Source: an optimization exercise on an open RTL-to-GDS flow (aim: small area and a short achievable clock period). Production flows keep margins and buffers that such runs may drop.
RTL that was checked went through simulation tests only; none was proved equivalent to the original.
The series may have gaps, and a smaller design here may also do less where the tests do not look.
Only the layout flow was run in runs 2 to 9; the RTL was not checked for function there.
No activity file was given, so power comes from the tool's default toggle rates.

### design/flow/constraint.sdc
create_clock -name core_clock -period 11.0 [get_ports {clk}]
set_input_delay 2.2000 -clock core_clock [delete_from_list [all_inputs] [get_ports {clk}]]
set_output_delay 2.2000 -clock core_clock [all_outputs]
set_load 0.01 [all_outputs]
### design/flow/run.sh
#!/bin/bash
# synth_recipe.tcl (not shown) runs the flow's synth.tcl, then flattens the netlist and writes it again
# the make line also repeats each setting of config.mk as NAME=value (left out here)
make -C /OpenROAD-flow-scripts/flow DESIGN_CONFIG=/design/flow/config.mk WORK_HOME=/design/flow/orfs CLKGATE_MAP_FILE= SYNTH_SCRIPT=/design/flow/synth_recipe.tcl finish
### design/flow/design.v
module edgeDetector (
    input  logic clk,
    input  logic i,
    output logic o
);
    logic last_i;
    always_ff @(posedge clk) begin
        last_i <= i;
    end
    assign o = (!last_i) && i;
endmodule
module gb_apu_function_envelope (
    input logic clk,
    input logic clk_vol_env,
    input logic start,
    input logic [3:0] initial_volume,
    input logic envelope_increasing,
    input logic [2:0] num_envelope_sweeps,
    output logic [3:0] target_vol
);
    logic [2:0] enve_left;   
    logic enve_enabled;
    assign enve_enabled = (num_envelope_sweeps == 3'd0) ? 0 : 1;
    always_ff @(posedge clk) begin
        if (start) begin
            target_vol <= initial_volume;
            enve_left  <= num_envelope_sweeps;
        end else if (clk_vol_env) begin
            if (enve_left != 3'b0) enve_left <= enve_left - 1'b1;
            else begin
                if (enve_enabled) begin
                    if (envelope_increasing)
                        if (target_vol != 4'b1111) target_vol <= target_vol + 1;
                        else if (target_vol != 4'b0000) target_vol <= target_vol - 1;
                    enve_left <= num_envelope_sweeps;
                end
            end
        end
    end
endmodule
module gb_apu_function_length #(
    parameter WIDTH = 6
) (
    input logic clk,
    input logic reset,
    input logic clk_length_ctr,
    input logic start,
    input logic single,
    input logic [WIDTH-1:0] length,
    output logic enable
);
    logic [WIDTH-1:0] length_left;
    always_ff @(posedge clk) begin
        if (reset) begin
            enable <= 1'b0;
            length_left <= 0;
        end else begin
            if (start) begin
                enable <= 1'b1;
                length_left <= (length == 0) ? ({WIDTH{1'b1}}) : (length);
            end else if (clk_length_ctr) begin
                if (single) begin
                    if (length_left != {WIDTH{1'b1}}) length_left <= length_left + 1;
                    else enable <= 1'b0;
                end
            end
        end
    end
endmodule
module gb_apu_function_sweep (
    input logic clk,
    input logic clk_sweep,
    input logic trigger,
    input logic [2:0] sweep_pace,
    input logic sweep_decreasing,
    input logic [2:0] num_sweep_shifts,
    input logic [10:0] frequency,
    output logic overflow,
    output logic [10:0] shadow_frequency
);
    logic sweep_enabled;
    logic [3:0] sweep_timer;   
    logic [10:0] new_frequency;
    assign new_frequency = shadow_frequency >> num_sweep_shifts;
    always_ff @(posedge clk) begin
        if (trigger) begin
            shadow_frequency <= frequency;
            sweep_timer <= (sweep_pace == 3'b000) ? 4'b1000 : {1'b0, sweep_pace};
            sweep_enabled <= ((sweep_pace != 0) && (num_sweep_shifts != 0)) ? 1'b1 : 1'b0;
            overflow <= 1'b0;
        end else if (clk_sweep) begin
            if (sweep_timer != 4'b0000) begin
                sweep_timer <= sweep_timer - 1;
            end else begin
                sweep_timer <= (sweep_pace == 3'b000) ? 4'b1000 : {1'b0, sweep_pace};
                if (sweep_enabled) begin
                    if (sweep_decreasing) shadow_frequency <= shadow_frequency - new_frequency;
                    else begin
                        if (~overflow) {overflow, shadow_frequency} <= {1'b0, shadow_frequency} + {1'b0, new_frequency};
                    end
                end
            end
        end
    end
endmodule
module gb_apu_channel_pulse (
    input logic reset,
    input logic clk,
    input logic clk_length_ctr,
    input logic clk_vol_env,
    input logic clk_sweep,
    input logic [2:0] sweep_time,
    input logic sweep_decreasing,
    input logic [2:0] num_sweep_shifts,
    input logic [1:0] wave_duty,
    input logic [5:0] length,
    input logic [3:0] initial_volume,
    input logic envelope_increasing,
    input logic [2:0] num_envelope_sweeps,
    input logic start,
    input logic single,
    input logic [10:0] frequency,
    output logic [3:0] level,
    output logic enable
);
    logic start_posedge;
    edgeDetector start_edgeDetection (
        .clk(clk),
        .i  (start),
        .o  (start_posedge)
    );
    logic overflow;
    logic [10:0] pulse_frequency;
    gb_apu_function_sweep sweepFunction (
        .clk(clk),
        .clk_sweep(clk_sweep),
        .trigger(start_posedge),
        .sweep_pace(sweep_time),
        .sweep_decreasing(sweep_decreasing),
        .num_sweep_shifts(num_sweep_shifts),
        .frequency(frequency),
        .overflow(overflow),
        .shadow_frequency(pulse_frequency)
    );
    logic [3:0] target_vol;
    gb_apu_function_envelope envelopeFunction (
        .clk(clk),
        .clk_vol_env(clk_vol_env),
        .start(start_posedge),
        .initial_volume(initial_volume),
        .envelope_increasing(envelope_increasing),
        .num_envelope_sweeps(num_envelope_sweeps),
        .target_vol(target_vol)
    );
    logic enable_length;
    gb_apu_function_length #(6) lengthFunction (
        .clk(clk),
        .reset(reset),
        .clk_length_ctr(clk_length_ctr),
        .start(start_posedge),
        .single(single),
        .length(length),
        .enable(enable_length)
    );
    logic [ 2:0] waveIndex;
    logic [10:0] periodDivider;   
    logic [ 1:0] periodDividerClock;   
    always_ff @(posedge clk) begin
        if (start_posedge) begin
            waveIndex <= 3'b000;
            periodDivider <= frequency;
            periodDividerClock <= 2'b11;
        end else begin
            if (periodDividerClock == 2'b00) begin
                if (periodDivider == 11'd2047) begin
                    waveIndex <= waveIndex + 1;
                    periodDivider <= pulse_frequency;   
                end else periodDivider <= periodDivider + 1;
            end
            periodDividerClock <= periodDividerClock - 1;
        end
    end
    logic waveValue;
    always_comb begin
        case (wave_duty)
            2'b00:   waveValue = (waveIndex != 3'b111) ? 1'b0 : 1'b1;
            2'b01:   waveValue = (waveIndex[2:1] != 2'b11) ? 1'b0 : 1'b1;
            2'b10:   waveValue = (waveIndex[2]) ? 1'b1 : 1'b0;
            2'b11:   waveValue = (waveIndex[2:1] == 2'b00) ? 1'b0 : 1'b1;
            default: waveValue = 1'b0;
        endcase
    end
    assign enable = enable_length & ~overflow;
    assign level  = (enable & waveValue) ? target_vol : 4'b0000;
endmodule
module gb_apu_channel_custom (
    input logic reset,
    input logic clk,
    input logic clk_length_ctr,
    input logic [7:0] length,
    input logic [1:0] volume,
    input logic on,
    input logic single,
    input logic start,
    input logic [10:0] frequency,
    input logic [7:0] wave_data,
    output logic [3:0] wave_addr,
    output logic [3:0] level,
    output logic enable
);
    logic start_posedge;
    edgeDetector start_edgeDetection (
        .clk(clk),
        .i  (start),
        .o  (start_posedge)
    );
    logic [4:0] current_pointer;
    logic [3:0] current_sample;
    assign wave_addr[3:0] = current_pointer[4:1];
    assign current_sample[3:0] = (current_pointer[0]) ? (wave_data[3:0]) : (wave_data[7:4]);
    logic [11:0] divider;
    always_ff @(posedge clk) begin
        if (start_posedge) begin
            divider <= {frequency, 1'b0};   
            current_pointer <= 5'd0;
        end else begin
            if (divider == 12'd4095) begin
                if (on) current_pointer <= current_pointer + 1'b1;
                divider <= {frequency, 1'b0};
            end else divider <= divider + 1'b1;
        end
    end
    gb_apu_function_length #(8) lengthFunction (
        .clk(clk),
        .reset(reset),
        .clk_length_ctr(clk_length_ctr),
        .start(start),
        .single(single),
        .length(length),
        .enable(enable)
    );
    always_comb begin
        if (on) begin
            case (volume)
                2'b00:   level = 4'b0000;
                2'b01:   level = current_sample[3:0];
                2'b10:   level = {1'b0, current_sample[3:1]};   
                2'b11:   level = {2'b00, current_sample[3:2]};   
                default: level = 4'b0000;
            endcase
        end else begin
            level = 4'b0000;   
        end
    end
endmodule
module gb_apu_channel_noise (
    input logic reset,
    input logic clk,
    input logic clk_length_ctr,
    input logic clk_vol_env,
    input logic [5:0] length,
    input logic [3:0] initial_volume,
    input logic envelope_increasing,
    input logic [2:0] num_envelope_sweeps,
    input logic [3:0] shift_clock_freq,
    input logic counter_width,
    input logic [2:0] freq_dividing_ratio,
    input logic start,
    input logic single,
    output logic [3:0] level,
    output logic enable
);
    logic start_posedge;
    edgeDetector start_edgeDetection (
        .clk(clk),
        .i  (start),
        .o  (start_posedge)
    );
    logic [6:0] polynomialDivisor;
    always_comb begin
        if (freq_dividing_ratio == 3'b000) polynomialDivisor = 7'd8;
        else polynomialDivisor = {freq_dividing_ratio, 4'b0000};
    end
    logic [21:0] frequencyTimer;
    logic [21:0] calcFrequencyTimer;
    assign calcFrequencyTimer = ({{15{1'b0}}, polynomialDivisor} << shift_clock_freq);
    logic [14:0] lfsr;
    logic target_freq_out;
    assign target_freq_out = ~lfsr[0];
    logic [14:0] lfsr_next;
    always_comb begin
        case (counter_width)
            0: lfsr_next = {(lfsr[0] ^ lfsr[1]), lfsr[14:1]};
            1: lfsr_next = {(lfsr[0] ^ lfsr[1]), lfsr[14:8], (lfsr[0] ^ lfsr[1]), lfsr[6:1]};
            default: lfsr_next = lfsr;
        endcase
    end
    always_ff @(posedge clk) begin
        if (start_posedge) begin
            frequencyTimer <= calcFrequencyTimer;
            lfsr <= {15{1'b1}};
        end else begin
            if (frequencyTimer == 38'd0) begin
                frequencyTimer <= calcFrequencyTimer;
                lfsr <= lfsr_next;
            end else frequencyTimer <= frequencyTimer - 1;
        end
    end
    logic [3:0] target_vol;   
    gb_apu_function_envelope envelopeFunction (
        .clk(clk),
        .clk_vol_env(clk_vol_env),
        .start(start_posedge),
        .initial_volume(initial_volume),
        .envelope_increasing(envelope_increasing),
        .num_envelope_sweeps(num_envelope_sweeps),
        .target_vol(target_vol)
    );
    gb_apu_function_length #(6) lengthFunction (
        .clk(clk),
        .reset(reset),
        .clk_length_ctr(clk_length_ctr),
        .start(start_posedge),
        .single(single),
        .length(length),
        .enable(enable)
    );
    assign level = (enable & target_freq_out) ? target_vol : 4'b0000;
endmodule
module gb_apu_frameSequencer (
    input  logic clk,
    input  logic reset,
    output logic length_clk,
    output logic envelope_clk,
    output logic sweep_clk
);
    logic [15:0] div;
    always_ff @(posedge clk) begin
        if (reset) div <= 16'd0;
        else div <= div + 16'd1;
    end
    assign length_clk   = (div[13:0] == {14{1'b1}});   
    assign envelope_clk = (div[15:0] == {16{1'b1}});   
    assign sweep_clk    = (div[14:0] == {15{1'b1}});   
endmodule
module gb_apu (
    input logic clk,
    input logic reset,
    input logic [15:0] addr_i,
    input logic [7:0] data_i,
    input logic wren,
    output logic [7:0] data_o,
    output logic [15:0] left,
    output logic [15:0] right
);
    logic [7:0] regs[32];
    logic [7:0] reg_nr10, reg_nr11, reg_nr12, reg_nr13, reg_nr14;
    logic [7:0] reg_nr21, reg_nr22, reg_nr23, reg_nr24;
    logic [7:0] reg_nr30, reg_nr31, reg_nr32, reg_nr33, reg_nr34;
    logic [7:0] reg_nr41, reg_nr42, reg_nr43, reg_nr44;
    logic [7:0] reg_nr50, reg_nr51, reg_nr52;
    assign reg_nr10 = regs[00];   
    assign reg_nr11 = regs[01];   
    assign reg_nr12 = regs[02];   
    assign reg_nr13 = regs[03];   
    assign reg_nr14 = regs[04];   
    assign reg_nr21 = regs[06];   
    assign reg_nr22 = regs[07];   
    assign reg_nr23 = regs[08];   
    assign reg_nr24 = regs[09];   
    assign reg_nr30 = regs[10];   
    assign reg_nr31 = regs[11];   
    assign reg_nr32 = regs[12];   
    assign reg_nr33 = regs[13];   
    assign reg_nr34 = regs[14];   
    assign reg_nr41 = regs[16];   
    assign reg_nr42 = regs[17];   
    assign reg_nr43 = regs[18];   
    assign reg_nr44 = regs[19];   
    assign reg_nr50 = regs[20];   
    assign reg_nr51 = regs[21];   
    assign reg_nr52 = regs[22];   
    logic [ 2:0] ch1_sweep_time;
    logic        ch1_sweep_decreasing;
    logic [ 2:0] ch1_num_sweep_shifts;
    logic [ 1:0] ch1_wave_duty;
    logic [ 5:0] ch1_length;   
    logic [ 3:0] ch1_initial_volume;
    logic        ch1_envelope_increasing;
    logic [ 2:0] ch1_num_envelope_sweeps;
    logic [10:0] ch1_frequency;
    logic        ch1_start;   
    logic        ch1_single;
    assign ch1_sweep_time = reg_nr10[6:4];
    assign ch1_sweep_decreasing = reg_nr10[3];
    assign ch1_num_sweep_shifts = reg_nr10[2:0];
    assign ch1_wave_duty = reg_nr11[7:6];
    assign ch1_length = reg_nr11[5:0];
    assign ch1_initial_volume = reg_nr12[7:4];
    assign ch1_envelope_increasing = reg_nr12[3];
    assign ch1_num_envelope_sweeps = reg_nr12[2:0];
    assign ch1_frequency = {reg_nr14[2:0], reg_nr13[7:0]};
    assign ch1_single = reg_nr14[6];
    logic [ 1:0] ch2_wave_duty;
    logic [ 5:0] ch2_length;
    logic [ 3:0] ch2_initial_volume;
    logic        ch2_envelope_increasing;
    logic [ 2:0] ch2_num_envelope_sweeps;
    logic [10:0] ch2_frequency;
    logic        ch2_start;   
    logic        ch2_single;
    assign ch2_wave_duty = reg_nr21[7:6];
    assign ch2_length = reg_nr21[5:0];
    assign ch2_initial_volume = reg_nr22[7:4];
    assign ch2_envelope_increasing = reg_nr22[3];
    assign ch2_num_envelope_sweeps = reg_nr22[2:0];
    assign ch2_frequency = {reg_nr24[2:0], reg_nr23[7:0]};
    assign ch2_single = reg_nr24[6];
    logic        ch3_on;
    logic [ 7:0] ch3_length;   
    logic [ 1:0] ch3_volume;   
    logic [10:0] ch3_frequency;
    logic        ch3_start;   
    logic        ch3_single;
    assign ch3_on = reg_nr30[7];
    assign ch3_length = reg_nr31[7:0];
    assign ch3_volume = reg_nr32[6:5];
    assign ch3_frequency = {reg_nr34[2:0], reg_nr33[7:0]};
    assign ch3_single = reg_nr34[6];
    logic [5:0] ch4_length;   
    logic [3:0] ch4_initial_volume;
    logic       ch4_envelope_increasing;
    logic [2:0] ch4_num_envelope_sweeps;
    logic [3:0] ch4_shift_clock_freq;
    logic       ch4_counter_width;   
    logic [2:0] ch4_freq_dividing_ratio;
    logic       ch4_start;   
    logic       ch4_single;   
    assign ch4_length = reg_nr41[5:0];
    assign ch4_initial_volume = reg_nr42[7:4];
    assign ch4_envelope_increasing = reg_nr42[3];
    assign ch4_num_envelope_sweeps = reg_nr42[2:0];
    assign ch4_shift_clock_freq = reg_nr43[7:4];
    assign ch4_counter_width = reg_nr43[3];
    assign ch4_freq_dividing_ratio = reg_nr43[2:0];
    assign ch4_single = reg_nr44[6];   
    logic [2:0] left_output_level, right_output_level;
    logic left_ch4_enable, left_ch3_enable, left_ch2_enable, left_ch1_enable;
    logic right_ch4_enable, right_ch3_enable, right_ch2_enable, right_ch1_enable;
    logic sound_enable;   
    assign left_output_level = reg_nr50[6:4];
    assign right_output_level = reg_nr50[2:0];
    assign left_ch4_enable = reg_nr51[7];
    assign left_ch3_enable = reg_nr51[6];
    assign left_ch2_enable = reg_nr51[5];
    assign left_ch1_enable = reg_nr51[4];
    assign right_ch4_enable = reg_nr51[3];
    assign right_ch3_enable = reg_nr51[2];
    assign right_ch2_enable = reg_nr51[1];
    assign right_ch1_enable = reg_nr51[0];
    assign sound_enable = reg_nr52[7];
    logic ch4_on_flag, ch3_on_flag, ch2_on_flag, ch1_on_flag;
    logic [7:0] wave[16];
    logic [3:0] wave_addr_ext;   
    logic [3:0] wave_addr_int;   
    logic [3:0] wave_addr;
    logic [7:0] wave_data;
    always_comb begin
        wave_addr_ext = addr_i[3:0];
        wave_addr = (ch3_on) ? (wave_addr_int) : (wave_addr_ext);
        wave_data = wave[wave_addr];
    end
    logic addr_in_regs;
    logic addr_in_wave;
    assign addr_in_regs = (addr_i >= 16'hFF10 && addr_i <= 16'hFF2F);
    assign addr_in_wave = (addr_i >= 16'hFF30 && addr_i <= 16'hFF3F);
    logic [4:0] reg_addr;
    assign reg_addr = {~addr_i[4], addr_i[3:0]};
    always_comb begin
        if (addr_in_regs) begin
            if (addr_i == 16'hFF26) data_o = {sound_enable, 3'b000, ch4_on_flag, ch3_on_flag, ch2_on_flag, ch1_on_flag};
            else data_o = regs[reg_addr];
        end else if (addr_in_wave) begin
            data_o = wave[wave_addr];
        end else begin
            data_o = 8'hFF;   
        end
    end
    integer i;
    always_ff @(posedge clk) begin
        if (reset) begin
            for (i = 0; i < 32; i = i + 1) begin : resetAudioRegisters
                regs[i] <= 8'h00;
            end
        end else begin
            if (wren) begin
                if (addr_in_regs) begin
                    if ((addr_i == 16'hFF26) && (data_i[7] == 1'b0)) begin
                        for (i = 0; i < 32; i = i + 1) begin : masterResetAudio
                            regs[i] <= 8'h00;
                        end
                    end else if (sound_enable || ((addr_i == 16'hFF26) && (data_i[7] == 1'b1)))
                        regs[reg_addr] <= data_i;
                end else if (addr_in_wave) begin
                    wave[wave_addr] <= data_i;
                end
            end
            if ((wren) && (addr_i == 16'hFF14)) ch1_start <= data_i[7];
            else ch1_start <= 0;
            if ((wren) && (addr_i == 16'hFF19)) ch2_start <= data_i[7];
            else ch2_start <= 0;
            if ((wren) && (addr_i == 16'hFF1E)) ch3_start <= data_i[7];
            else ch3_start <= 0;
            if ((wren) && (addr_i == 16'hFF23)) ch4_start <= data_i[7];
            else ch4_start <= 0;
        end
    end
    logic clk_length_ctr;   
    logic clk_vol_env;   
    logic clk_sweep;   
    gb_apu_frameSequencer APUclockDivider (
        .clk(clk),
        .reset(reset),
        .length_clk(clk_length_ctr),
        .envelope_clk(clk_vol_env),
        .sweep_clk(clk_sweep)
    );
    logic [3:0] ch1;
    logic [3:0] ch2;
    logic [3:0] ch3;
    logic [3:0] ch4;
    gb_apu_channel_pulse channel_1 (
        .reset(~sound_enable),
        .clk(clk),
        .clk_length_ctr(clk_length_ctr),
        .clk_vol_env(clk_vol_env),
        .clk_sweep(clk_sweep),
        .sweep_time(ch1_sweep_time),
        .sweep_decreasing(ch1_sweep_decreasing),
        .num_sweep_shifts(ch1_num_sweep_shifts),
        .wave_duty(ch1_wave_duty),
        .length(ch1_length),
        .initial_volume(ch1_initial_volume),
        .envelope_increasing(ch1_envelope_increasing),
        .num_envelope_sweeps(ch1_num_envelope_sweeps),
        .start(ch1_start),
        .single(ch1_single),
        .frequency(ch1_frequency),
        .level(ch1),
        .enable(ch1_on_flag)
    );
    gb_apu_channel_pulse channel_2 (
        .reset(~sound_enable),
        .clk(clk),
        .clk_length_ctr(clk_length_ctr),
        .clk_vol_env(clk_vol_env),
        .clk_sweep(clk_sweep),
        .sweep_time(3'b000),
        .sweep_decreasing(1'b0),
        .num_sweep_shifts(3'b000),
        .wave_duty(ch2_wave_duty),
        .length(ch2_length),
        .initial_volume(ch2_initial_volume),
        .envelope_increasing(ch2_envelope_increasing),
        .num_envelope_sweeps(ch2_num_envelope_sweeps),
        .start(ch2_start),
        .single(ch2_single),
        .frequency(ch2_frequency),
        .level(ch2),
        .enable(ch2_on_flag)
    );
    gb_apu_channel_custom channel_3 (
        .reset(~sound_enable),
        .clk(clk),
        .clk_length_ctr(clk_length_ctr),
        .length(ch3_length),
        .volume(ch3_volume),
        .on(ch3_on),
        .single(ch3_single),
        .start(ch3_start),
        .frequency(ch3_frequency),
        .wave_addr(wave_addr_int),
        .wave_data(wave_data),
        .level(ch3),
        .enable(ch3_on_flag)
    );
    gb_apu_channel_noise channel_4 (
        .reset(~sound_enable),
        .clk(clk),
        .clk_length_ctr(clk_length_ctr),
        .clk_vol_env(clk_vol_env),
        .length(ch4_length),
        .initial_volume(ch4_initial_volume),
        .envelope_increasing(ch4_envelope_increasing),
        .num_envelope_sweeps(ch4_num_envelope_sweeps),
        .shift_clock_freq(ch4_shift_clock_freq),
        .counter_width(ch4_counter_width),
        .freq_dividing_ratio(ch4_freq_dividing_ratio),
        .start(ch4_start),
        .single(ch4_single),
        .level(ch4),
        .enable(ch4_on_flag)
    );
    logic [5:0] DAC_sum_left;
    logic [5:0] DAC_sum_right;
    always_comb begin
        DAC_sum_left  = 6'd0;
        DAC_sum_right = 6'd0;
        if (left_ch1_enable) DAC_sum_left = DAC_sum_left + {2'b00, ch1};
        if (left_ch2_enable) DAC_sum_left = DAC_sum_left + {2'b00, ch2};
        if (left_ch3_enable) DAC_sum_left = DAC_sum_left + {2'b00, ch3};
        if (left_ch4_enable) DAC_sum_left = DAC_sum_left + {2'b00, ch4};
        if (right_ch1_enable) DAC_sum_right = DAC_sum_right + {2'b00, ch1};
        if (right_ch2_enable) DAC_sum_right = DAC_sum_right + {2'b00, ch2};
        if (right_ch3_enable) DAC_sum_right = DAC_sum_right + {2'b00, ch3};
        if (right_ch4_enable) DAC_sum_right = DAC_sum_right + {2'b00, ch4};
    end
    logic [8:0] mixer_sum_left;
    logic [8:0] mixer_sum_right;
    assign mixer_sum_left = DAC_sum_left * left_output_level;
    assign mixer_sum_right = DAC_sum_right * right_output_level;
    assign left = (sound_enable) ? {1'b0, mixer_sum_left[8:0], 6'b0} : 16'b0;
    assign right = (sound_enable) ? {1'b0, mixer_sum_right[8:0], 6'b0} : 16'b0;
endmodule
### design/flow/config.mk
export PLATFORM = sky130hd
export DESIGN_NAME = gb_apu
export DESIGN_NICKNAME = gb_apu
export VERILOG_FILES = /design/flow/design.v
export SDC_FILE = /design/flow/constraint.sdc
export NUM_CORES = 4
export LEC_CHECK = 0
export CAP_MARGIN = 20
export CORE_MARGIN = 2
export CORE_UTILIZATION = 40
export SLEW_MARGIN = 20
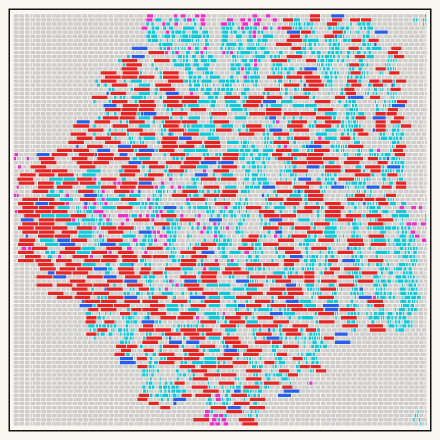
Fig. 1. Cells colored by class (run 1).
Drawn at 1.5 px/um. Fill, decap, tap and diode cells in gray.
legend:
  other buffers and delay cells:
    color: magenta
    cells: 142
  combinational and other logic:
    color: cyan
    cells: 1907
  clock drivers and dummy loads:
    color: blue
    cells: 114
  flops:
    color: red
    cells: 573
final instance area: 34500 um2
Core Region: 75700 um2
row count: 101

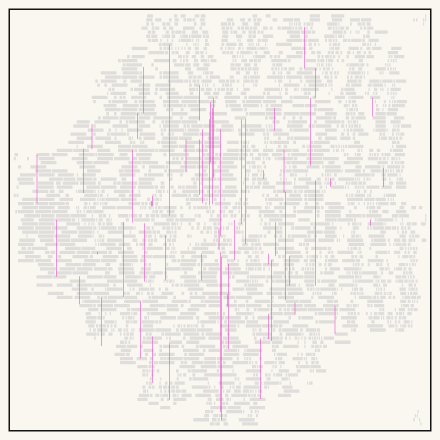
Fig. 2. The metal 4 layer (run 1).
Drawn at 1.5 px/um. Cells faint in the background.
wire length on this layer: 2020 um
share of all routed wire: 2.6%
nets with wire on the layer: 31
Post-Route WL: 77600 um
Via Count: 20700

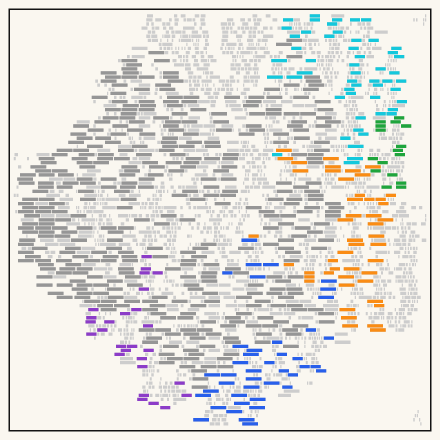
Fig. 3. Flops by top-level scope (run 1).
Drawn at 1.5 px/um.
legend:
  channel_4:
    color: cyan
    placed_flops: 52
    where: upper right
  channel_2:
    color: blue
    placed_flops: 42
    where: bottom center
  channel_1:
    color: orange
    placed_flops: 48
    where: middle right
  channel_3:
    color: purple
    placed_flops: 27
  APUclockDivider:
    color: green
    placed_flops: 16
not colored: 388
post-route insts no fill: 3718
Die Area: 78400 um2
final core occ: 45.5%

==> run summary, run 1 <==
status=no timing/DRC/antenna violations; max cap viols=0; Ys Warns=10; Setup Buffers After CTS=1; Slew @ Worst Pin=1170 ps; crit path capture type=output pin; synth unique cells=78; ranking of synthesized cells by area=edfxtp_1, dfxtp_1, mux4_2; xor/xnor share of the synthesized area=3.39%; top post-synthesis cells by count=edfxtp_1, and2_1, nor2_1, nand2_1, o21ai_0; DRT met1 WL=33300 um; Reg2Reg Setup Slack=7130 ps; hold endpoint=channel_1.periodDividerClock[0]$_SDFF_PP1_; max reg flops=256; PnR worst setup slack=391 ps; layout cell share with drive strength beyond 1=12.8%; crit path from=addr_i[0]; # setup viols final=0; die width=280 um; sw frac=24.8%; first-pass GRT wire length=119000 um; Pwr Density=157 nW/um2; Worst setup endpoint=right[11]; filler cell count=6774; adder-cell share of the synthesized area=4.96%; Area growth syn-to-layout=13.2%; skew final=18.4 ps; Max Used Layer=met5; clock transition at the registers of the reported paths=60 ps; Fin Setup TNS=0 ps; DRT antenna net count=0; Hold Path Cell Cnt=1; largest area contributor in the netlist=edfxtp_1; Inserted Clock Buffers=61; Final nets=2822; post-placement cell count=3595; Max Clk Rate=94.3 MHz; Placement Setup Slack=-166 ps
## Run 2: files that changed since run 1, shown whole
==> design/flow/design.v <==
module gbx_len #(
    parameter W = 6
) (
    input  logic         clk,
    input  logic         rst,
    input  logic         tick,
    input  logic         start,
    input  logic         single,
    input  logic [W-1:0] length,
    output logic         en,
    output logic         en_n
);
    logic [W-1:0] cnt;
    logic step;
    assign step = tick & single;
    always_comb begin
        if (rst) en_n = 1'b0;
        else if (start) en_n = 1'b1;
        else if (step & (&cnt)) en_n = 1'b0;
        else en_n = en;
    end
    always_ff @(posedge clk) begin
        en <= en_n;
        if (start) cnt <= length | {W{~|length}};
        else if (step) cnt <= cnt + 1'b1;
    end
endmodule
module gbx_env (
    input  logic       clk,
    input  logic       tick,
    input  logic       start,
    input  logic [3:0] init,
    input  logic       inc,
    input  logic [2:0] n,
    output logic [3:0] vol_n
);
    logic [2:0] cnt;
    logic [3:0] vol;
    always_comb begin
        if (start) vol_n = init;
        else if (tick & (cnt == 3'd0) & (n != 3'd0) & inc) vol_n = (&vol) ? 4'd14 : vol + 1'b1;
        else vol_n = vol;
    end
    always_ff @(posedge clk) begin
        vol <= vol_n;
        if (start) cnt <= n;
        else if (tick) cnt <= (cnt != 3'd0) ? cnt - 1'b1 : n;
    end
endmodule
module gbx_pulse #(
    parameter SWEEP = 1
) (
    input  logic        clk,
    input  logic        len_rst,
    input  logic        len_clk,
    input  logic        env_clk,
    input  logic        sw_clk,
    input  logic        sp,
    input  logic [ 2:0] pace,
    input  logic        dec,
    input  logic [ 2:0] nsh,
    input  logic [ 1:0] duty_n,
    input  logic [ 5:0] length,
    input  logic [ 3:0] init,
    input  logic        inc,
    input  logic [ 2:0] nenv,
    input  logic        single,
    input  logic [10:0] freq,
    output logic [ 3:0] level_n,
    output logic        on
);
    logic [10:0] shadow;
    logic        ovf, ovf_n;
    generate
        if (SWEEP) begin : g_sweep
            logic [3:0] stimer;
            logic sen;
            logic [10:0] delta;
            logic [3:0] reload;
            logic step;
            assign delta  = shadow >> nsh;
            assign reload = (pace == 3'd0) ? 4'd8 : {1'b0, pace};
            assign step   = sw_clk & (stimer == 4'd0) & sen;
            always_comb begin
                if (sp) ovf_n = 1'b0;
                else if (step & ~dec & ~ovf) ovf_n = ({1'b0, shadow} + {1'b0, delta}) > 12'd2047;
                else ovf_n = ovf;
            end
            always_ff @(posedge clk) begin
                ovf <= ovf_n;
                if (sp) begin
                    shadow <= freq;
                    stimer <= reload;
                    sen    <= (pace != 3'd0) && (nsh != 3'd0);
                end else if (sw_clk) begin
                    if (stimer != 4'd0) stimer <= stimer - 1'b1;
                    else begin
                        stimer <= reload;
                        if (sen) begin
                            if (dec) shadow <= shadow - delta;
                            else if (~ovf) shadow <= shadow + delta;
                        end
                    end
                end
            end
        end else begin : g_nosweep
            always_ff @(posedge clk) begin
                if (sp) shadow <= freq;
            end
            assign ovf   = 1'b0;
            assign ovf_n = 1'b0;
        end
    endgenerate
    logic [3:0] vol_n;
    gbx_env envelope (
        .clk  (clk),
        .tick (env_clk),
        .start(sp),
        .init (init),
        .inc  (inc),
        .n    (nenv),
        .vol_n(vol_n)
    );
    logic len_en, len_en_n;
    gbx_len #(6) len (
        .clk   (clk),
        .rst   (len_rst),
        .tick  (len_clk),
        .start (sp),
        .single(single),
        .length(length),
        .en    (len_en),
        .en_n  (len_en_n)
    );
    logic [ 2:0] widx, widx_n;
    logic [10:0] pd;
    logic [ 1:0] pdc;
    logic        wrap;
    assign wrap = (pdc == 2'b00) & (&pd);
    always_comb begin
        if (sp) widx_n = 3'd0;
        else if (wrap) widx_n = widx + 1'b1;
        else widx_n = widx;
    end
    always_ff @(posedge clk) begin
        widx <= widx_n;
        if (sp) pdc <= 2'b11;
        else pdc <= pdc - 1'b1;
        if (sp) pd <= freq;
        else if (pdc == 2'b00) pd <= (&pd) ? shadow : pd + 1'b1;
    end
    logic wv_n;
    always_comb begin
        case (duty_n)
            2'b00:   wv_n = &widx_n;
            2'b01:   wv_n = &widx_n[2:1];
            2'b10:   wv_n = widx_n[2];
            default: wv_n = |widx_n[2:1];
        endcase
    end
    assign on      = len_en & ~ovf;
    assign level_n = (len_en_n & ~ovf_n & wv_n) ? vol_n : 4'b0000;
endmodule
module gbx_wave (
    input  logic        clk,
    input  logic        len_rst,
    input  logic        len_clk,
    input  logic        start,
    input  logic        sp,
    input  logic [ 7:0] length,
    input  logic [ 1:0] vol_n,
    input  logic        on,
    input  logic        on_n,
    input  logic        single,
    input  logic [10:0] freq,
    input  logic [ 7:0] byte_n,
    output logic [ 4:0] ptr,
    output logic [ 4:0] ptr_next,
    output logic [ 3:0] level_n,
    output logic        en
);
    logic [11:0] div;
    logic        wrap;
    assign wrap = &div;
    always_comb begin
        if (sp) ptr_next = 5'd0;
        else if (wrap & on) ptr_next = ptr + 1'b1;
        else ptr_next = ptr;
    end
    always_ff @(posedge clk) begin
        ptr <= ptr_next;
        if (sp | wrap) div <= {freq, 1'b0};
        else div <= div + 1'b1;
    end
    logic [3:0] sample_n;
    assign sample_n = ptr_next[0] ? byte_n[3:0] : byte_n[7:4];
    always_comb begin
        if (on_n) begin
            case (vol_n)
                2'b00:   level_n = 4'b0000;
                2'b01:   level_n = sample_n;
                2'b10:   level_n = {1'b0, sample_n[3:1]};
                default: level_n = {2'b00, sample_n[3:2]};
            endcase
        end else level_n = 4'b0000;
    end
    logic en_n;
    gbx_len #(8) len (
        .clk   (clk),
        .rst   (len_rst),
        .tick  (len_clk),
        .start (start),
        .single(single),
        .length(length),
        .en    (en),
        .en_n  (en_n)
    );
endmodule
module gbx_noise (
    input  logic       clk,
    input  logic       len_rst,
    input  logic       len_clk,
    input  logic       env_clk,
    input  logic       sp,
    input  logic [5:0] length,
    input  logic [3:0] init,
    input  logic       inc,
    input  logic [2:0] nenv,
    input  logic [3:0] shift,
    input  logic       width7,
    input  logic [2:0] ratio,
    input  logic       single,
    output logic [3:0] level_n,
    output logic       en
);
    logic [ 6:0] pdiv;
    logic [21:0] calc;
    assign pdiv = (ratio == 3'd0) ? 7'd8 : {ratio, 4'b0000};
    assign calc = {15'd0, pdiv} << shift;
    logic [21:0] ft;
    logic [14:0] lfsr, lfsr_n;
    logic        fb, fire;
    assign fb   = lfsr[0] ^ lfsr[1];
    assign fire = (ft == 22'd0);
    always_comb begin
        if (sp) lfsr_n = {15{1'b1}};
        else if (fire) lfsr_n = width7 ? {fb, lfsr[14:8], fb, lfsr[6:1]} : {fb, lfsr[14:1]};
        else lfsr_n = lfsr;
    end
    always_ff @(posedge clk) begin
        lfsr <= lfsr_n;
        if (sp | fire) ft <= calc;
        else ft <= ft - 1'b1;
    end
    logic [3:0] vol_n;
    gbx_env envelope (
        .clk  (clk),
        .tick (env_clk),
        .start(sp),
        .init (init),
        .inc  (inc),
        .n    (nenv),
        .vol_n(vol_n)
    );
    logic en_n;
    gbx_len #(6) len (
        .clk   (clk),
        .rst   (len_rst),
        .tick  (len_clk),
        .start (sp),
        .single(single),
        .length(length),
        .en    (en),
        .en_n  (en_n)
    );
    assign level_n = (en_n & ~lfsr_n[0]) ? vol_n : 4'b0000;
endmodule
module gb_apu (
    input  logic        clk,
    input  logic        reset,
    input  logic [15:0] addr_i,
    input  logic [ 7:0] data_i,
    input  logic        wren,
    output logic [ 7:0] data_o,
    output logic [15:0] left,
    output logic [15:0] right
);
    logic       hi_ok, in_regs, in_wave, is26;
    logic [4:0] ridx;
    assign hi_ok   = (addr_i[15:6] == 10'b1111111100);
    assign in_regs = hi_ok & (addr_i[5] ^ addr_i[4]);
    assign in_wave = hi_ok & addr_i[5] & addr_i[4];
    assign ridx    = {~addr_i[4], addr_i[3:0]};
    assign is26    = in_regs & (ridx == 5'd22);
    logic [31:0][7:0] regs, regs_n;
    logic             se;
    assign se = regs[22][7];
    logic       clr, wr_ok;
    logic [7:0] dcol;
    assign clr   = reset | (wren & is26 & ~data_i[7]);
    assign wr_ok = wren & in_regs & (se | (is26 & data_i[7]));
    assign dcol  = data_i & {8{~clr}};
    integer i;
    always_comb begin
        for (i = 0; i < 32; i = i + 1) begin
            regs_n[i] = (clr | (wr_ok & (ridx == i[4:0]))) ? dcol : regs[i];
        end
    end
    always_ff @(posedge clk) regs <= regs_n;
    logic [15:0][7:0] wave;
    logic [7:0] cur_byte, byte_n;
    logic [4:0] ptr, ptr_next;
    logic [3:0] wave_waddr;
    logic       wave_we, ch3_dac;
    assign ch3_dac    = regs[10][7];
    assign wave_waddr = ch3_dac ? ptr[4:1] : addr_i[3:0];
    assign wave_we    = ~reset & wren & in_wave;
    integer k;
    always_ff @(posedge clk) begin
        for (k = 0; k < 16; k = k + 1) begin
            if (wave_we & (wave_waddr == k[3:0])) wave[k] <= data_i;
        end
    end
    assign byte_n = (wave_we && (wave_waddr == ptr_next[4:1])) ? data_i : wave[ptr_next[4:1]];
    always_ff @(posedge clk) cur_byte <= byte_n;
    logic [3:0] trig_w, start, sp;
    assign trig_w[0] = wren & data_i[7] & (addr_i == 16'hFF14);
    assign trig_w[1] = wren & data_i[7] & (addr_i == 16'hFF19);
    assign trig_w[2] = wren & data_i[7] & (addr_i == 16'hFF1E);
    assign trig_w[3] = wren & data_i[7] & (addr_i == 16'hFF23);
    always_ff @(posedge clk) begin
        if (~reset) start <= trig_w;
        sp <= reset ? 4'b0000 : (trig_w & ~start);
    end
    logic [15:0] fdiv;
    always_ff @(posedge clk) begin
        if (reset) fdiv <= 16'd0;
        else fdiv <= fdiv + 1'b1;
    end
    logic len_clk, sw_clk, env_clk;
    assign len_clk = &fdiv[13:0];
    assign sw_clk  = &fdiv[14:0];
    assign env_clk = &fdiv[15:0];
    logic [3:0] lv1_n, lv2_n, lv3_n, lv4_n;
    logic ch1_on, ch2_on, ch3_on, ch4_on;
    gbx_pulse #(1) channel_1 (
        .clk    (clk),
        .len_rst(~se),
        .len_clk(len_clk),
        .env_clk(env_clk),
        .sw_clk (sw_clk),
        .sp     (sp[0]),
        .pace   (regs[0][6:4]),
        .dec    (regs[0][3]),
        .nsh    (regs[0][2:0]),
        .duty_n (regs_n[1][7:6]),
        .length (regs[1][5:0]),
        .init   (regs[2][7:4]),
        .inc    (regs[2][3]),
        .nenv   (regs[2][2:0]),
        .single (regs[4][6]),
        .freq   ({regs[4][2:0], regs[3]}),
        .level_n(lv1_n),
        .on     (ch1_on)
    );
    gbx_pulse #(0) channel_2 (
        .clk    (clk),
        .len_rst(~se),
        .len_clk(len_clk),
        .env_clk(env_clk),
        .sw_clk (sw_clk),
        .sp     (sp[1]),
        .pace   (3'd0),
        .dec    (1'b0),
        .nsh    (3'd0),
        .duty_n (regs_n[6][7:6]),
        .length (regs[6][5:0]),
        .init   (regs[7][7:4]),
        .inc    (regs[7][3]),
        .nenv   (regs[7][2:0]),
        .single (regs[9][6]),
        .freq   ({regs[9][2:0], regs[8]}),
        .level_n(lv2_n),
        .on     (ch2_on)
    );
    gbx_wave channel_3 (
        .clk     (clk),
        .len_rst (~se),
        .len_clk (len_clk),
        .start   (start[2]),
        .sp      (sp[2]),
        .length  (regs[11]),
        .vol_n   (regs_n[12][6:5]),
        .on      (ch3_dac),
        .on_n    (regs_n[10][7]),
        .single  (regs[14][6]),
        .freq    ({regs[14][2:0], regs[13]}),
        .byte_n  (byte_n),
        .ptr     (ptr),
        .ptr_next(ptr_next),
        .level_n (lv3_n),
        .en      (ch3_on)
    );
    gbx_noise channel_4 (
        .clk    (clk),
        .len_rst(~se),
        .len_clk(len_clk),
        .env_clk(env_clk),
        .sp     (sp[3]),
        .length (regs[16][5:0]),
        .init   (regs[17][7:4]),
        .inc    (regs[17][3]),
        .nenv   (regs[17][2:0]),
        .shift  (regs[18][7:4]),
        .width7 (regs[18][3]),
        .ratio  (regs[18][2:0]),
        .single (regs[19][6]),
        .level_n(lv4_n),
        .en     (ch4_on)
    );
    always_comb begin
        if (in_regs) begin
            if (ridx == 5'd22) data_o = {se, 3'b000, ch4_on, ch3_on, ch2_on, ch1_on};
            else data_o = regs[ridx];
        end else if (in_wave) data_o = ch3_dac ? cur_byte : wave[addr_i[3:0]];
        else data_o = 8'hFF;
    end
    logic [7:0] pan_n;
    assign pan_n = regs_n[21];
    logic [5:0] sum_l, sum_r;
    always_ff @(posedge clk) begin
        sum_l <= (pan_n[4] ? {2'b00, lv1_n} : 6'd0) + (pan_n[5] ? {2'b00, lv2_n} : 6'd0)
               + (pan_n[6] ? {2'b00, lv3_n} : 6'd0) + (pan_n[7] ? {2'b00, lv4_n} : 6'd0);
        sum_r <= (pan_n[0] ? {2'b00, lv1_n} : 6'd0) + (pan_n[1] ? {2'b00, lv2_n} : 6'd0)
               + (pan_n[2] ? {2'b00, lv3_n} : 6'd0) + (pan_n[3] ? {2'b00, lv4_n} : 6'd0);
    end
    logic [2:0] vl, vr;
    assign vl = regs[20][6:4] & {3{se}};
    assign vr = regs[20][2:0] & {3{se}};
    logic [8:0] mix_l, mix_r;
    assign mix_l = (vl[0] ? {3'd0, sum_l} : 9'd0) + (vl[1] ? {2'd0, sum_l, 1'b0} : 9'd0)
                 + (vl[2] ? {1'd0, sum_l, 2'b0} : 9'd0);
    assign mix_r = (vr[0] ? {3'd0, sum_r} : 9'd0) + (vr[1] ? {2'd0, sum_r, 1'b0} : 9'd0)
                 + (vr[2] ? {1'd0, sum_r, 2'b0} : 9'd0);
    assign left  = {1'b0, mix_l, 6'b0};
    assign right = {1'b0, mix_r, 6'b0};
endmodule
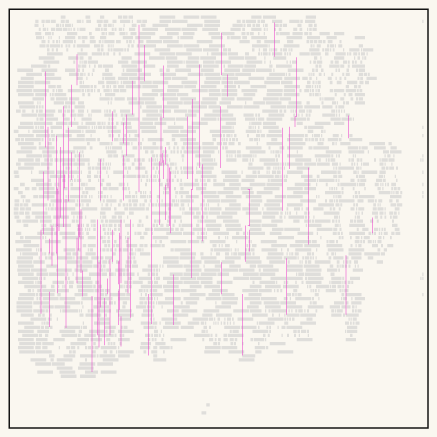
Fig. 4. The metal 4 layer (run 2).
Drawn at 1.5 px/um. Cells faint in the background.
longest straight run: 112 um
wire length on this layer: 3060 um
nets with wire on the layer: 53
main direction: vertical
share of all routed wire: 3.8%
Post-Route WL: 81300 um
Via Count: 20500

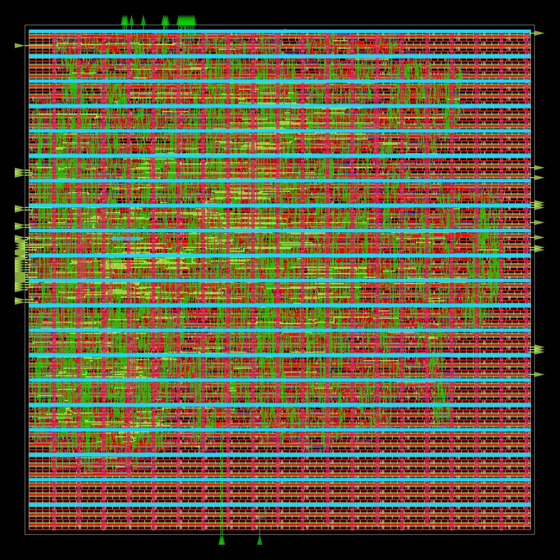
Fig. 5. Final layout (run 2).
die width: 278 um
post-route insts no fill: 3521
final instance area: 33600 um2
Die H: 278 um

==> run summary, run 2 <==
status=no timing/DRC/antenna violations; xor/xnor share of the synthesized area=3.28%; Comb power frac=8.1%; clock transition at the registers of the reported paths=60 ps; Max Used Layer=met5; Ys Warns=8; maximum clock path buffer count=3; DRT met1 WL=33200 um; Hold Path Cell Cnt=1; top post-synthesis cells by count=edfxtp_1, nor2_1, nand2_1, dfxtp_1; Final nets=2628; hold endpoint=channel_1.pdc[0]$_SDFF_PP1_; Simple-Gate Fraction of Synth Area=12.9%; max cap viols=0; Setup Buffers After CTS=0; register with the most flip-flops=regs; Worst setup endpoint=sum_l[5]$_DFF_P_; Reg2Reg Setup Slack=4290 ps; sw frac=24.2%; Max Clk Rate=119 MHz; crit path capture type=flop; # setup viols final=0; Placement Setup Slack=2170 ps; Hold Buf Count CTS=0; skew final=18.0 ps; Pwr Density=152 nW/um2; Worst Reg2Reg Path Length in Cells=23; row count=100; filler cell count=6605; DRT antenna net count=0; crit path from=addr_i[4]; Slew @ Worst Pin=1130 ps; Initial Utilization=40.4%; ranking of synthesized cells by area=edfxtp_1, mux4_2, dfxtp_1; max reg flops=256; HP Class=reg -> reg; post-placement cell count=3399; worst reg2reg path endpoint=sum_l[5]$_DFF_P_; layout cell share with drive strength beyond 1=13.4%; met1 global-route usage=27.0%; Fin Setup TNS=0 ps; PnR worst setup slack=2610 ps; Inserted Clock Buffers=66; adder-cell share of the synthesized area=4.88%; first-pass GRT wire length=124000 um; synth unique cells=96; number of global-route vias before repair=20700; largest area contributor in the netlist=edfxtp_1; Hold Slack=395 ps
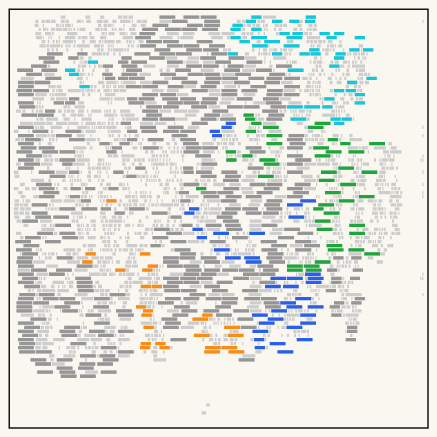
Fig. 6. Flops by top-level scope (run 2).
Drawn at 1.5 px/um.
legend:
  channel_2:
    color: blue
    placed_flops: 41
  channel_4:
    color: cyan
    placed_flops: 51
  channel_3:
    color: orange
    placed_flops: 26
  channel_1:
    color: green
    placed_flops: 47
not colored: 428
Die Area: 77400 um2
final core occ: 45.2%

## Run 3: what changed since run 2
--- a/design/flow/config.mk
+++ b/design/flow/config.mk
@@ -10,2 +10,3 @@
 export CORE_UTILIZATION = 40
+export SETUP_SLACK_MARGIN = 5
 export SLEW_MARGIN = 20
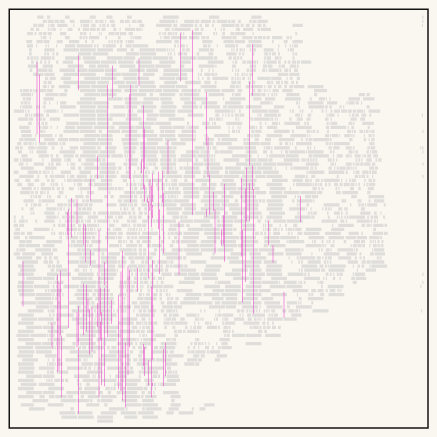
Fig. 7. The metal 4 layer (run 3).
Drawn at 1.5 px/um. Cells faint in the background.
share of all routed wire: 3.9%
wire length on this layer: 3390 um
main direction: vertical
Via Count: 21500
Post-Route WL: 87400 um

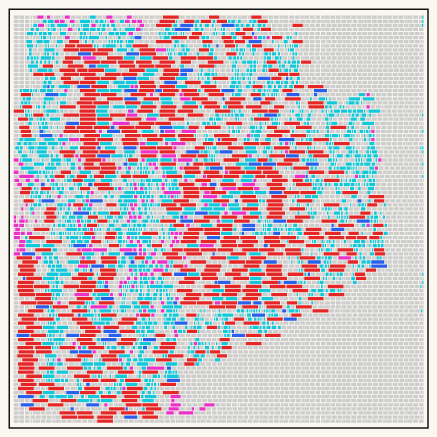
Fig. 8. Cells colored by class (run 3).
Drawn at 1.5 px/um. Fill, decap, tap and diode cells in gray.
legend:
  flops:
    color: red
    cells: 593
  combinational and other logic:
    color: cyan
    cells: 1738
  clock drivers and dummy loads:
    color: blue
    cells: 124
  other buffers and delay cells:
    color: magenta
    cells: 230
Seq area share: 45.6%
Core Region: 74400 um2

==> run summary, run 3 <==
layout cell share with drive strength beyond 1=21.8%; met1 global-route usage=29.5%; Fin Setup TNS=0 ps; DRT met1 WL=35000 um; Placement Setup Slack=2890 ps; Area growth syn-to-layout=20.1%; first-pass GRT wire length=130000 um; synth unique cells=96; final core occ=48.5%; Worst setup endpoint=data_o[2]; Hold Slack=391 ps; status=no timing/DRC/antenna violations; HP Class=reg -> reg; max reg flops=256; Max Used Layer=met4; Hold Buf Count CTS=0; filler cell count=6352; Hold Path Cell Cnt=1; Die Area=77400 um2; Comb power frac=9.1%; Slew @ Worst Pin=1190 ps; top post-synthesis cells by count=edfxtp_1, nor2_1, nand2_1, dfxtp_1; ranking of synthesized cells by area=edfxtp_1, mux4_2, dfxtp_1; Ys Warns=8; row count=100; Initial Utilization=40.4%
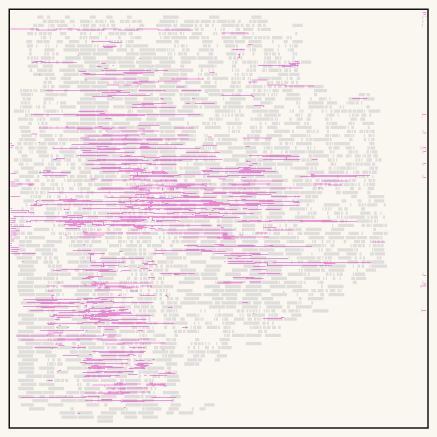
Fig. 9. M3 wires (run 3).
Drawn at 1.5 px/um. Cells faint in the background.
wire length on this layer: 8180 um
main direction: horizontal
longest straight run: 147 um
share of all routed wire: 9.4%
M3 GR Usage: 4.52%

## Run 4: what changed since run 3
--- a/design/flow/config.mk
+++ b/design/flow/config.mk
@@ -10,3 +10,3 @@
 export CORE_UTILIZATION = 40
-export SETUP_SLACK_MARGIN = 5
+export SETUP_SLACK_MARGIN = 4
 export SLEW_MARGIN = 20
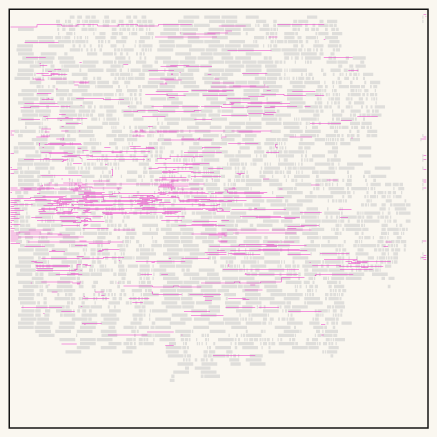
Fig. 10. M3 wires (run 4).
Drawn at 1.5 px/um. Cells faint in the background.
wire length on this layer: 6090 um
longest straight run: 87.4 um
nets with wire on the layer: 288
main direction: horizontal
Post-Route WL: 82300 um
M3 GR Usage: 3.66%
Via Count: 20700

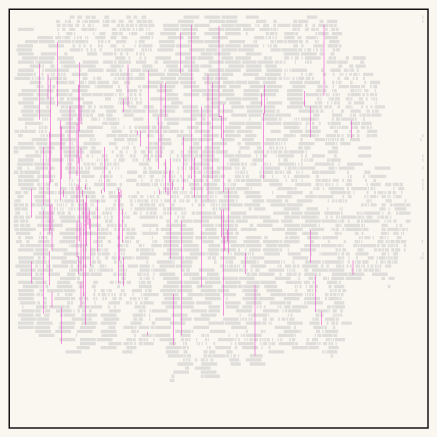
Fig. 11. The metal 4 layer (run 4).
Drawn at 1.5 px/um. Cells faint in the background.
longest straight run: 120 um
main direction: vertical

==> run summary, run 4 <==
# setup viols final=0; skew final=29.1 ps; Area growth syn-to-layout=14.1%; sw frac=23.7%; post-route insts no fill=3534; DRT antenna net count=0; Simple-Gate Fraction of Synth Area=12.9%; die width=278 um; maximum clock path buffer count=3; crit path from=addr_i[1]; Hold Slack=398 ps; worst reg2reg path endpoint=sum_r[5]$_DFF_P_; Reg2Reg Setup Slack=4390 ps; Max Used Layer=met5; DRT met1 WL=33000 um; Comb power frac=8.2%; HP Class=reg -> reg; clock transition at the registers of the reported paths=60 ps; register with the most flip-flops=regs; Final nets=2641; xor/xnor share of the synthesized area=3.28%; status=no timing/DRC/antenna violations; Pwr Density=153 nW/um2; max cap viols=0; Die Area=77400 um2; number of global-route vias before repair=20500; Placement Setup Slack=2870 ps; synth unique cells=96
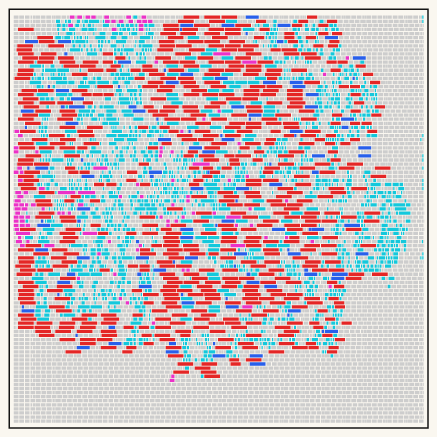
Fig. 12. Cells colored by class (run 4).
Drawn at 1.5 px/um. Fill, decap, tap and diode cells in gray.
legend:
  clock drivers and dummy loads:
    color: blue
    cells: 120
  other buffers and delay cells:
    color: magenta
    cells: 117
  flops:
    color: red
    cells: 593
  combinational and other logic:
    color: cyan
    cells: 1735
row count: 100
final instance area: 34300 um2
Seq area share: 47.9%
final core occ: 46.1%

## Run 5: what changed since run 4
--- a/design/flow/design.v
+++ b/design/flow/design.v
@@ -80,2 +80,3 @@
             logic step;
+            logic [11:0] res;
             assign delta  = shadow >> nsh;
@@ -83,5 +84,6 @@
             assign step   = sw_clk & (stimer == 4'd0) & sen;
+            assign res    = {1'b0, shadow} + {1'b0, delta ^ {11{dec}}} + {11'd0, dec};
             always_comb begin
                 if (sp) ovf_n = 1'b0;
-                else if (step & ~dec & ~ovf) ovf_n = ({1'b0, shadow} + {1'b0, delta}) > 12'd2047;
+                else if (step & ~dec & ~ovf) ovf_n = res[11];
                 else ovf_n = ovf;
@@ -98,6 +100,3 @@
                         stimer <= reload;
-                        if (sen) begin
-                            if (dec) shadow <= shadow - delta;
-                            else if (~ovf) shadow <= shadow + delta;
-                        end
+                        if (sen & (dec | ~ovf)) shadow <= res[10:0];
                     end
@@ -420,7 +419,10 @@
     );
+    logic [31:0][7:0] rdarr;
     always_comb begin
-        if (in_regs) begin
-            if (ridx == 5'd22) data_o = {se, 3'b000, ch4_on, ch3_on, ch2_on, ch1_on};
-            else data_o = regs[ridx];
-        end else if (in_wave) data_o = ch3_dac ? cur_byte : wave[addr_i[3:0]];
+        rdarr     = regs;
+        rdarr[22] = {se, 3'b000, ch4_on, ch3_on, ch2_on, ch1_on};
+    end
+    always_comb begin
+        if (in_regs) data_o = rdarr[ridx];
+        else if (in_wave) data_o = ch3_dac ? cur_byte : wave[addr_i[3:0]];
         else data_o = 8'hFF;
--- a/design/flow/config.mk
+++ b/design/flow/config.mk
@@ -10,3 +10,3 @@
 export CORE_UTILIZATION = 40
-export SETUP_SLACK_MARGIN = 4
+export SETUP_SLACK_MARGIN = 5
 export SLEW_MARGIN = 20
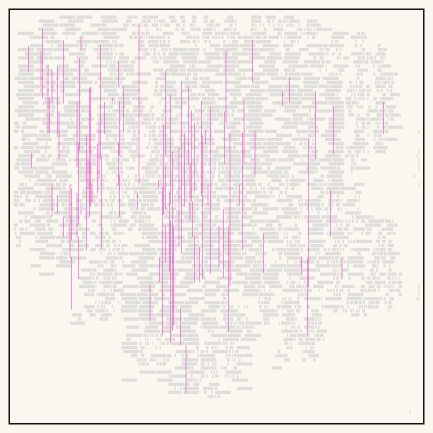
Fig. 13. The metal 4 layer (run 5).
Drawn at 1.5 px/um. Cells faint in the background.
Post-Route WL: 86900 um
Via Count: 20900

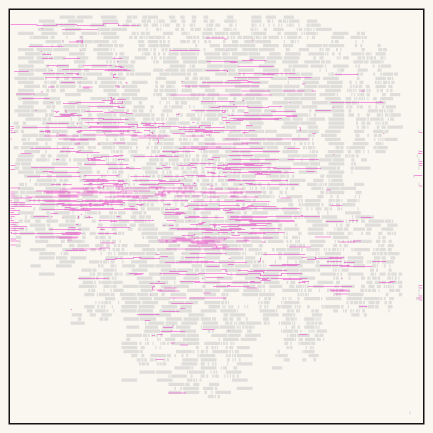
Fig. 14. M3 wires (run 5).
Drawn at 1.5 px/um. Cells faint in the background.
M3 GR Usage: 4.38%

==> run summary, run 5 <==
ranking of synthesized cells by area=edfxtp_1, mux4_2, dfxtp_1; number of global-route vias before repair=20300; post-route insts no fill=3529; worst reg2reg path endpoint=sum_r[5]$_DFF_P_; Hold Path Cell Cnt=1; first-pass GRT wire length=129000 um; DRT met1 WL=35300 um; Hold Buf Count CTS=0; adder-cell share of the synthesized area=4.47%; Worst Reg2Reg Path Length in Cells=17; Inserted Clock Buffers=66; Pwr Density=150 nW/um2; Hold Slack=392 ps; Comb power frac=9.3%; Placement Setup Slack=2800 ps; crit path from=addr_i[1]; Slew @ Worst Pin=1110 ps; HP Class=reg -> reg; Max Clk Rate=154 MHz; Max Used Layer=met4; sw frac=24.3%; met1 global-route usage=30.1%; DRT antenna net count=0; crit path capture type=output pin; max cap viols=0; maximum clock path buffer count=3; filler cell count=6341; register with the most flip-flops=regs; Ys Warns=8; Initial Utilization=40.4%; xor/xnor share of the synthesized area=3.57%; skew final=17.4 ps; post-placement cell count=3313; Setup Buffers After CTS=48; Fin Setup TNS=0 ps; status=no timing/DRC/antenna violations; Area growth syn-to-layout=19.4%; # setup viols final=0; Core Region=73000 um2; Final nets=2632; PnR worst setup slack=4490 ps; Seq area share=46.2%
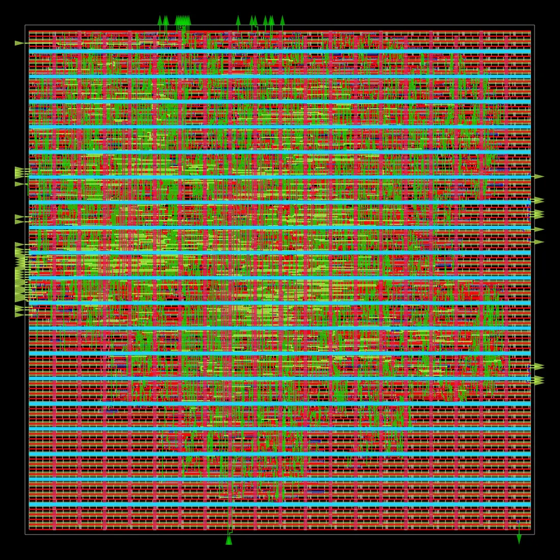
Fig. 15. Final layout (run 5).
final core occ: 48.2%
io pins: 67
die width: 275 um
Die Area: 75800 um2
final instance area: 35200 um2

## Run 6: what changed since run 5
--- a/design/flow/config.mk
+++ b/design/flow/config.mk
@@ -10,2 +10,4 @@
 export CORE_UTILIZATION = 40
+export CTS_CLUSTER_DIAMETER = 80
+export CTS_CLUSTER_SIZE = 30
 export SETUP_SLACK_MARGIN = 5
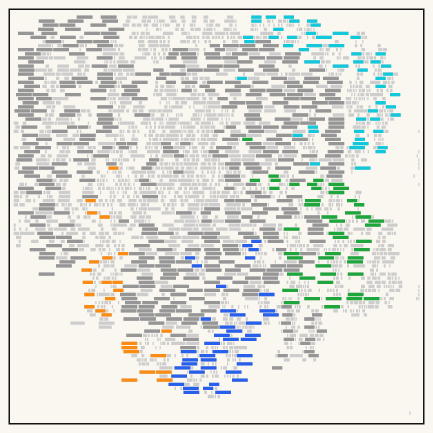
Fig. 16. Flops by top-level scope (run 6).
Drawn at 1.5 px/um.
legend:
  channel_3:
    color: orange
    placed_flops: 26
  channel_4:
    color: cyan
    placed_flops: 51
    where: upper right
  channel_1:
    color: green
    placed_flops: 47
    where: middle right
  channel_2:
    color: blue
    placed_flops: 41
    where: bottom center
not colored: 421
post-route insts no fill: 3467
final core occ: 47.0%

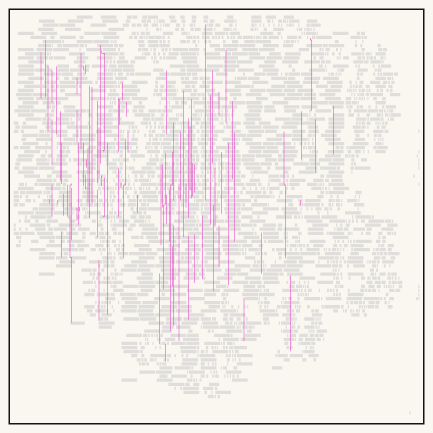
Fig. 17. The metal 4 layer (run 6).
Drawn at 1.5 px/um. Cells faint in the background.
longest straight run: 117 um
share of all routed wire: 4.5%
main direction: vertical
Via Count: 20600
Post-Route WL: 85500 um

==> run summary, run 6 <==
Inserted Clock Buffers=34; Max Used Layer=met4; status=no timing/DRC/antenna violations; Simple-Gate Fraction of Synth Area=11.8%; Hold Buf Count CTS=0; largest area contributor in the netlist=edfxtp_1; Worst Reg2Reg Path Length in Cells=17; met1 global-route usage=29.6%; Max Clk Rate=153 MHz; crit path capture type=output pin; xor/xnor share of the synthesized area=3.57%; Final nets=2599; Pwr Density=134 nW/um2; Area growth syn-to-layout=16.4%; Ys Warns=8; DRT antenna net count=0; register with the most flip-flops=regs; adder-cell share of the synthesized area=4.47%; top post-synthesis cells by count=edfxtp_1, nor2_1, nand2_1, dfxtp_1, a21oi_1; Fin Setup TNS=0 ps; Initial Utilization=40.4%; Die H=275 um; layout cell share with drive strength beyond 1=20.8%; Hold Slack=402 ps; crit path from=addr_i[1]; Slew @ Worst Pin=1130 ps; Placement Setup Slack=2800 ps; maximum clock path buffer count=3; skew final=35.9 ps; max cap viols=0; first-pass GRT wire length=127000 um; worst reg2reg path endpoint=sum_r[5]$_DFF_P_; Reg2Reg Setup Slack=4830 ps; final instance area=34300 um2
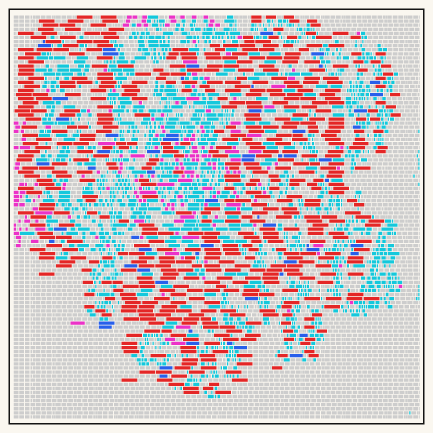
Fig. 18. Cells colored by class (run 6).
Drawn at 1.5 px/um. Fill, decap, tap and diode cells in gray.
legend:
  clock drivers and dummy loads:
    color: blue
    cells: 61
  other buffers and delay cells:
    color: magenta
    cells: 197
  combinational and other logic:
    color: cyan
    cells: 1664
  flops:
    color: red
    cells: 586
row count: 99
Core Region: 73000 um2

## Run 7: what changed since run 6
--- a/design/flow/config.mk
+++ b/design/flow/config.mk
@@ -12,3 +12,3 @@
 export CTS_CLUSTER_SIZE = 30
-export SETUP_SLACK_MARGIN = 5
+export SETUP_SLACK_MARGIN = 4.6
 export SLEW_MARGIN = 20
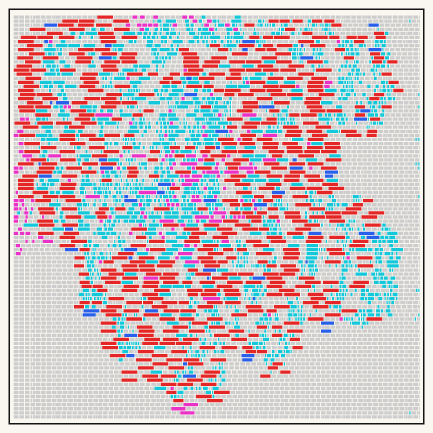
Fig. 19. Cells colored by class (run 7).
Drawn at 1.5 px/um. Fill, decap, tap and diode cells in gray.
legend:
  flops:
    color: red
    cells: 586
  combinational and other logic:
    color: cyan
    cells: 1664
  clock drivers and dummy loads:
    color: blue
    cells: 58
  other buffers and delay cells:
    color: magenta
    cells: 175
Seq area share: 48.0%
final core occ: 46.3%
final instance area: 33800 um2

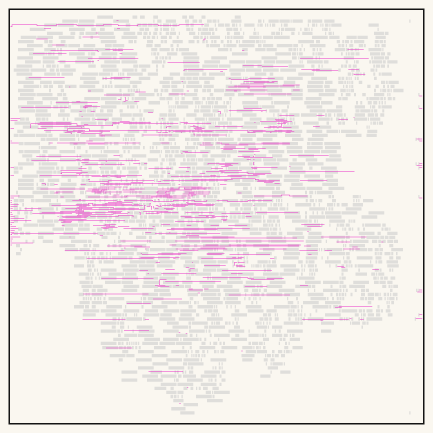
Fig. 20. M3 wires (run 7).
Drawn at 1.5 px/um. Cells faint in the background.
main direction: horizontal
nets with wire on the layer: 306
Via Count: 20400
Post-Route WL: 83500 um
M3 GR Usage: 3.09%

==> run summary, run 7 <==
status=no timing/DRC/antenna violations; DRT antenna net count=0; crit path from=addr_i[1]; worst reg2reg path endpoint=sum_r[5]$_DFF_P_; Placement Setup Slack=2810 ps; sw frac=26.4%; Ys Warns=8; io pins=67; Initial Utilization=40.4%; filler cell count=6406; hold path start=channel_2.pdc[0]$_SDFF_PP1_; Hold Buf Count CTS=0; die width=275 um; Core Region=73000 um2; Setup Buffers After CTS=36; crit path capture type=output pin; Fin Setup TNS=0 ps; met1 global-route usage=29.6%; first-pass GRT wire length=124000 um; gr usage total=21.6%; maximum clock path buffer count=3; skew final=34.7 ps; Max Clk Rate=152 MHz; Simple-Gate Fraction of Synth Area=11.8%; register with the most flip-flops=regs; PnR worst setup slack=4430 ps; Synth Area in Compound Gates=8.95%; Inserted Clock Buffers=31; top post-synthesis cells by count=edfxtp_1, nor2_1, nand2_1, dfxtp_1, a21oi_1; post-placement cell count=3313; Die H=275 um; Final nets=2574; Pwr Density=133 nW/um2; P_clk=0.00142 W; DRT met1 WL=34700 um; max cap viols=0; DP HPWL=54400 um; Worst Reg2Reg Path Length in Cells=19; layout cell share with drive strength beyond 1=18.6%; HP Class=reg -> reg; Area growth syn-to-layout=14.8%; # setup viols final=0; ranking of synthesized cells by area=edfxtp_1, mux4_2, dfxtp_1; largest area contributor in the netlist=edfxtp_1; share of the synthesized area in the top cell type=45.9%; Comb power frac=10.8%; number of global-route vias before repair=19700; max reg flops=249; synth unique cells=91; Hold Slack=407 ps; Die Area=75800 um2; Hold Path Cell Cnt=1; Reg2Reg Setup Slack=4680 ps; min Tclk post-route=6570 ps
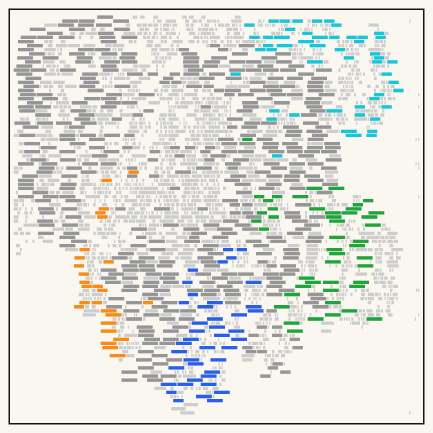
Fig. 21. Flops by top-level scope (run 7).
Drawn at 1.5 px/um.
legend:
  channel_2:
    color: blue
    placed_flops: 41
    where: bottom center
  channel_3:
    color: orange
    placed_flops: 26
  channel_1:
    color: green
    placed_flops: 47
    where: middle right
  channel_4:
    color: cyan
    placed_flops: 51
    where: upper right
not colored: 421
post-route insts no fill: 3442

## Run 8: what changed since run 7
--- a/design/flow/design.v
+++ b/design/flow/design.v
@@ -419,11 +419,15 @@
     );
-    logic [31:0][7:0] rdarr;
+    logic [47:0] rsel;
+    logic [ 7:0] rd;
+    integer m;
     always_comb begin
-        rdarr     = regs;
-        rdarr[22] = {se, 3'b000, ch4_on, ch3_on, ch2_on, ch1_on};
-    end
-    always_comb begin
-        if (in_regs) data_o = rdarr[ridx];
-        else if (in_wave) data_o = ch3_dac ? cur_byte : wave[addr_i[3:0]];
-        else data_o = 8'hFF;
+        for (m = 0; m < 48; m = m + 1) rsel[m] = hi_ok & (addr_i[5:0] == m[5:0] + 6'd16);
+        rd = 8'h00;
+        for (m = 0; m < 32; m = m + 1) begin
+            if (m == 22) rd = rd | ({8{rsel[m]}} & {se, 3'b000, ch4_on, ch3_on, ch2_on, ch1_on});
+            else rd = rd | ({8{rsel[m]}} & regs[m]);
+        end
+        for (m = 0; m < 16; m = m + 1) rd = rd | ({8{rsel[32+m] & ~ch3_dac}} & wave[m]);
+        rd = rd | ({8{in_wave & ch3_dac}} & cur_byte);
+        data_o = rd | {8{~(in_regs | in_wave)}};
     end
--- a/design/flow/config.mk
+++ b/design/flow/config.mk
@@ -10,5 +10,4 @@
 export CORE_UTILIZATION = 40
-export CTS_CLUSTER_DIAMETER = 80
-export CTS_CLUSTER_SIZE = 30
-export SETUP_SLACK_MARGIN = 4.6
+export CTS_BUF_LIST = sky130_fd_sc_hd__clkbuf_4
+export SETUP_SLACK_MARGIN = 5
 export SLEW_MARGIN = 20
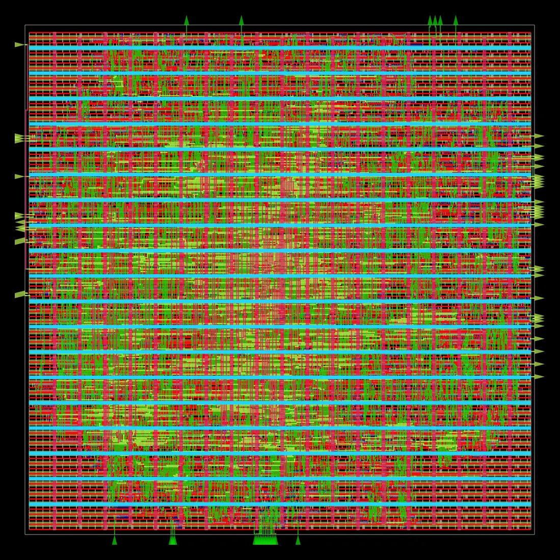
Fig. 22. Final layout (run 8).
Die H: 273 um
die width: 273 um
Post-Route WL: 121000 um
post-route insts no fill: 3892

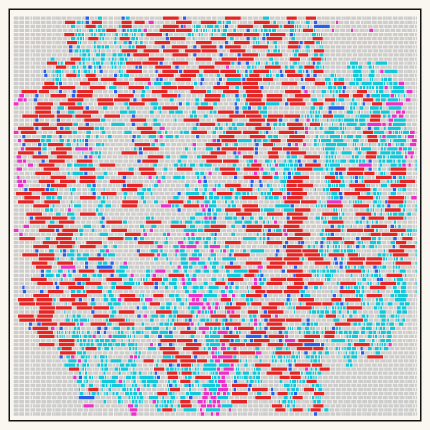
Fig. 23. Cells colored by class (run 8).
Drawn at 1.5 px/um. Fill, decap, tap and diode cells in gray.
legend:
  flops:
    color: red
    cells: 586
  clock drivers and dummy loads:
    color: blue
    cells: 297
  other buffers and delay cells:
    color: magenta
    cells: 211
  combinational and other logic:
    color: cyan
    cells: 1843
final instance area: 35600 um2
Seq area share: 45.6%
row count: 98

==> run summary, run 8 <==
register with the most flip-flops=regs; max reg flops=249; # setup viols final=0; post-placement cell count=3481; Slew @ Worst Pin=1170 ps; DP HPWL=86000 um; Hold Slack=394 ps; Inserted Clock Buffers=161; Pwr Density=149 nW/um2; Core Region=71700 um2; layout cell share with drive strength beyond 1=25.0%; xor/xnor share of the synthesized area=3.35%; min Tclk post-route=6910 ps; DRT antenna net count=0; crit path from=addr_i[2]; sw frac=27.5%; DRT met1 WL=47400 um; Final nets=2920; gr usage total=31.9%; Synth Area in Compound Gates=15.6%; Fin Setup TNS=0 ps; Initial Utilization=40.5%; max cap viols=0; status=no timing/DRC/antenna violations; worst reg2reg path endpoint=sum_l[5]$_DFF_P_; Reg2Reg Setup Slack=5130 ps
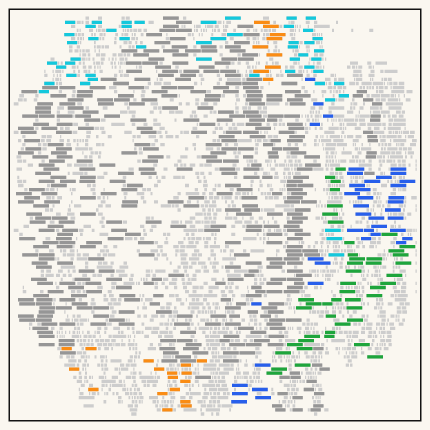
Fig. 24. Flops by top-level scope (run 8).
Drawn at 1.5 px/um.
legend:
  channel_2:
    color: blue
    placed_flops: 41
  channel_4:
    color: cyan
    placed_flops: 51
    where: a horizontal strip, top
  channel_3:
    color: orange
    placed_flops: 26
  channel_1:
    color: green
    placed_flops: 47
Die Area: 74800 um2
final core occ: 49.7%

## Run 9: what changed since run 8
--- a/design/flow/config.mk
+++ b/design/flow/config.mk
@@ -10,3 +10,2 @@
 export CORE_UTILIZATION = 40
-export CTS_BUF_LIST = sky130_fd_sc_hd__clkbuf_4
 export SETUP_SLACK_MARGIN = 5
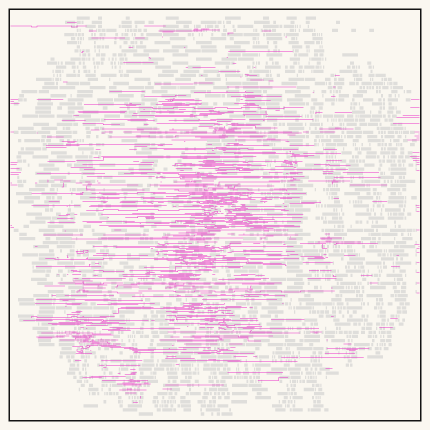
Fig. 25. M3 wires (run 9).
Drawn at 1.5 px/um. Cells faint in the background.
Post-Route WL: 120000 um
M3 GR Usage: 8.61%

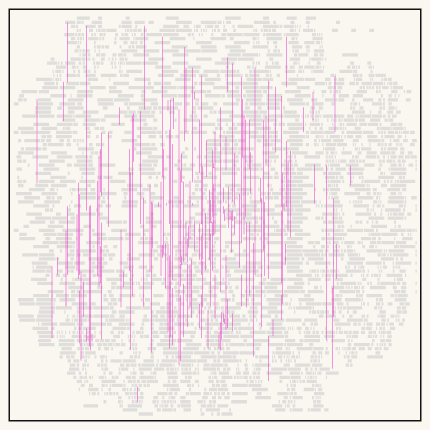
Fig. 26. The metal 4 layer (run 9).
Drawn at 1.5 px/um. Cells faint in the background.
Via Count: 23700

==> run summary, run 9 <==
crit path capture type=output pin; layout cell share with drive strength beyond 1=20.4%; max reg flops=249; xor/xnor share of the synthesized area=3.35%; clock transition at the registers of the reported paths=60 ps; ranking of synthesized cells by area=edfxtp_1, dfxtp_1, nor2_1; hold path start=channel_1.pdc[0]$_SDFF_PP1_; HP Class=reg -> reg; Pwr Density=155 nW/um2; crit path from=addr_i[2]; synth unique cells=100; Comb power frac=8.8%; DP HPWL=86000 um; row count=98; Hold Buf Count CTS=0; Area growth syn-to-layout=22.8%; Setup Buffers After CTS=56; DRT antenna net count=0; max cap viols=0; Slew @ Worst Pin=1180 ps; register with the most flip-flops=regs; number of global-route vias before repair=22500; DRT met1 WL=47000 um; status=no timing/DRC/antenna violations; skew final=27.4 ps; sw frac=25.7%
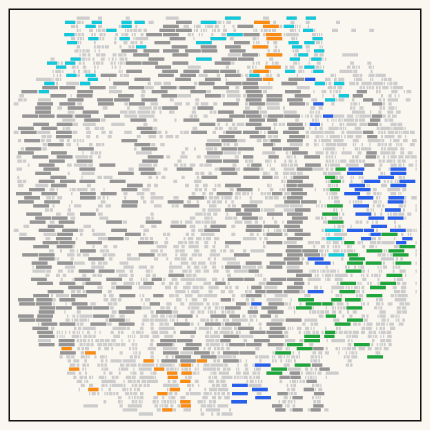
Fig. 27. Flops by top-level scope (run 9).
Drawn at 1.5 px/um.
legend:
  channel_3:
    color: orange
    placed_flops: 26
  channel_4:
    color: cyan
    placed_flops: 51
    where: a horizontal strip, top
  channel_2:
    color: blue
    placed_flops: 41
  channel_1:
    color: green
    placed_flops: 47
not colored: 421
post-route insts no fill: 3720
final core occ: 49.7%

## Run 10: files that changed since run 9, shown whole
==> design/flow/design.v <==
module gbx_len #(
    parameter W = 6
) (
    input  logic         clk,
    input  logic         rst,
    input  logic         tick,
    input  logic         start,
    input  logic         single,
    input  logic [W-1:0] length,
    output logic         en
);
    logic [W-1:0] cnt;
    logic step;
    assign step = tick & single;
    always_ff @(posedge clk) begin
        if (rst) en <= 1'b0;
        else if (start) en <= 1'b1;
        else if (step & (&cnt)) en <= 1'b0;
    end
    always_ff @(posedge clk) begin
        if (start) cnt <= length | {W{~|length}};
        else if (step) cnt <= cnt + 1'b1;
    end
endmodule
module gbx_env (
    input  logic       clk,
    input  logic       tick,
    input  logic       start,
    input  logic [3:0] init,
    input  logic       inc,
    input  logic [2:0] n,
    output logic [3:0] vol
);
    logic [2:0] cnt;
    always_ff @(posedge clk) begin
        if (start) cnt <= n;
        else if (tick) cnt <= (cnt != 3'd0) ? cnt - 1'b1 : n;
    end
    always_ff @(posedge clk) begin
        if (start) vol <= init;
        else if (tick & (cnt == 3'd0) & (n != 3'd0) & inc)
            vol <= (&vol) ? 4'd14 : vol + 1'b1;
    end
endmodule
module gbx_pulse #(
    parameter SWEEP = 1
) (
    input  logic        clk,
    input  logic        len_rst,
    input  logic        len_clk,
    input  logic        env_clk,
    input  logic        sw_clk,
    input  logic        sp,
    input  logic [ 2:0] pace,
    input  logic        dec,
    input  logic [ 2:0] nsh,
    input  logic [ 1:0] duty,
    input  logic [ 5:0] length,
    input  logic [ 3:0] init,
    input  logic        inc,
    input  logic [ 2:0] nenv,
    input  logic        single,
    input  logic [10:0] freq,
    output logic [ 3:0] level,
    output logic        on
);
    logic [10:0] shadow;
    logic        ovf;
    generate
        if (SWEEP) begin : g_sweep
            logic [3:0] stimer;
            logic sen;
            logic [10:0] delta;
            logic [3:0] reload;
            assign delta  = shadow >> nsh;
            assign reload = (pace == 3'd0) ? 4'd8 : {1'b0, pace};
            always_ff @(posedge clk) begin
                if (sp) begin
                    shadow <= freq;
                    stimer <= reload;
                    sen    <= (pace != 3'd0) && (nsh != 3'd0);
                    ovf    <= 1'b0;
                end else if (sw_clk) begin
                    if (stimer != 4'd0) stimer <= stimer - 1'b1;
                    else begin
                        stimer <= reload;
                        if (sen) begin
                            if (dec) shadow <= shadow - delta;
                            else if (~ovf) {ovf, shadow} <= {1'b0, shadow} + {1'b0, delta};
                        end
                    end
                end
            end
        end else begin : g_nosweep
            always_ff @(posedge clk) begin
                if (sp) shadow <= freq;
            end
            assign ovf = 1'b0;
        end
    endgenerate
    logic [3:0] vol;
    gbx_env envelope (
        .clk  (clk),
        .tick (env_clk),
        .start(sp),
        .init (init),
        .inc  (inc),
        .n    (nenv),
        .vol  (vol)
    );
    logic len_en;
    gbx_len #(6) len (
        .clk   (clk),
        .rst   (len_rst),
        .tick  (len_clk),
        .start (sp),
        .single(single),
        .length(length),
        .en    (len_en)
    );
    logic [ 2:0] widx;
    logic [10:0] pd;
    logic [ 1:0] pdc;
    always_ff @(posedge clk) begin
        if (sp) pdc <= 2'b11;
        else pdc <= pdc - 1'b1;
    end
    always_ff @(posedge clk) begin
        if (sp) begin
            widx <= 3'd0;
            pd   <= freq;
        end else if (pdc == 2'b00) begin
            if (&pd) begin
                widx <= widx + 1'b1;
                pd   <= shadow;
            end else pd <= pd + 1'b1;
        end
    end
    logic wv;
    always_comb begin
        case (duty)
            2'b00:   wv = &widx;
            2'b01:   wv = &widx[2:1];
            2'b10:   wv = widx[2];
            default: wv = |widx[2:1];
        endcase
    end
    assign on    = len_en & ~ovf;
    assign level = (on & wv) ? vol : 4'b0000;
endmodule
module gbx_wave (
    input  logic        clk,
    input  logic        len_rst,
    input  logic        len_clk,
    input  logic        start,
    input  logic        sp,
    input  logic [ 7:0] length,
    input  logic [ 1:0] vol,
    input  logic        on,
    input  logic        single,
    input  logic [10:0] freq,
    input  logic [ 7:0] wdata,
    output logic [ 3:0] waddr,
    output logic [ 3:0] level,
    output logic        en
);
    logic [11:0] div;
    logic [ 4:0] ptr;
    always_ff @(posedge clk) begin
        if (sp) begin
            div <= {freq, 1'b0};
            ptr <= 5'd0;
        end else if (&div) begin
            if (on) ptr <= ptr + 1'b1;
            div <= {freq, 1'b0};
        end else div <= div + 1'b1;
    end
    assign waddr = ptr[4:1];
    logic [3:0] sample;
    assign sample = ptr[0] ? wdata[3:0] : wdata[7:4];
    always_comb begin
        if (on) begin
            case (vol)
                2'b00:   level = 4'b0000;
                2'b01:   level = sample;
                2'b10:   level = {1'b0, sample[3:1]};
                default: level = {2'b00, sample[3:2]};
            endcase
        end else level = 4'b0000;
    end
    gbx_len #(8) len (
        .clk   (clk),
        .rst   (len_rst),
        .tick  (len_clk),
        .start (start),
        .single(single),
        .length(length),
        .en    (en)
    );
endmodule
module gbx_noise (
    input  logic       clk,
    input  logic       len_rst,
    input  logic       len_clk,
    input  logic       env_clk,
    input  logic       sp,
    input  logic [5:0] length,
    input  logic [3:0] init,
    input  logic       inc,
    input  logic [2:0] nenv,
    input  logic [3:0] shift,
    input  logic       width7,
    input  logic [2:0] ratio,
    input  logic       single,
    output logic [3:0] level,
    output logic       en
);
    logic [ 6:0] pdiv;
    logic [21:0] calc;
    assign pdiv = (ratio == 3'd0) ? 7'd8 : {ratio, 4'b0000};
    assign calc = {15'd0, pdiv} << shift;
    logic [21:0] ft;
    logic [14:0] lfsr;
    logic        fb;
    assign fb = lfsr[0] ^ lfsr[1];
    always_ff @(posedge clk) begin
        if (sp) begin
            ft   <= calc;
            lfsr <= {15{1'b1}};
        end else if (ft == 22'd0) begin
            ft <= calc;
            lfsr <= width7 ? {fb, lfsr[14:8], fb, lfsr[6:1]} : {fb, lfsr[14:1]};
        end else ft <= ft - 1'b1;
    end
    logic [3:0] vol;
    gbx_env envelope (
        .clk  (clk),
        .tick (env_clk),
        .start(sp),
        .init (init),
        .inc  (inc),
        .n    (nenv),
        .vol  (vol)
    );
    gbx_len #(6) len (
        .clk   (clk),
        .rst   (len_rst),
        .tick  (len_clk),
        .start (sp),
        .single(single),
        .length(length),
        .en    (en)
    );
    assign level = (en & ~lfsr[0]) ? vol : 4'b0000;
endmodule
module gb_apu (
    input  logic        clk,
    input  logic        reset,
    input  logic [15:0] addr_i,
    input  logic [ 7:0] data_i,
    input  logic        wren,
    output logic [ 7:0] data_o,
    output logic [15:0] left,
    output logic [15:0] right
);
    logic       hi_ok, in_regs, in_wave, is26;
    logic [4:0] ridx;
    assign hi_ok   = (addr_i[15:6] == 10'b1111111100);
    assign in_regs = hi_ok & (addr_i[5] ^ addr_i[4]);
    assign in_wave = hi_ok & addr_i[5] & addr_i[4];
    assign ridx    = {~addr_i[4], addr_i[3:0]};
    assign is26    = in_regs & (ridx == 5'd22);
    logic [7:0] regs[32];
    logic       se;
    assign se = regs[22][7];
    logic       clr, wr_ok;
    logic [7:0] dcol;
    assign clr   = reset | (wren & is26 & ~data_i[7]);
    assign wr_ok = wren & in_regs & (se | (is26 & data_i[7]));
    assign dcol  = data_i & {8{~clr}};
    integer i;
    always_ff @(posedge clk) begin
        for (i = 0; i < 32; i = i + 1) begin
            if (clr | (wr_ok & (ridx == i[4:0]))) regs[i] <= dcol;
        end
    end
    logic [7:0] wave[16];
    logic [3:0] wave_addr_int, wave_addr;
    logic [7:0] wave_data;
    logic       ch3_dac;
    assign ch3_dac   = regs[10][7];
    assign wave_addr = ch3_dac ? wave_addr_int : addr_i[3:0];
    assign wave_data = wave[wave_addr];
    always_ff @(posedge clk) begin
        if (~reset & wren & in_wave) wave[wave_addr] <= data_i;
    end
    logic [3:0] trig_w, start, sp;
    assign trig_w[0] = wren & data_i[7] & (addr_i == 16'hFF14);
    assign trig_w[1] = wren & data_i[7] & (addr_i == 16'hFF19);
    assign trig_w[2] = wren & data_i[7] & (addr_i == 16'hFF1E);
    assign trig_w[3] = wren & data_i[7] & (addr_i == 16'hFF23);
    always_ff @(posedge clk) begin
        if (~reset) start <= trig_w;
        sp <= reset ? 4'b0000 : (trig_w & ~start);
    end
    logic [15:0] fdiv;
    always_ff @(posedge clk) begin
        if (reset) fdiv <= 16'd0;
        else fdiv <= fdiv + 1'b1;
    end
    logic len_clk, sw_clk, env_clk;
    assign len_clk = &fdiv[13:0];
    assign sw_clk  = &fdiv[14:0];
    assign env_clk = &fdiv[15:0];
    logic [3:0] ch1, ch2, ch3, ch4;
    logic ch1_on, ch2_on, ch3_on, ch4_on;
    gbx_pulse #(1) channel_1 (
        .clk    (clk),
        .len_rst(~se),
        .len_clk(len_clk),
        .env_clk(env_clk),
        .sw_clk (sw_clk),
        .sp     (sp[0]),
        .pace   (regs[0][6:4]),
        .dec    (regs[0][3]),
        .nsh    (regs[0][2:0]),
        .duty   (regs[1][7:6]),
        .length (regs[1][5:0]),
        .init   (regs[2][7:4]),
        .inc    (regs[2][3]),
        .nenv   (regs[2][2:0]),
        .single (regs[4][6]),
        .freq   ({regs[4][2:0], regs[3]}),
        .level  (ch1),
        .on     (ch1_on)
    );
    gbx_pulse #(0) channel_2 (
        .clk    (clk),
        .len_rst(~se),
        .len_clk(len_clk),
        .env_clk(env_clk),
        .sw_clk (sw_clk),
        .sp     (sp[1]),
        .pace   (3'd0),
        .dec    (1'b0),
        .nsh    (3'd0),
        .duty   (regs[6][7:6]),
        .length (regs[6][5:0]),
        .init   (regs[7][7:4]),
        .inc    (regs[7][3]),
        .nenv   (regs[7][2:0]),
        .single (regs[9][6]),
        .freq   ({regs[9][2:0], regs[8]}),
        .level  (ch2),
        .on     (ch2_on)
    );
    gbx_wave channel_3 (
        .clk    (clk),
        .len_rst(~se),
        .len_clk(len_clk),
        .start  (start[2]),
        .sp     (sp[2]),
        .length (regs[11]),
        .vol    (regs[12][6:5]),
        .on     (ch3_dac),
        .single (regs[14][6]),
        .freq   ({regs[14][2:0], regs[13]}),
        .wdata  (wave_data),
        .waddr  (wave_addr_int),
        .level  (ch3),
        .en     (ch3_on)
    );
    gbx_noise channel_4 (
        .clk    (clk),
        .len_rst(~se),
        .len_clk(len_clk),
        .env_clk(env_clk),
        .sp     (sp[3]),
        .length (regs[16][5:0]),
        .init   (regs[17][7:4]),
        .inc    (regs[17][3]),
        .nenv   (regs[17][2:0]),
        .shift  (regs[18][7:4]),
        .width7 (regs[18][3]),
        .ratio  (regs[18][2:0]),
        .single (regs[19][6]),
        .level  (ch4),
        .en     (ch4_on)
    );
    always_comb begin
        if (in_regs) begin
            if (ridx == 5'd22) data_o = {se, 3'b000, ch4_on, ch3_on, ch2_on, ch1_on};
            else data_o = regs[ridx];
        end else if (in_wave) data_o = wave_data;
        else data_o = 8'hFF;
    end
    logic [7:0] pan;
    assign pan = regs[21];
    logic [5:0] sum_l, sum_r;
    assign sum_l = (pan[4] ? {2'b00, ch1} : 6'd0) + (pan[5] ? {2'b00, ch2} : 6'd0)
                 + (pan[6] ? {2'b00, ch3} : 6'd0) + (pan[7] ? {2'b00, ch4} : 6'd0);
    assign sum_r = (pan[0] ? {2'b00, ch1} : 6'd0) + (pan[1] ? {2'b00, ch2} : 6'd0)
                 + (pan[2] ? {2'b00, ch3} : 6'd0) + (pan[3] ? {2'b00, ch4} : 6'd0);
    logic [8:0] mix_l, mix_r;
    assign mix_l = sum_l * regs[20][6:4];
    assign mix_r = sum_r * regs[20][2:0];
    assign left  = se ? {1'b0, mix_l, 6'b0} : 16'b0;
    assign right = se ? {1'b0, mix_r, 6'b0} : 16'b0;
endmodule
==> design/flow/config.mk <==
export PLATFORM = sky130hd
export DESIGN_NAME = gb_apu
export DESIGN_NICKNAME = gb_apu
export VERILOG_FILES = /design/flow/design.v
export SDC_FILE = /design/flow/constraint.sdc
export NUM_CORES = 4
export LEC_CHECK = 0
export CAP_MARGIN = 20
export CORE_MARGIN = 2
export CORE_UTILIZATION = 40
export SLEW_MARGIN = 20
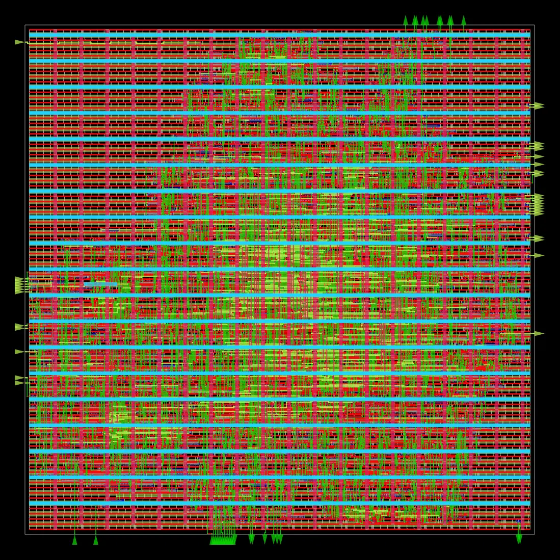
Fig. 28. Final layout (run 10).
Post-Route WL: 77700 um
final core occ: 46.4%
final instance area: 31700 um2
Die Area: 70900 um2
Die H: 266 um

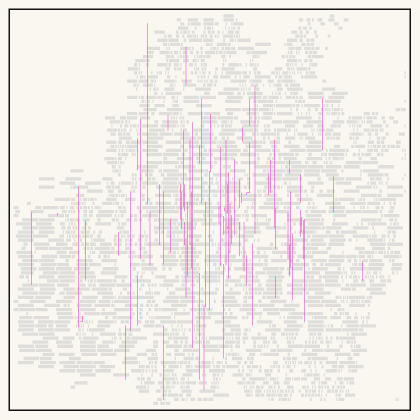
Fig. 29. The metal 4 layer (run 10).
Drawn at 1.5 px/um. Cells faint in the background.
Via Count: 19600

==> run summary, run 10 <==
crit path capture type=output pin; HP Class=reg -> reg; row count=96; # setup viols final=0; DP HPWL=54900 um; gr usage total=21.7%; M3 GR Usage=4.65%; maximum clock path buffer count=3; top post-synthesis cells by count=edfxtp_1, nor2_1, nand2_1, o21ai_0, a21oi_1; hold path start=channel_2.pdc[0]$_SDFF_PP1_; Placement Setup Slack=-403 ps; status=no timing/DRC/antenna violations; Reg2Reg Setup Slack=7140 ps; Max Clk Rate=93.0 MHz; worst reg2reg path endpoint=channel_1.shadow[9]$_DFFE_PP_; Hold Slack=390 ps; ranking of synthesized cells by area=edfxtp_1, dfxtp_1, ha_1; Worst Reg2Reg Path Length in Cells=12; P_clk=0.00210 W; xor/xnor share of the synthesized area=3.05%; synth unique cells=75; max cap viols=0; adder-cell share of the synthesized area=5.54%; Hold Path Cell Cnt=1; Core Region=68300 um2; Synth Area in Compound Gates=11.7%; Comb power frac=7.8%; Slew @ Worst Pin=1180 ps; Ys Warns=10; met1 global-route usage=29.6%; sw frac=24.4%; Seq area share=50.7%; max reg flops=249; DRT antenna net count=0; register with the most flip-flops=regs; Initial Utilization=40.3%; share of the synthesized area in the top cell type=52.0%; layout cell share with drive strength beyond 1=12.0%; Hold Buf Count CTS=0; skew final=52.1 ps; Fin Setup TNS=0 ps; Max Used Layer=met5; number of global-route vias before repair=18800; clock transition at the registers of the reported paths=60 ps; first-pass GRT wire length=117000 um; Inserted Clock Buffers=61; DRT met1 WL=32300 um; Final nets=2562; PnR worst setup slack=242 ps
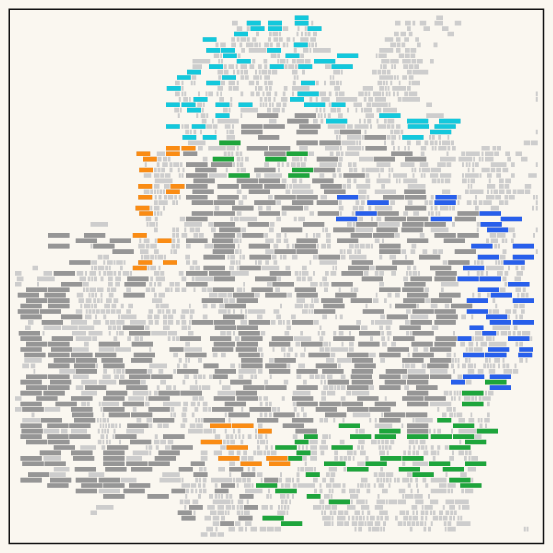
Fig. 30. Flops by top-level scope (run 10).
Drawn at 2 px/um.
legend:
  channel_2:
    color: blue
    placed_flops: 41
    where: middle right
  channel_4:
    color: cyan
    placed_flops: 51
    where: top center
  channel_1:
    color: green
    placed_flops: 47
  channel_3:
    color: orange
    placed_flops: 26
post-route insts no fill: 3365


==> screenshots <==
Final layout.
panel A
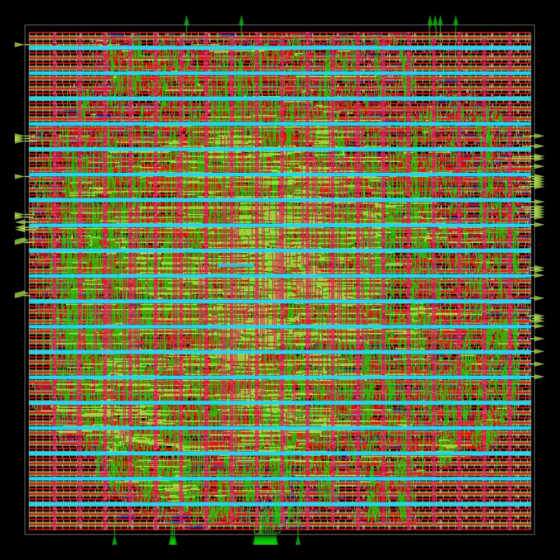
panel B
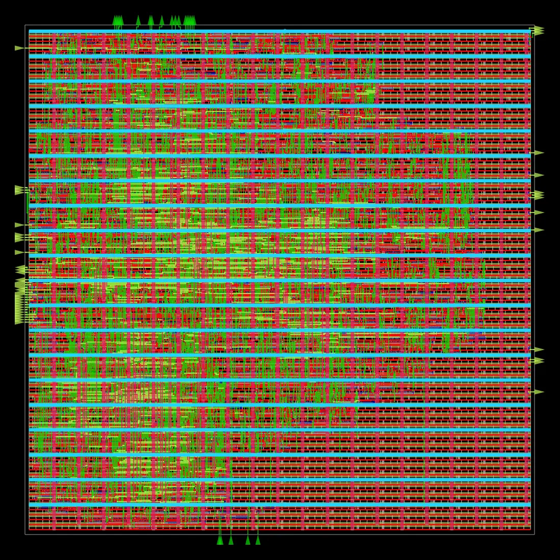
panel C
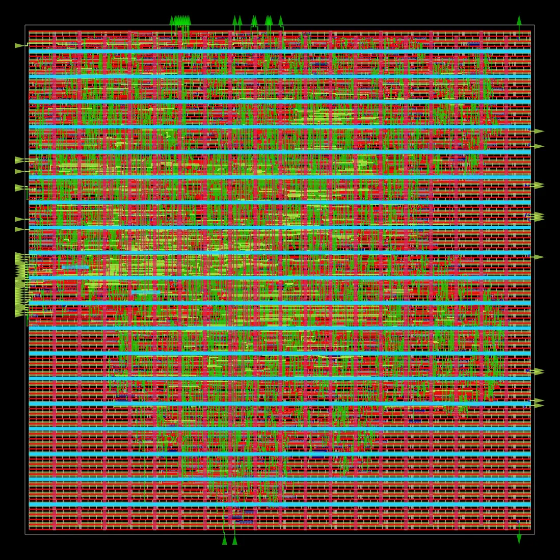
panel D
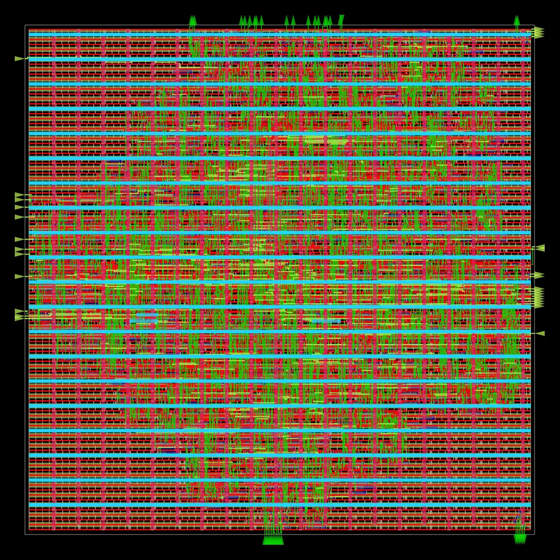
panel E
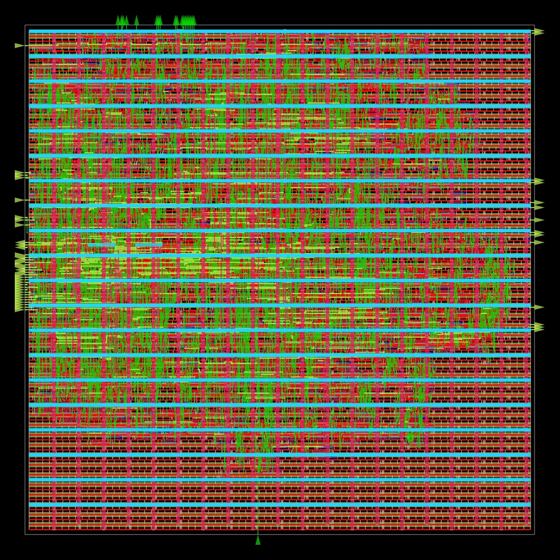
Of these, most wire: panel A
Panel B is run 3.
Panel E is run 4.
Panel D is run 1.
Panel A is run 9.
Panel C is run 7.


==> gallery <==
Cells colored by class.
Drawn at 1.5 px/um. Fill, decap, tap and diode cells in gray.
(a)
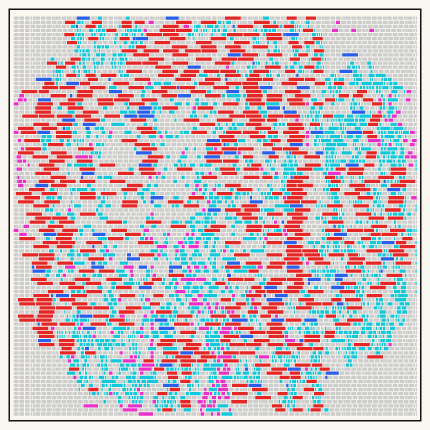
(b)
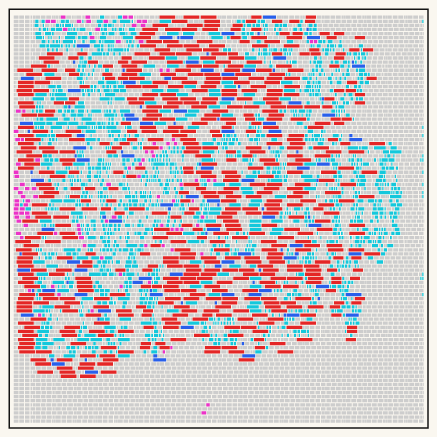
(c)
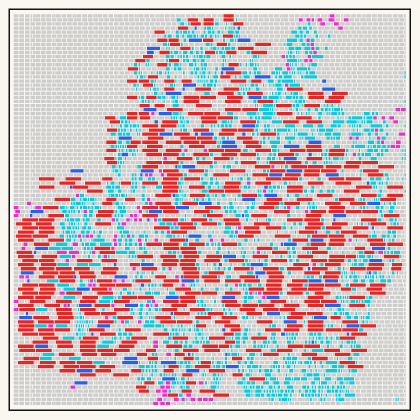
(d)
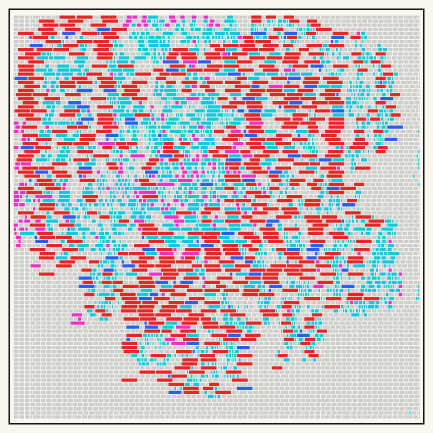
| from | picture |
|---|---|
| run 5 | (d) |
| run 2 | (b) |
| run 9 | (a) |
| run 10 | (c) |

-- static timing again, ports no longer ideal --
No port has a modelled driver above. Below, the same layouts with a new extraction and two added sets of constraints. Step 1 sets driving cells, clkbuf_16 on the clock port and buf_2 on the other inputs (assumed; they add their load-dependent delay and slew). Step 2 adds t to the input delays and takes it off the output delays; t is the mean of the earliest and latest rising clock arrival at the registers after step 1. Input paths then give back, and output paths get back, about the clock's delay inside the block. a / b / c = ideal ports / drivers / drivers and shift; a / b = the first two.
run	shift t [ns]	setup WS [ns]	slew at the worst register clock pin (ns)
run 1	0.695	0.391 / 0.331 / 0.331	0.07 / 0.07
run 2	0.663	2.614 / 2.602 / 1.940	0.07 / 0.07
run 3	0.667	4.501 / 4.298 / 4.287	0.07 / 0.07
run 4	0.663	3.885 / 3.726 / 3.638	0.07 / 0.07
run 5	0.675	4.486 / 4.170 / 3.864	0.06 / 0.06
run 6	0.644	4.468 / 4.227 / 3.968	0.11 / 0.11
run 7	0.704	4.434 / 4.250 / 3.795	0.12 / 0.12
run 8	1.078	4.095 / 4.032 / 4.032	0.08 / 0.08
run 9	0.690	4.053 / 3.919 / 3.919	0.07 / 0.07
run 10	0.703	0.242 / 0.224 / 0.224	0.07 / 0.07
After both steps setup and hold are still met in every run listed. For run 2, which loses most, drivers alone change the setup slack by -0.012 ns; drivers and shift together by -0.674 ns.
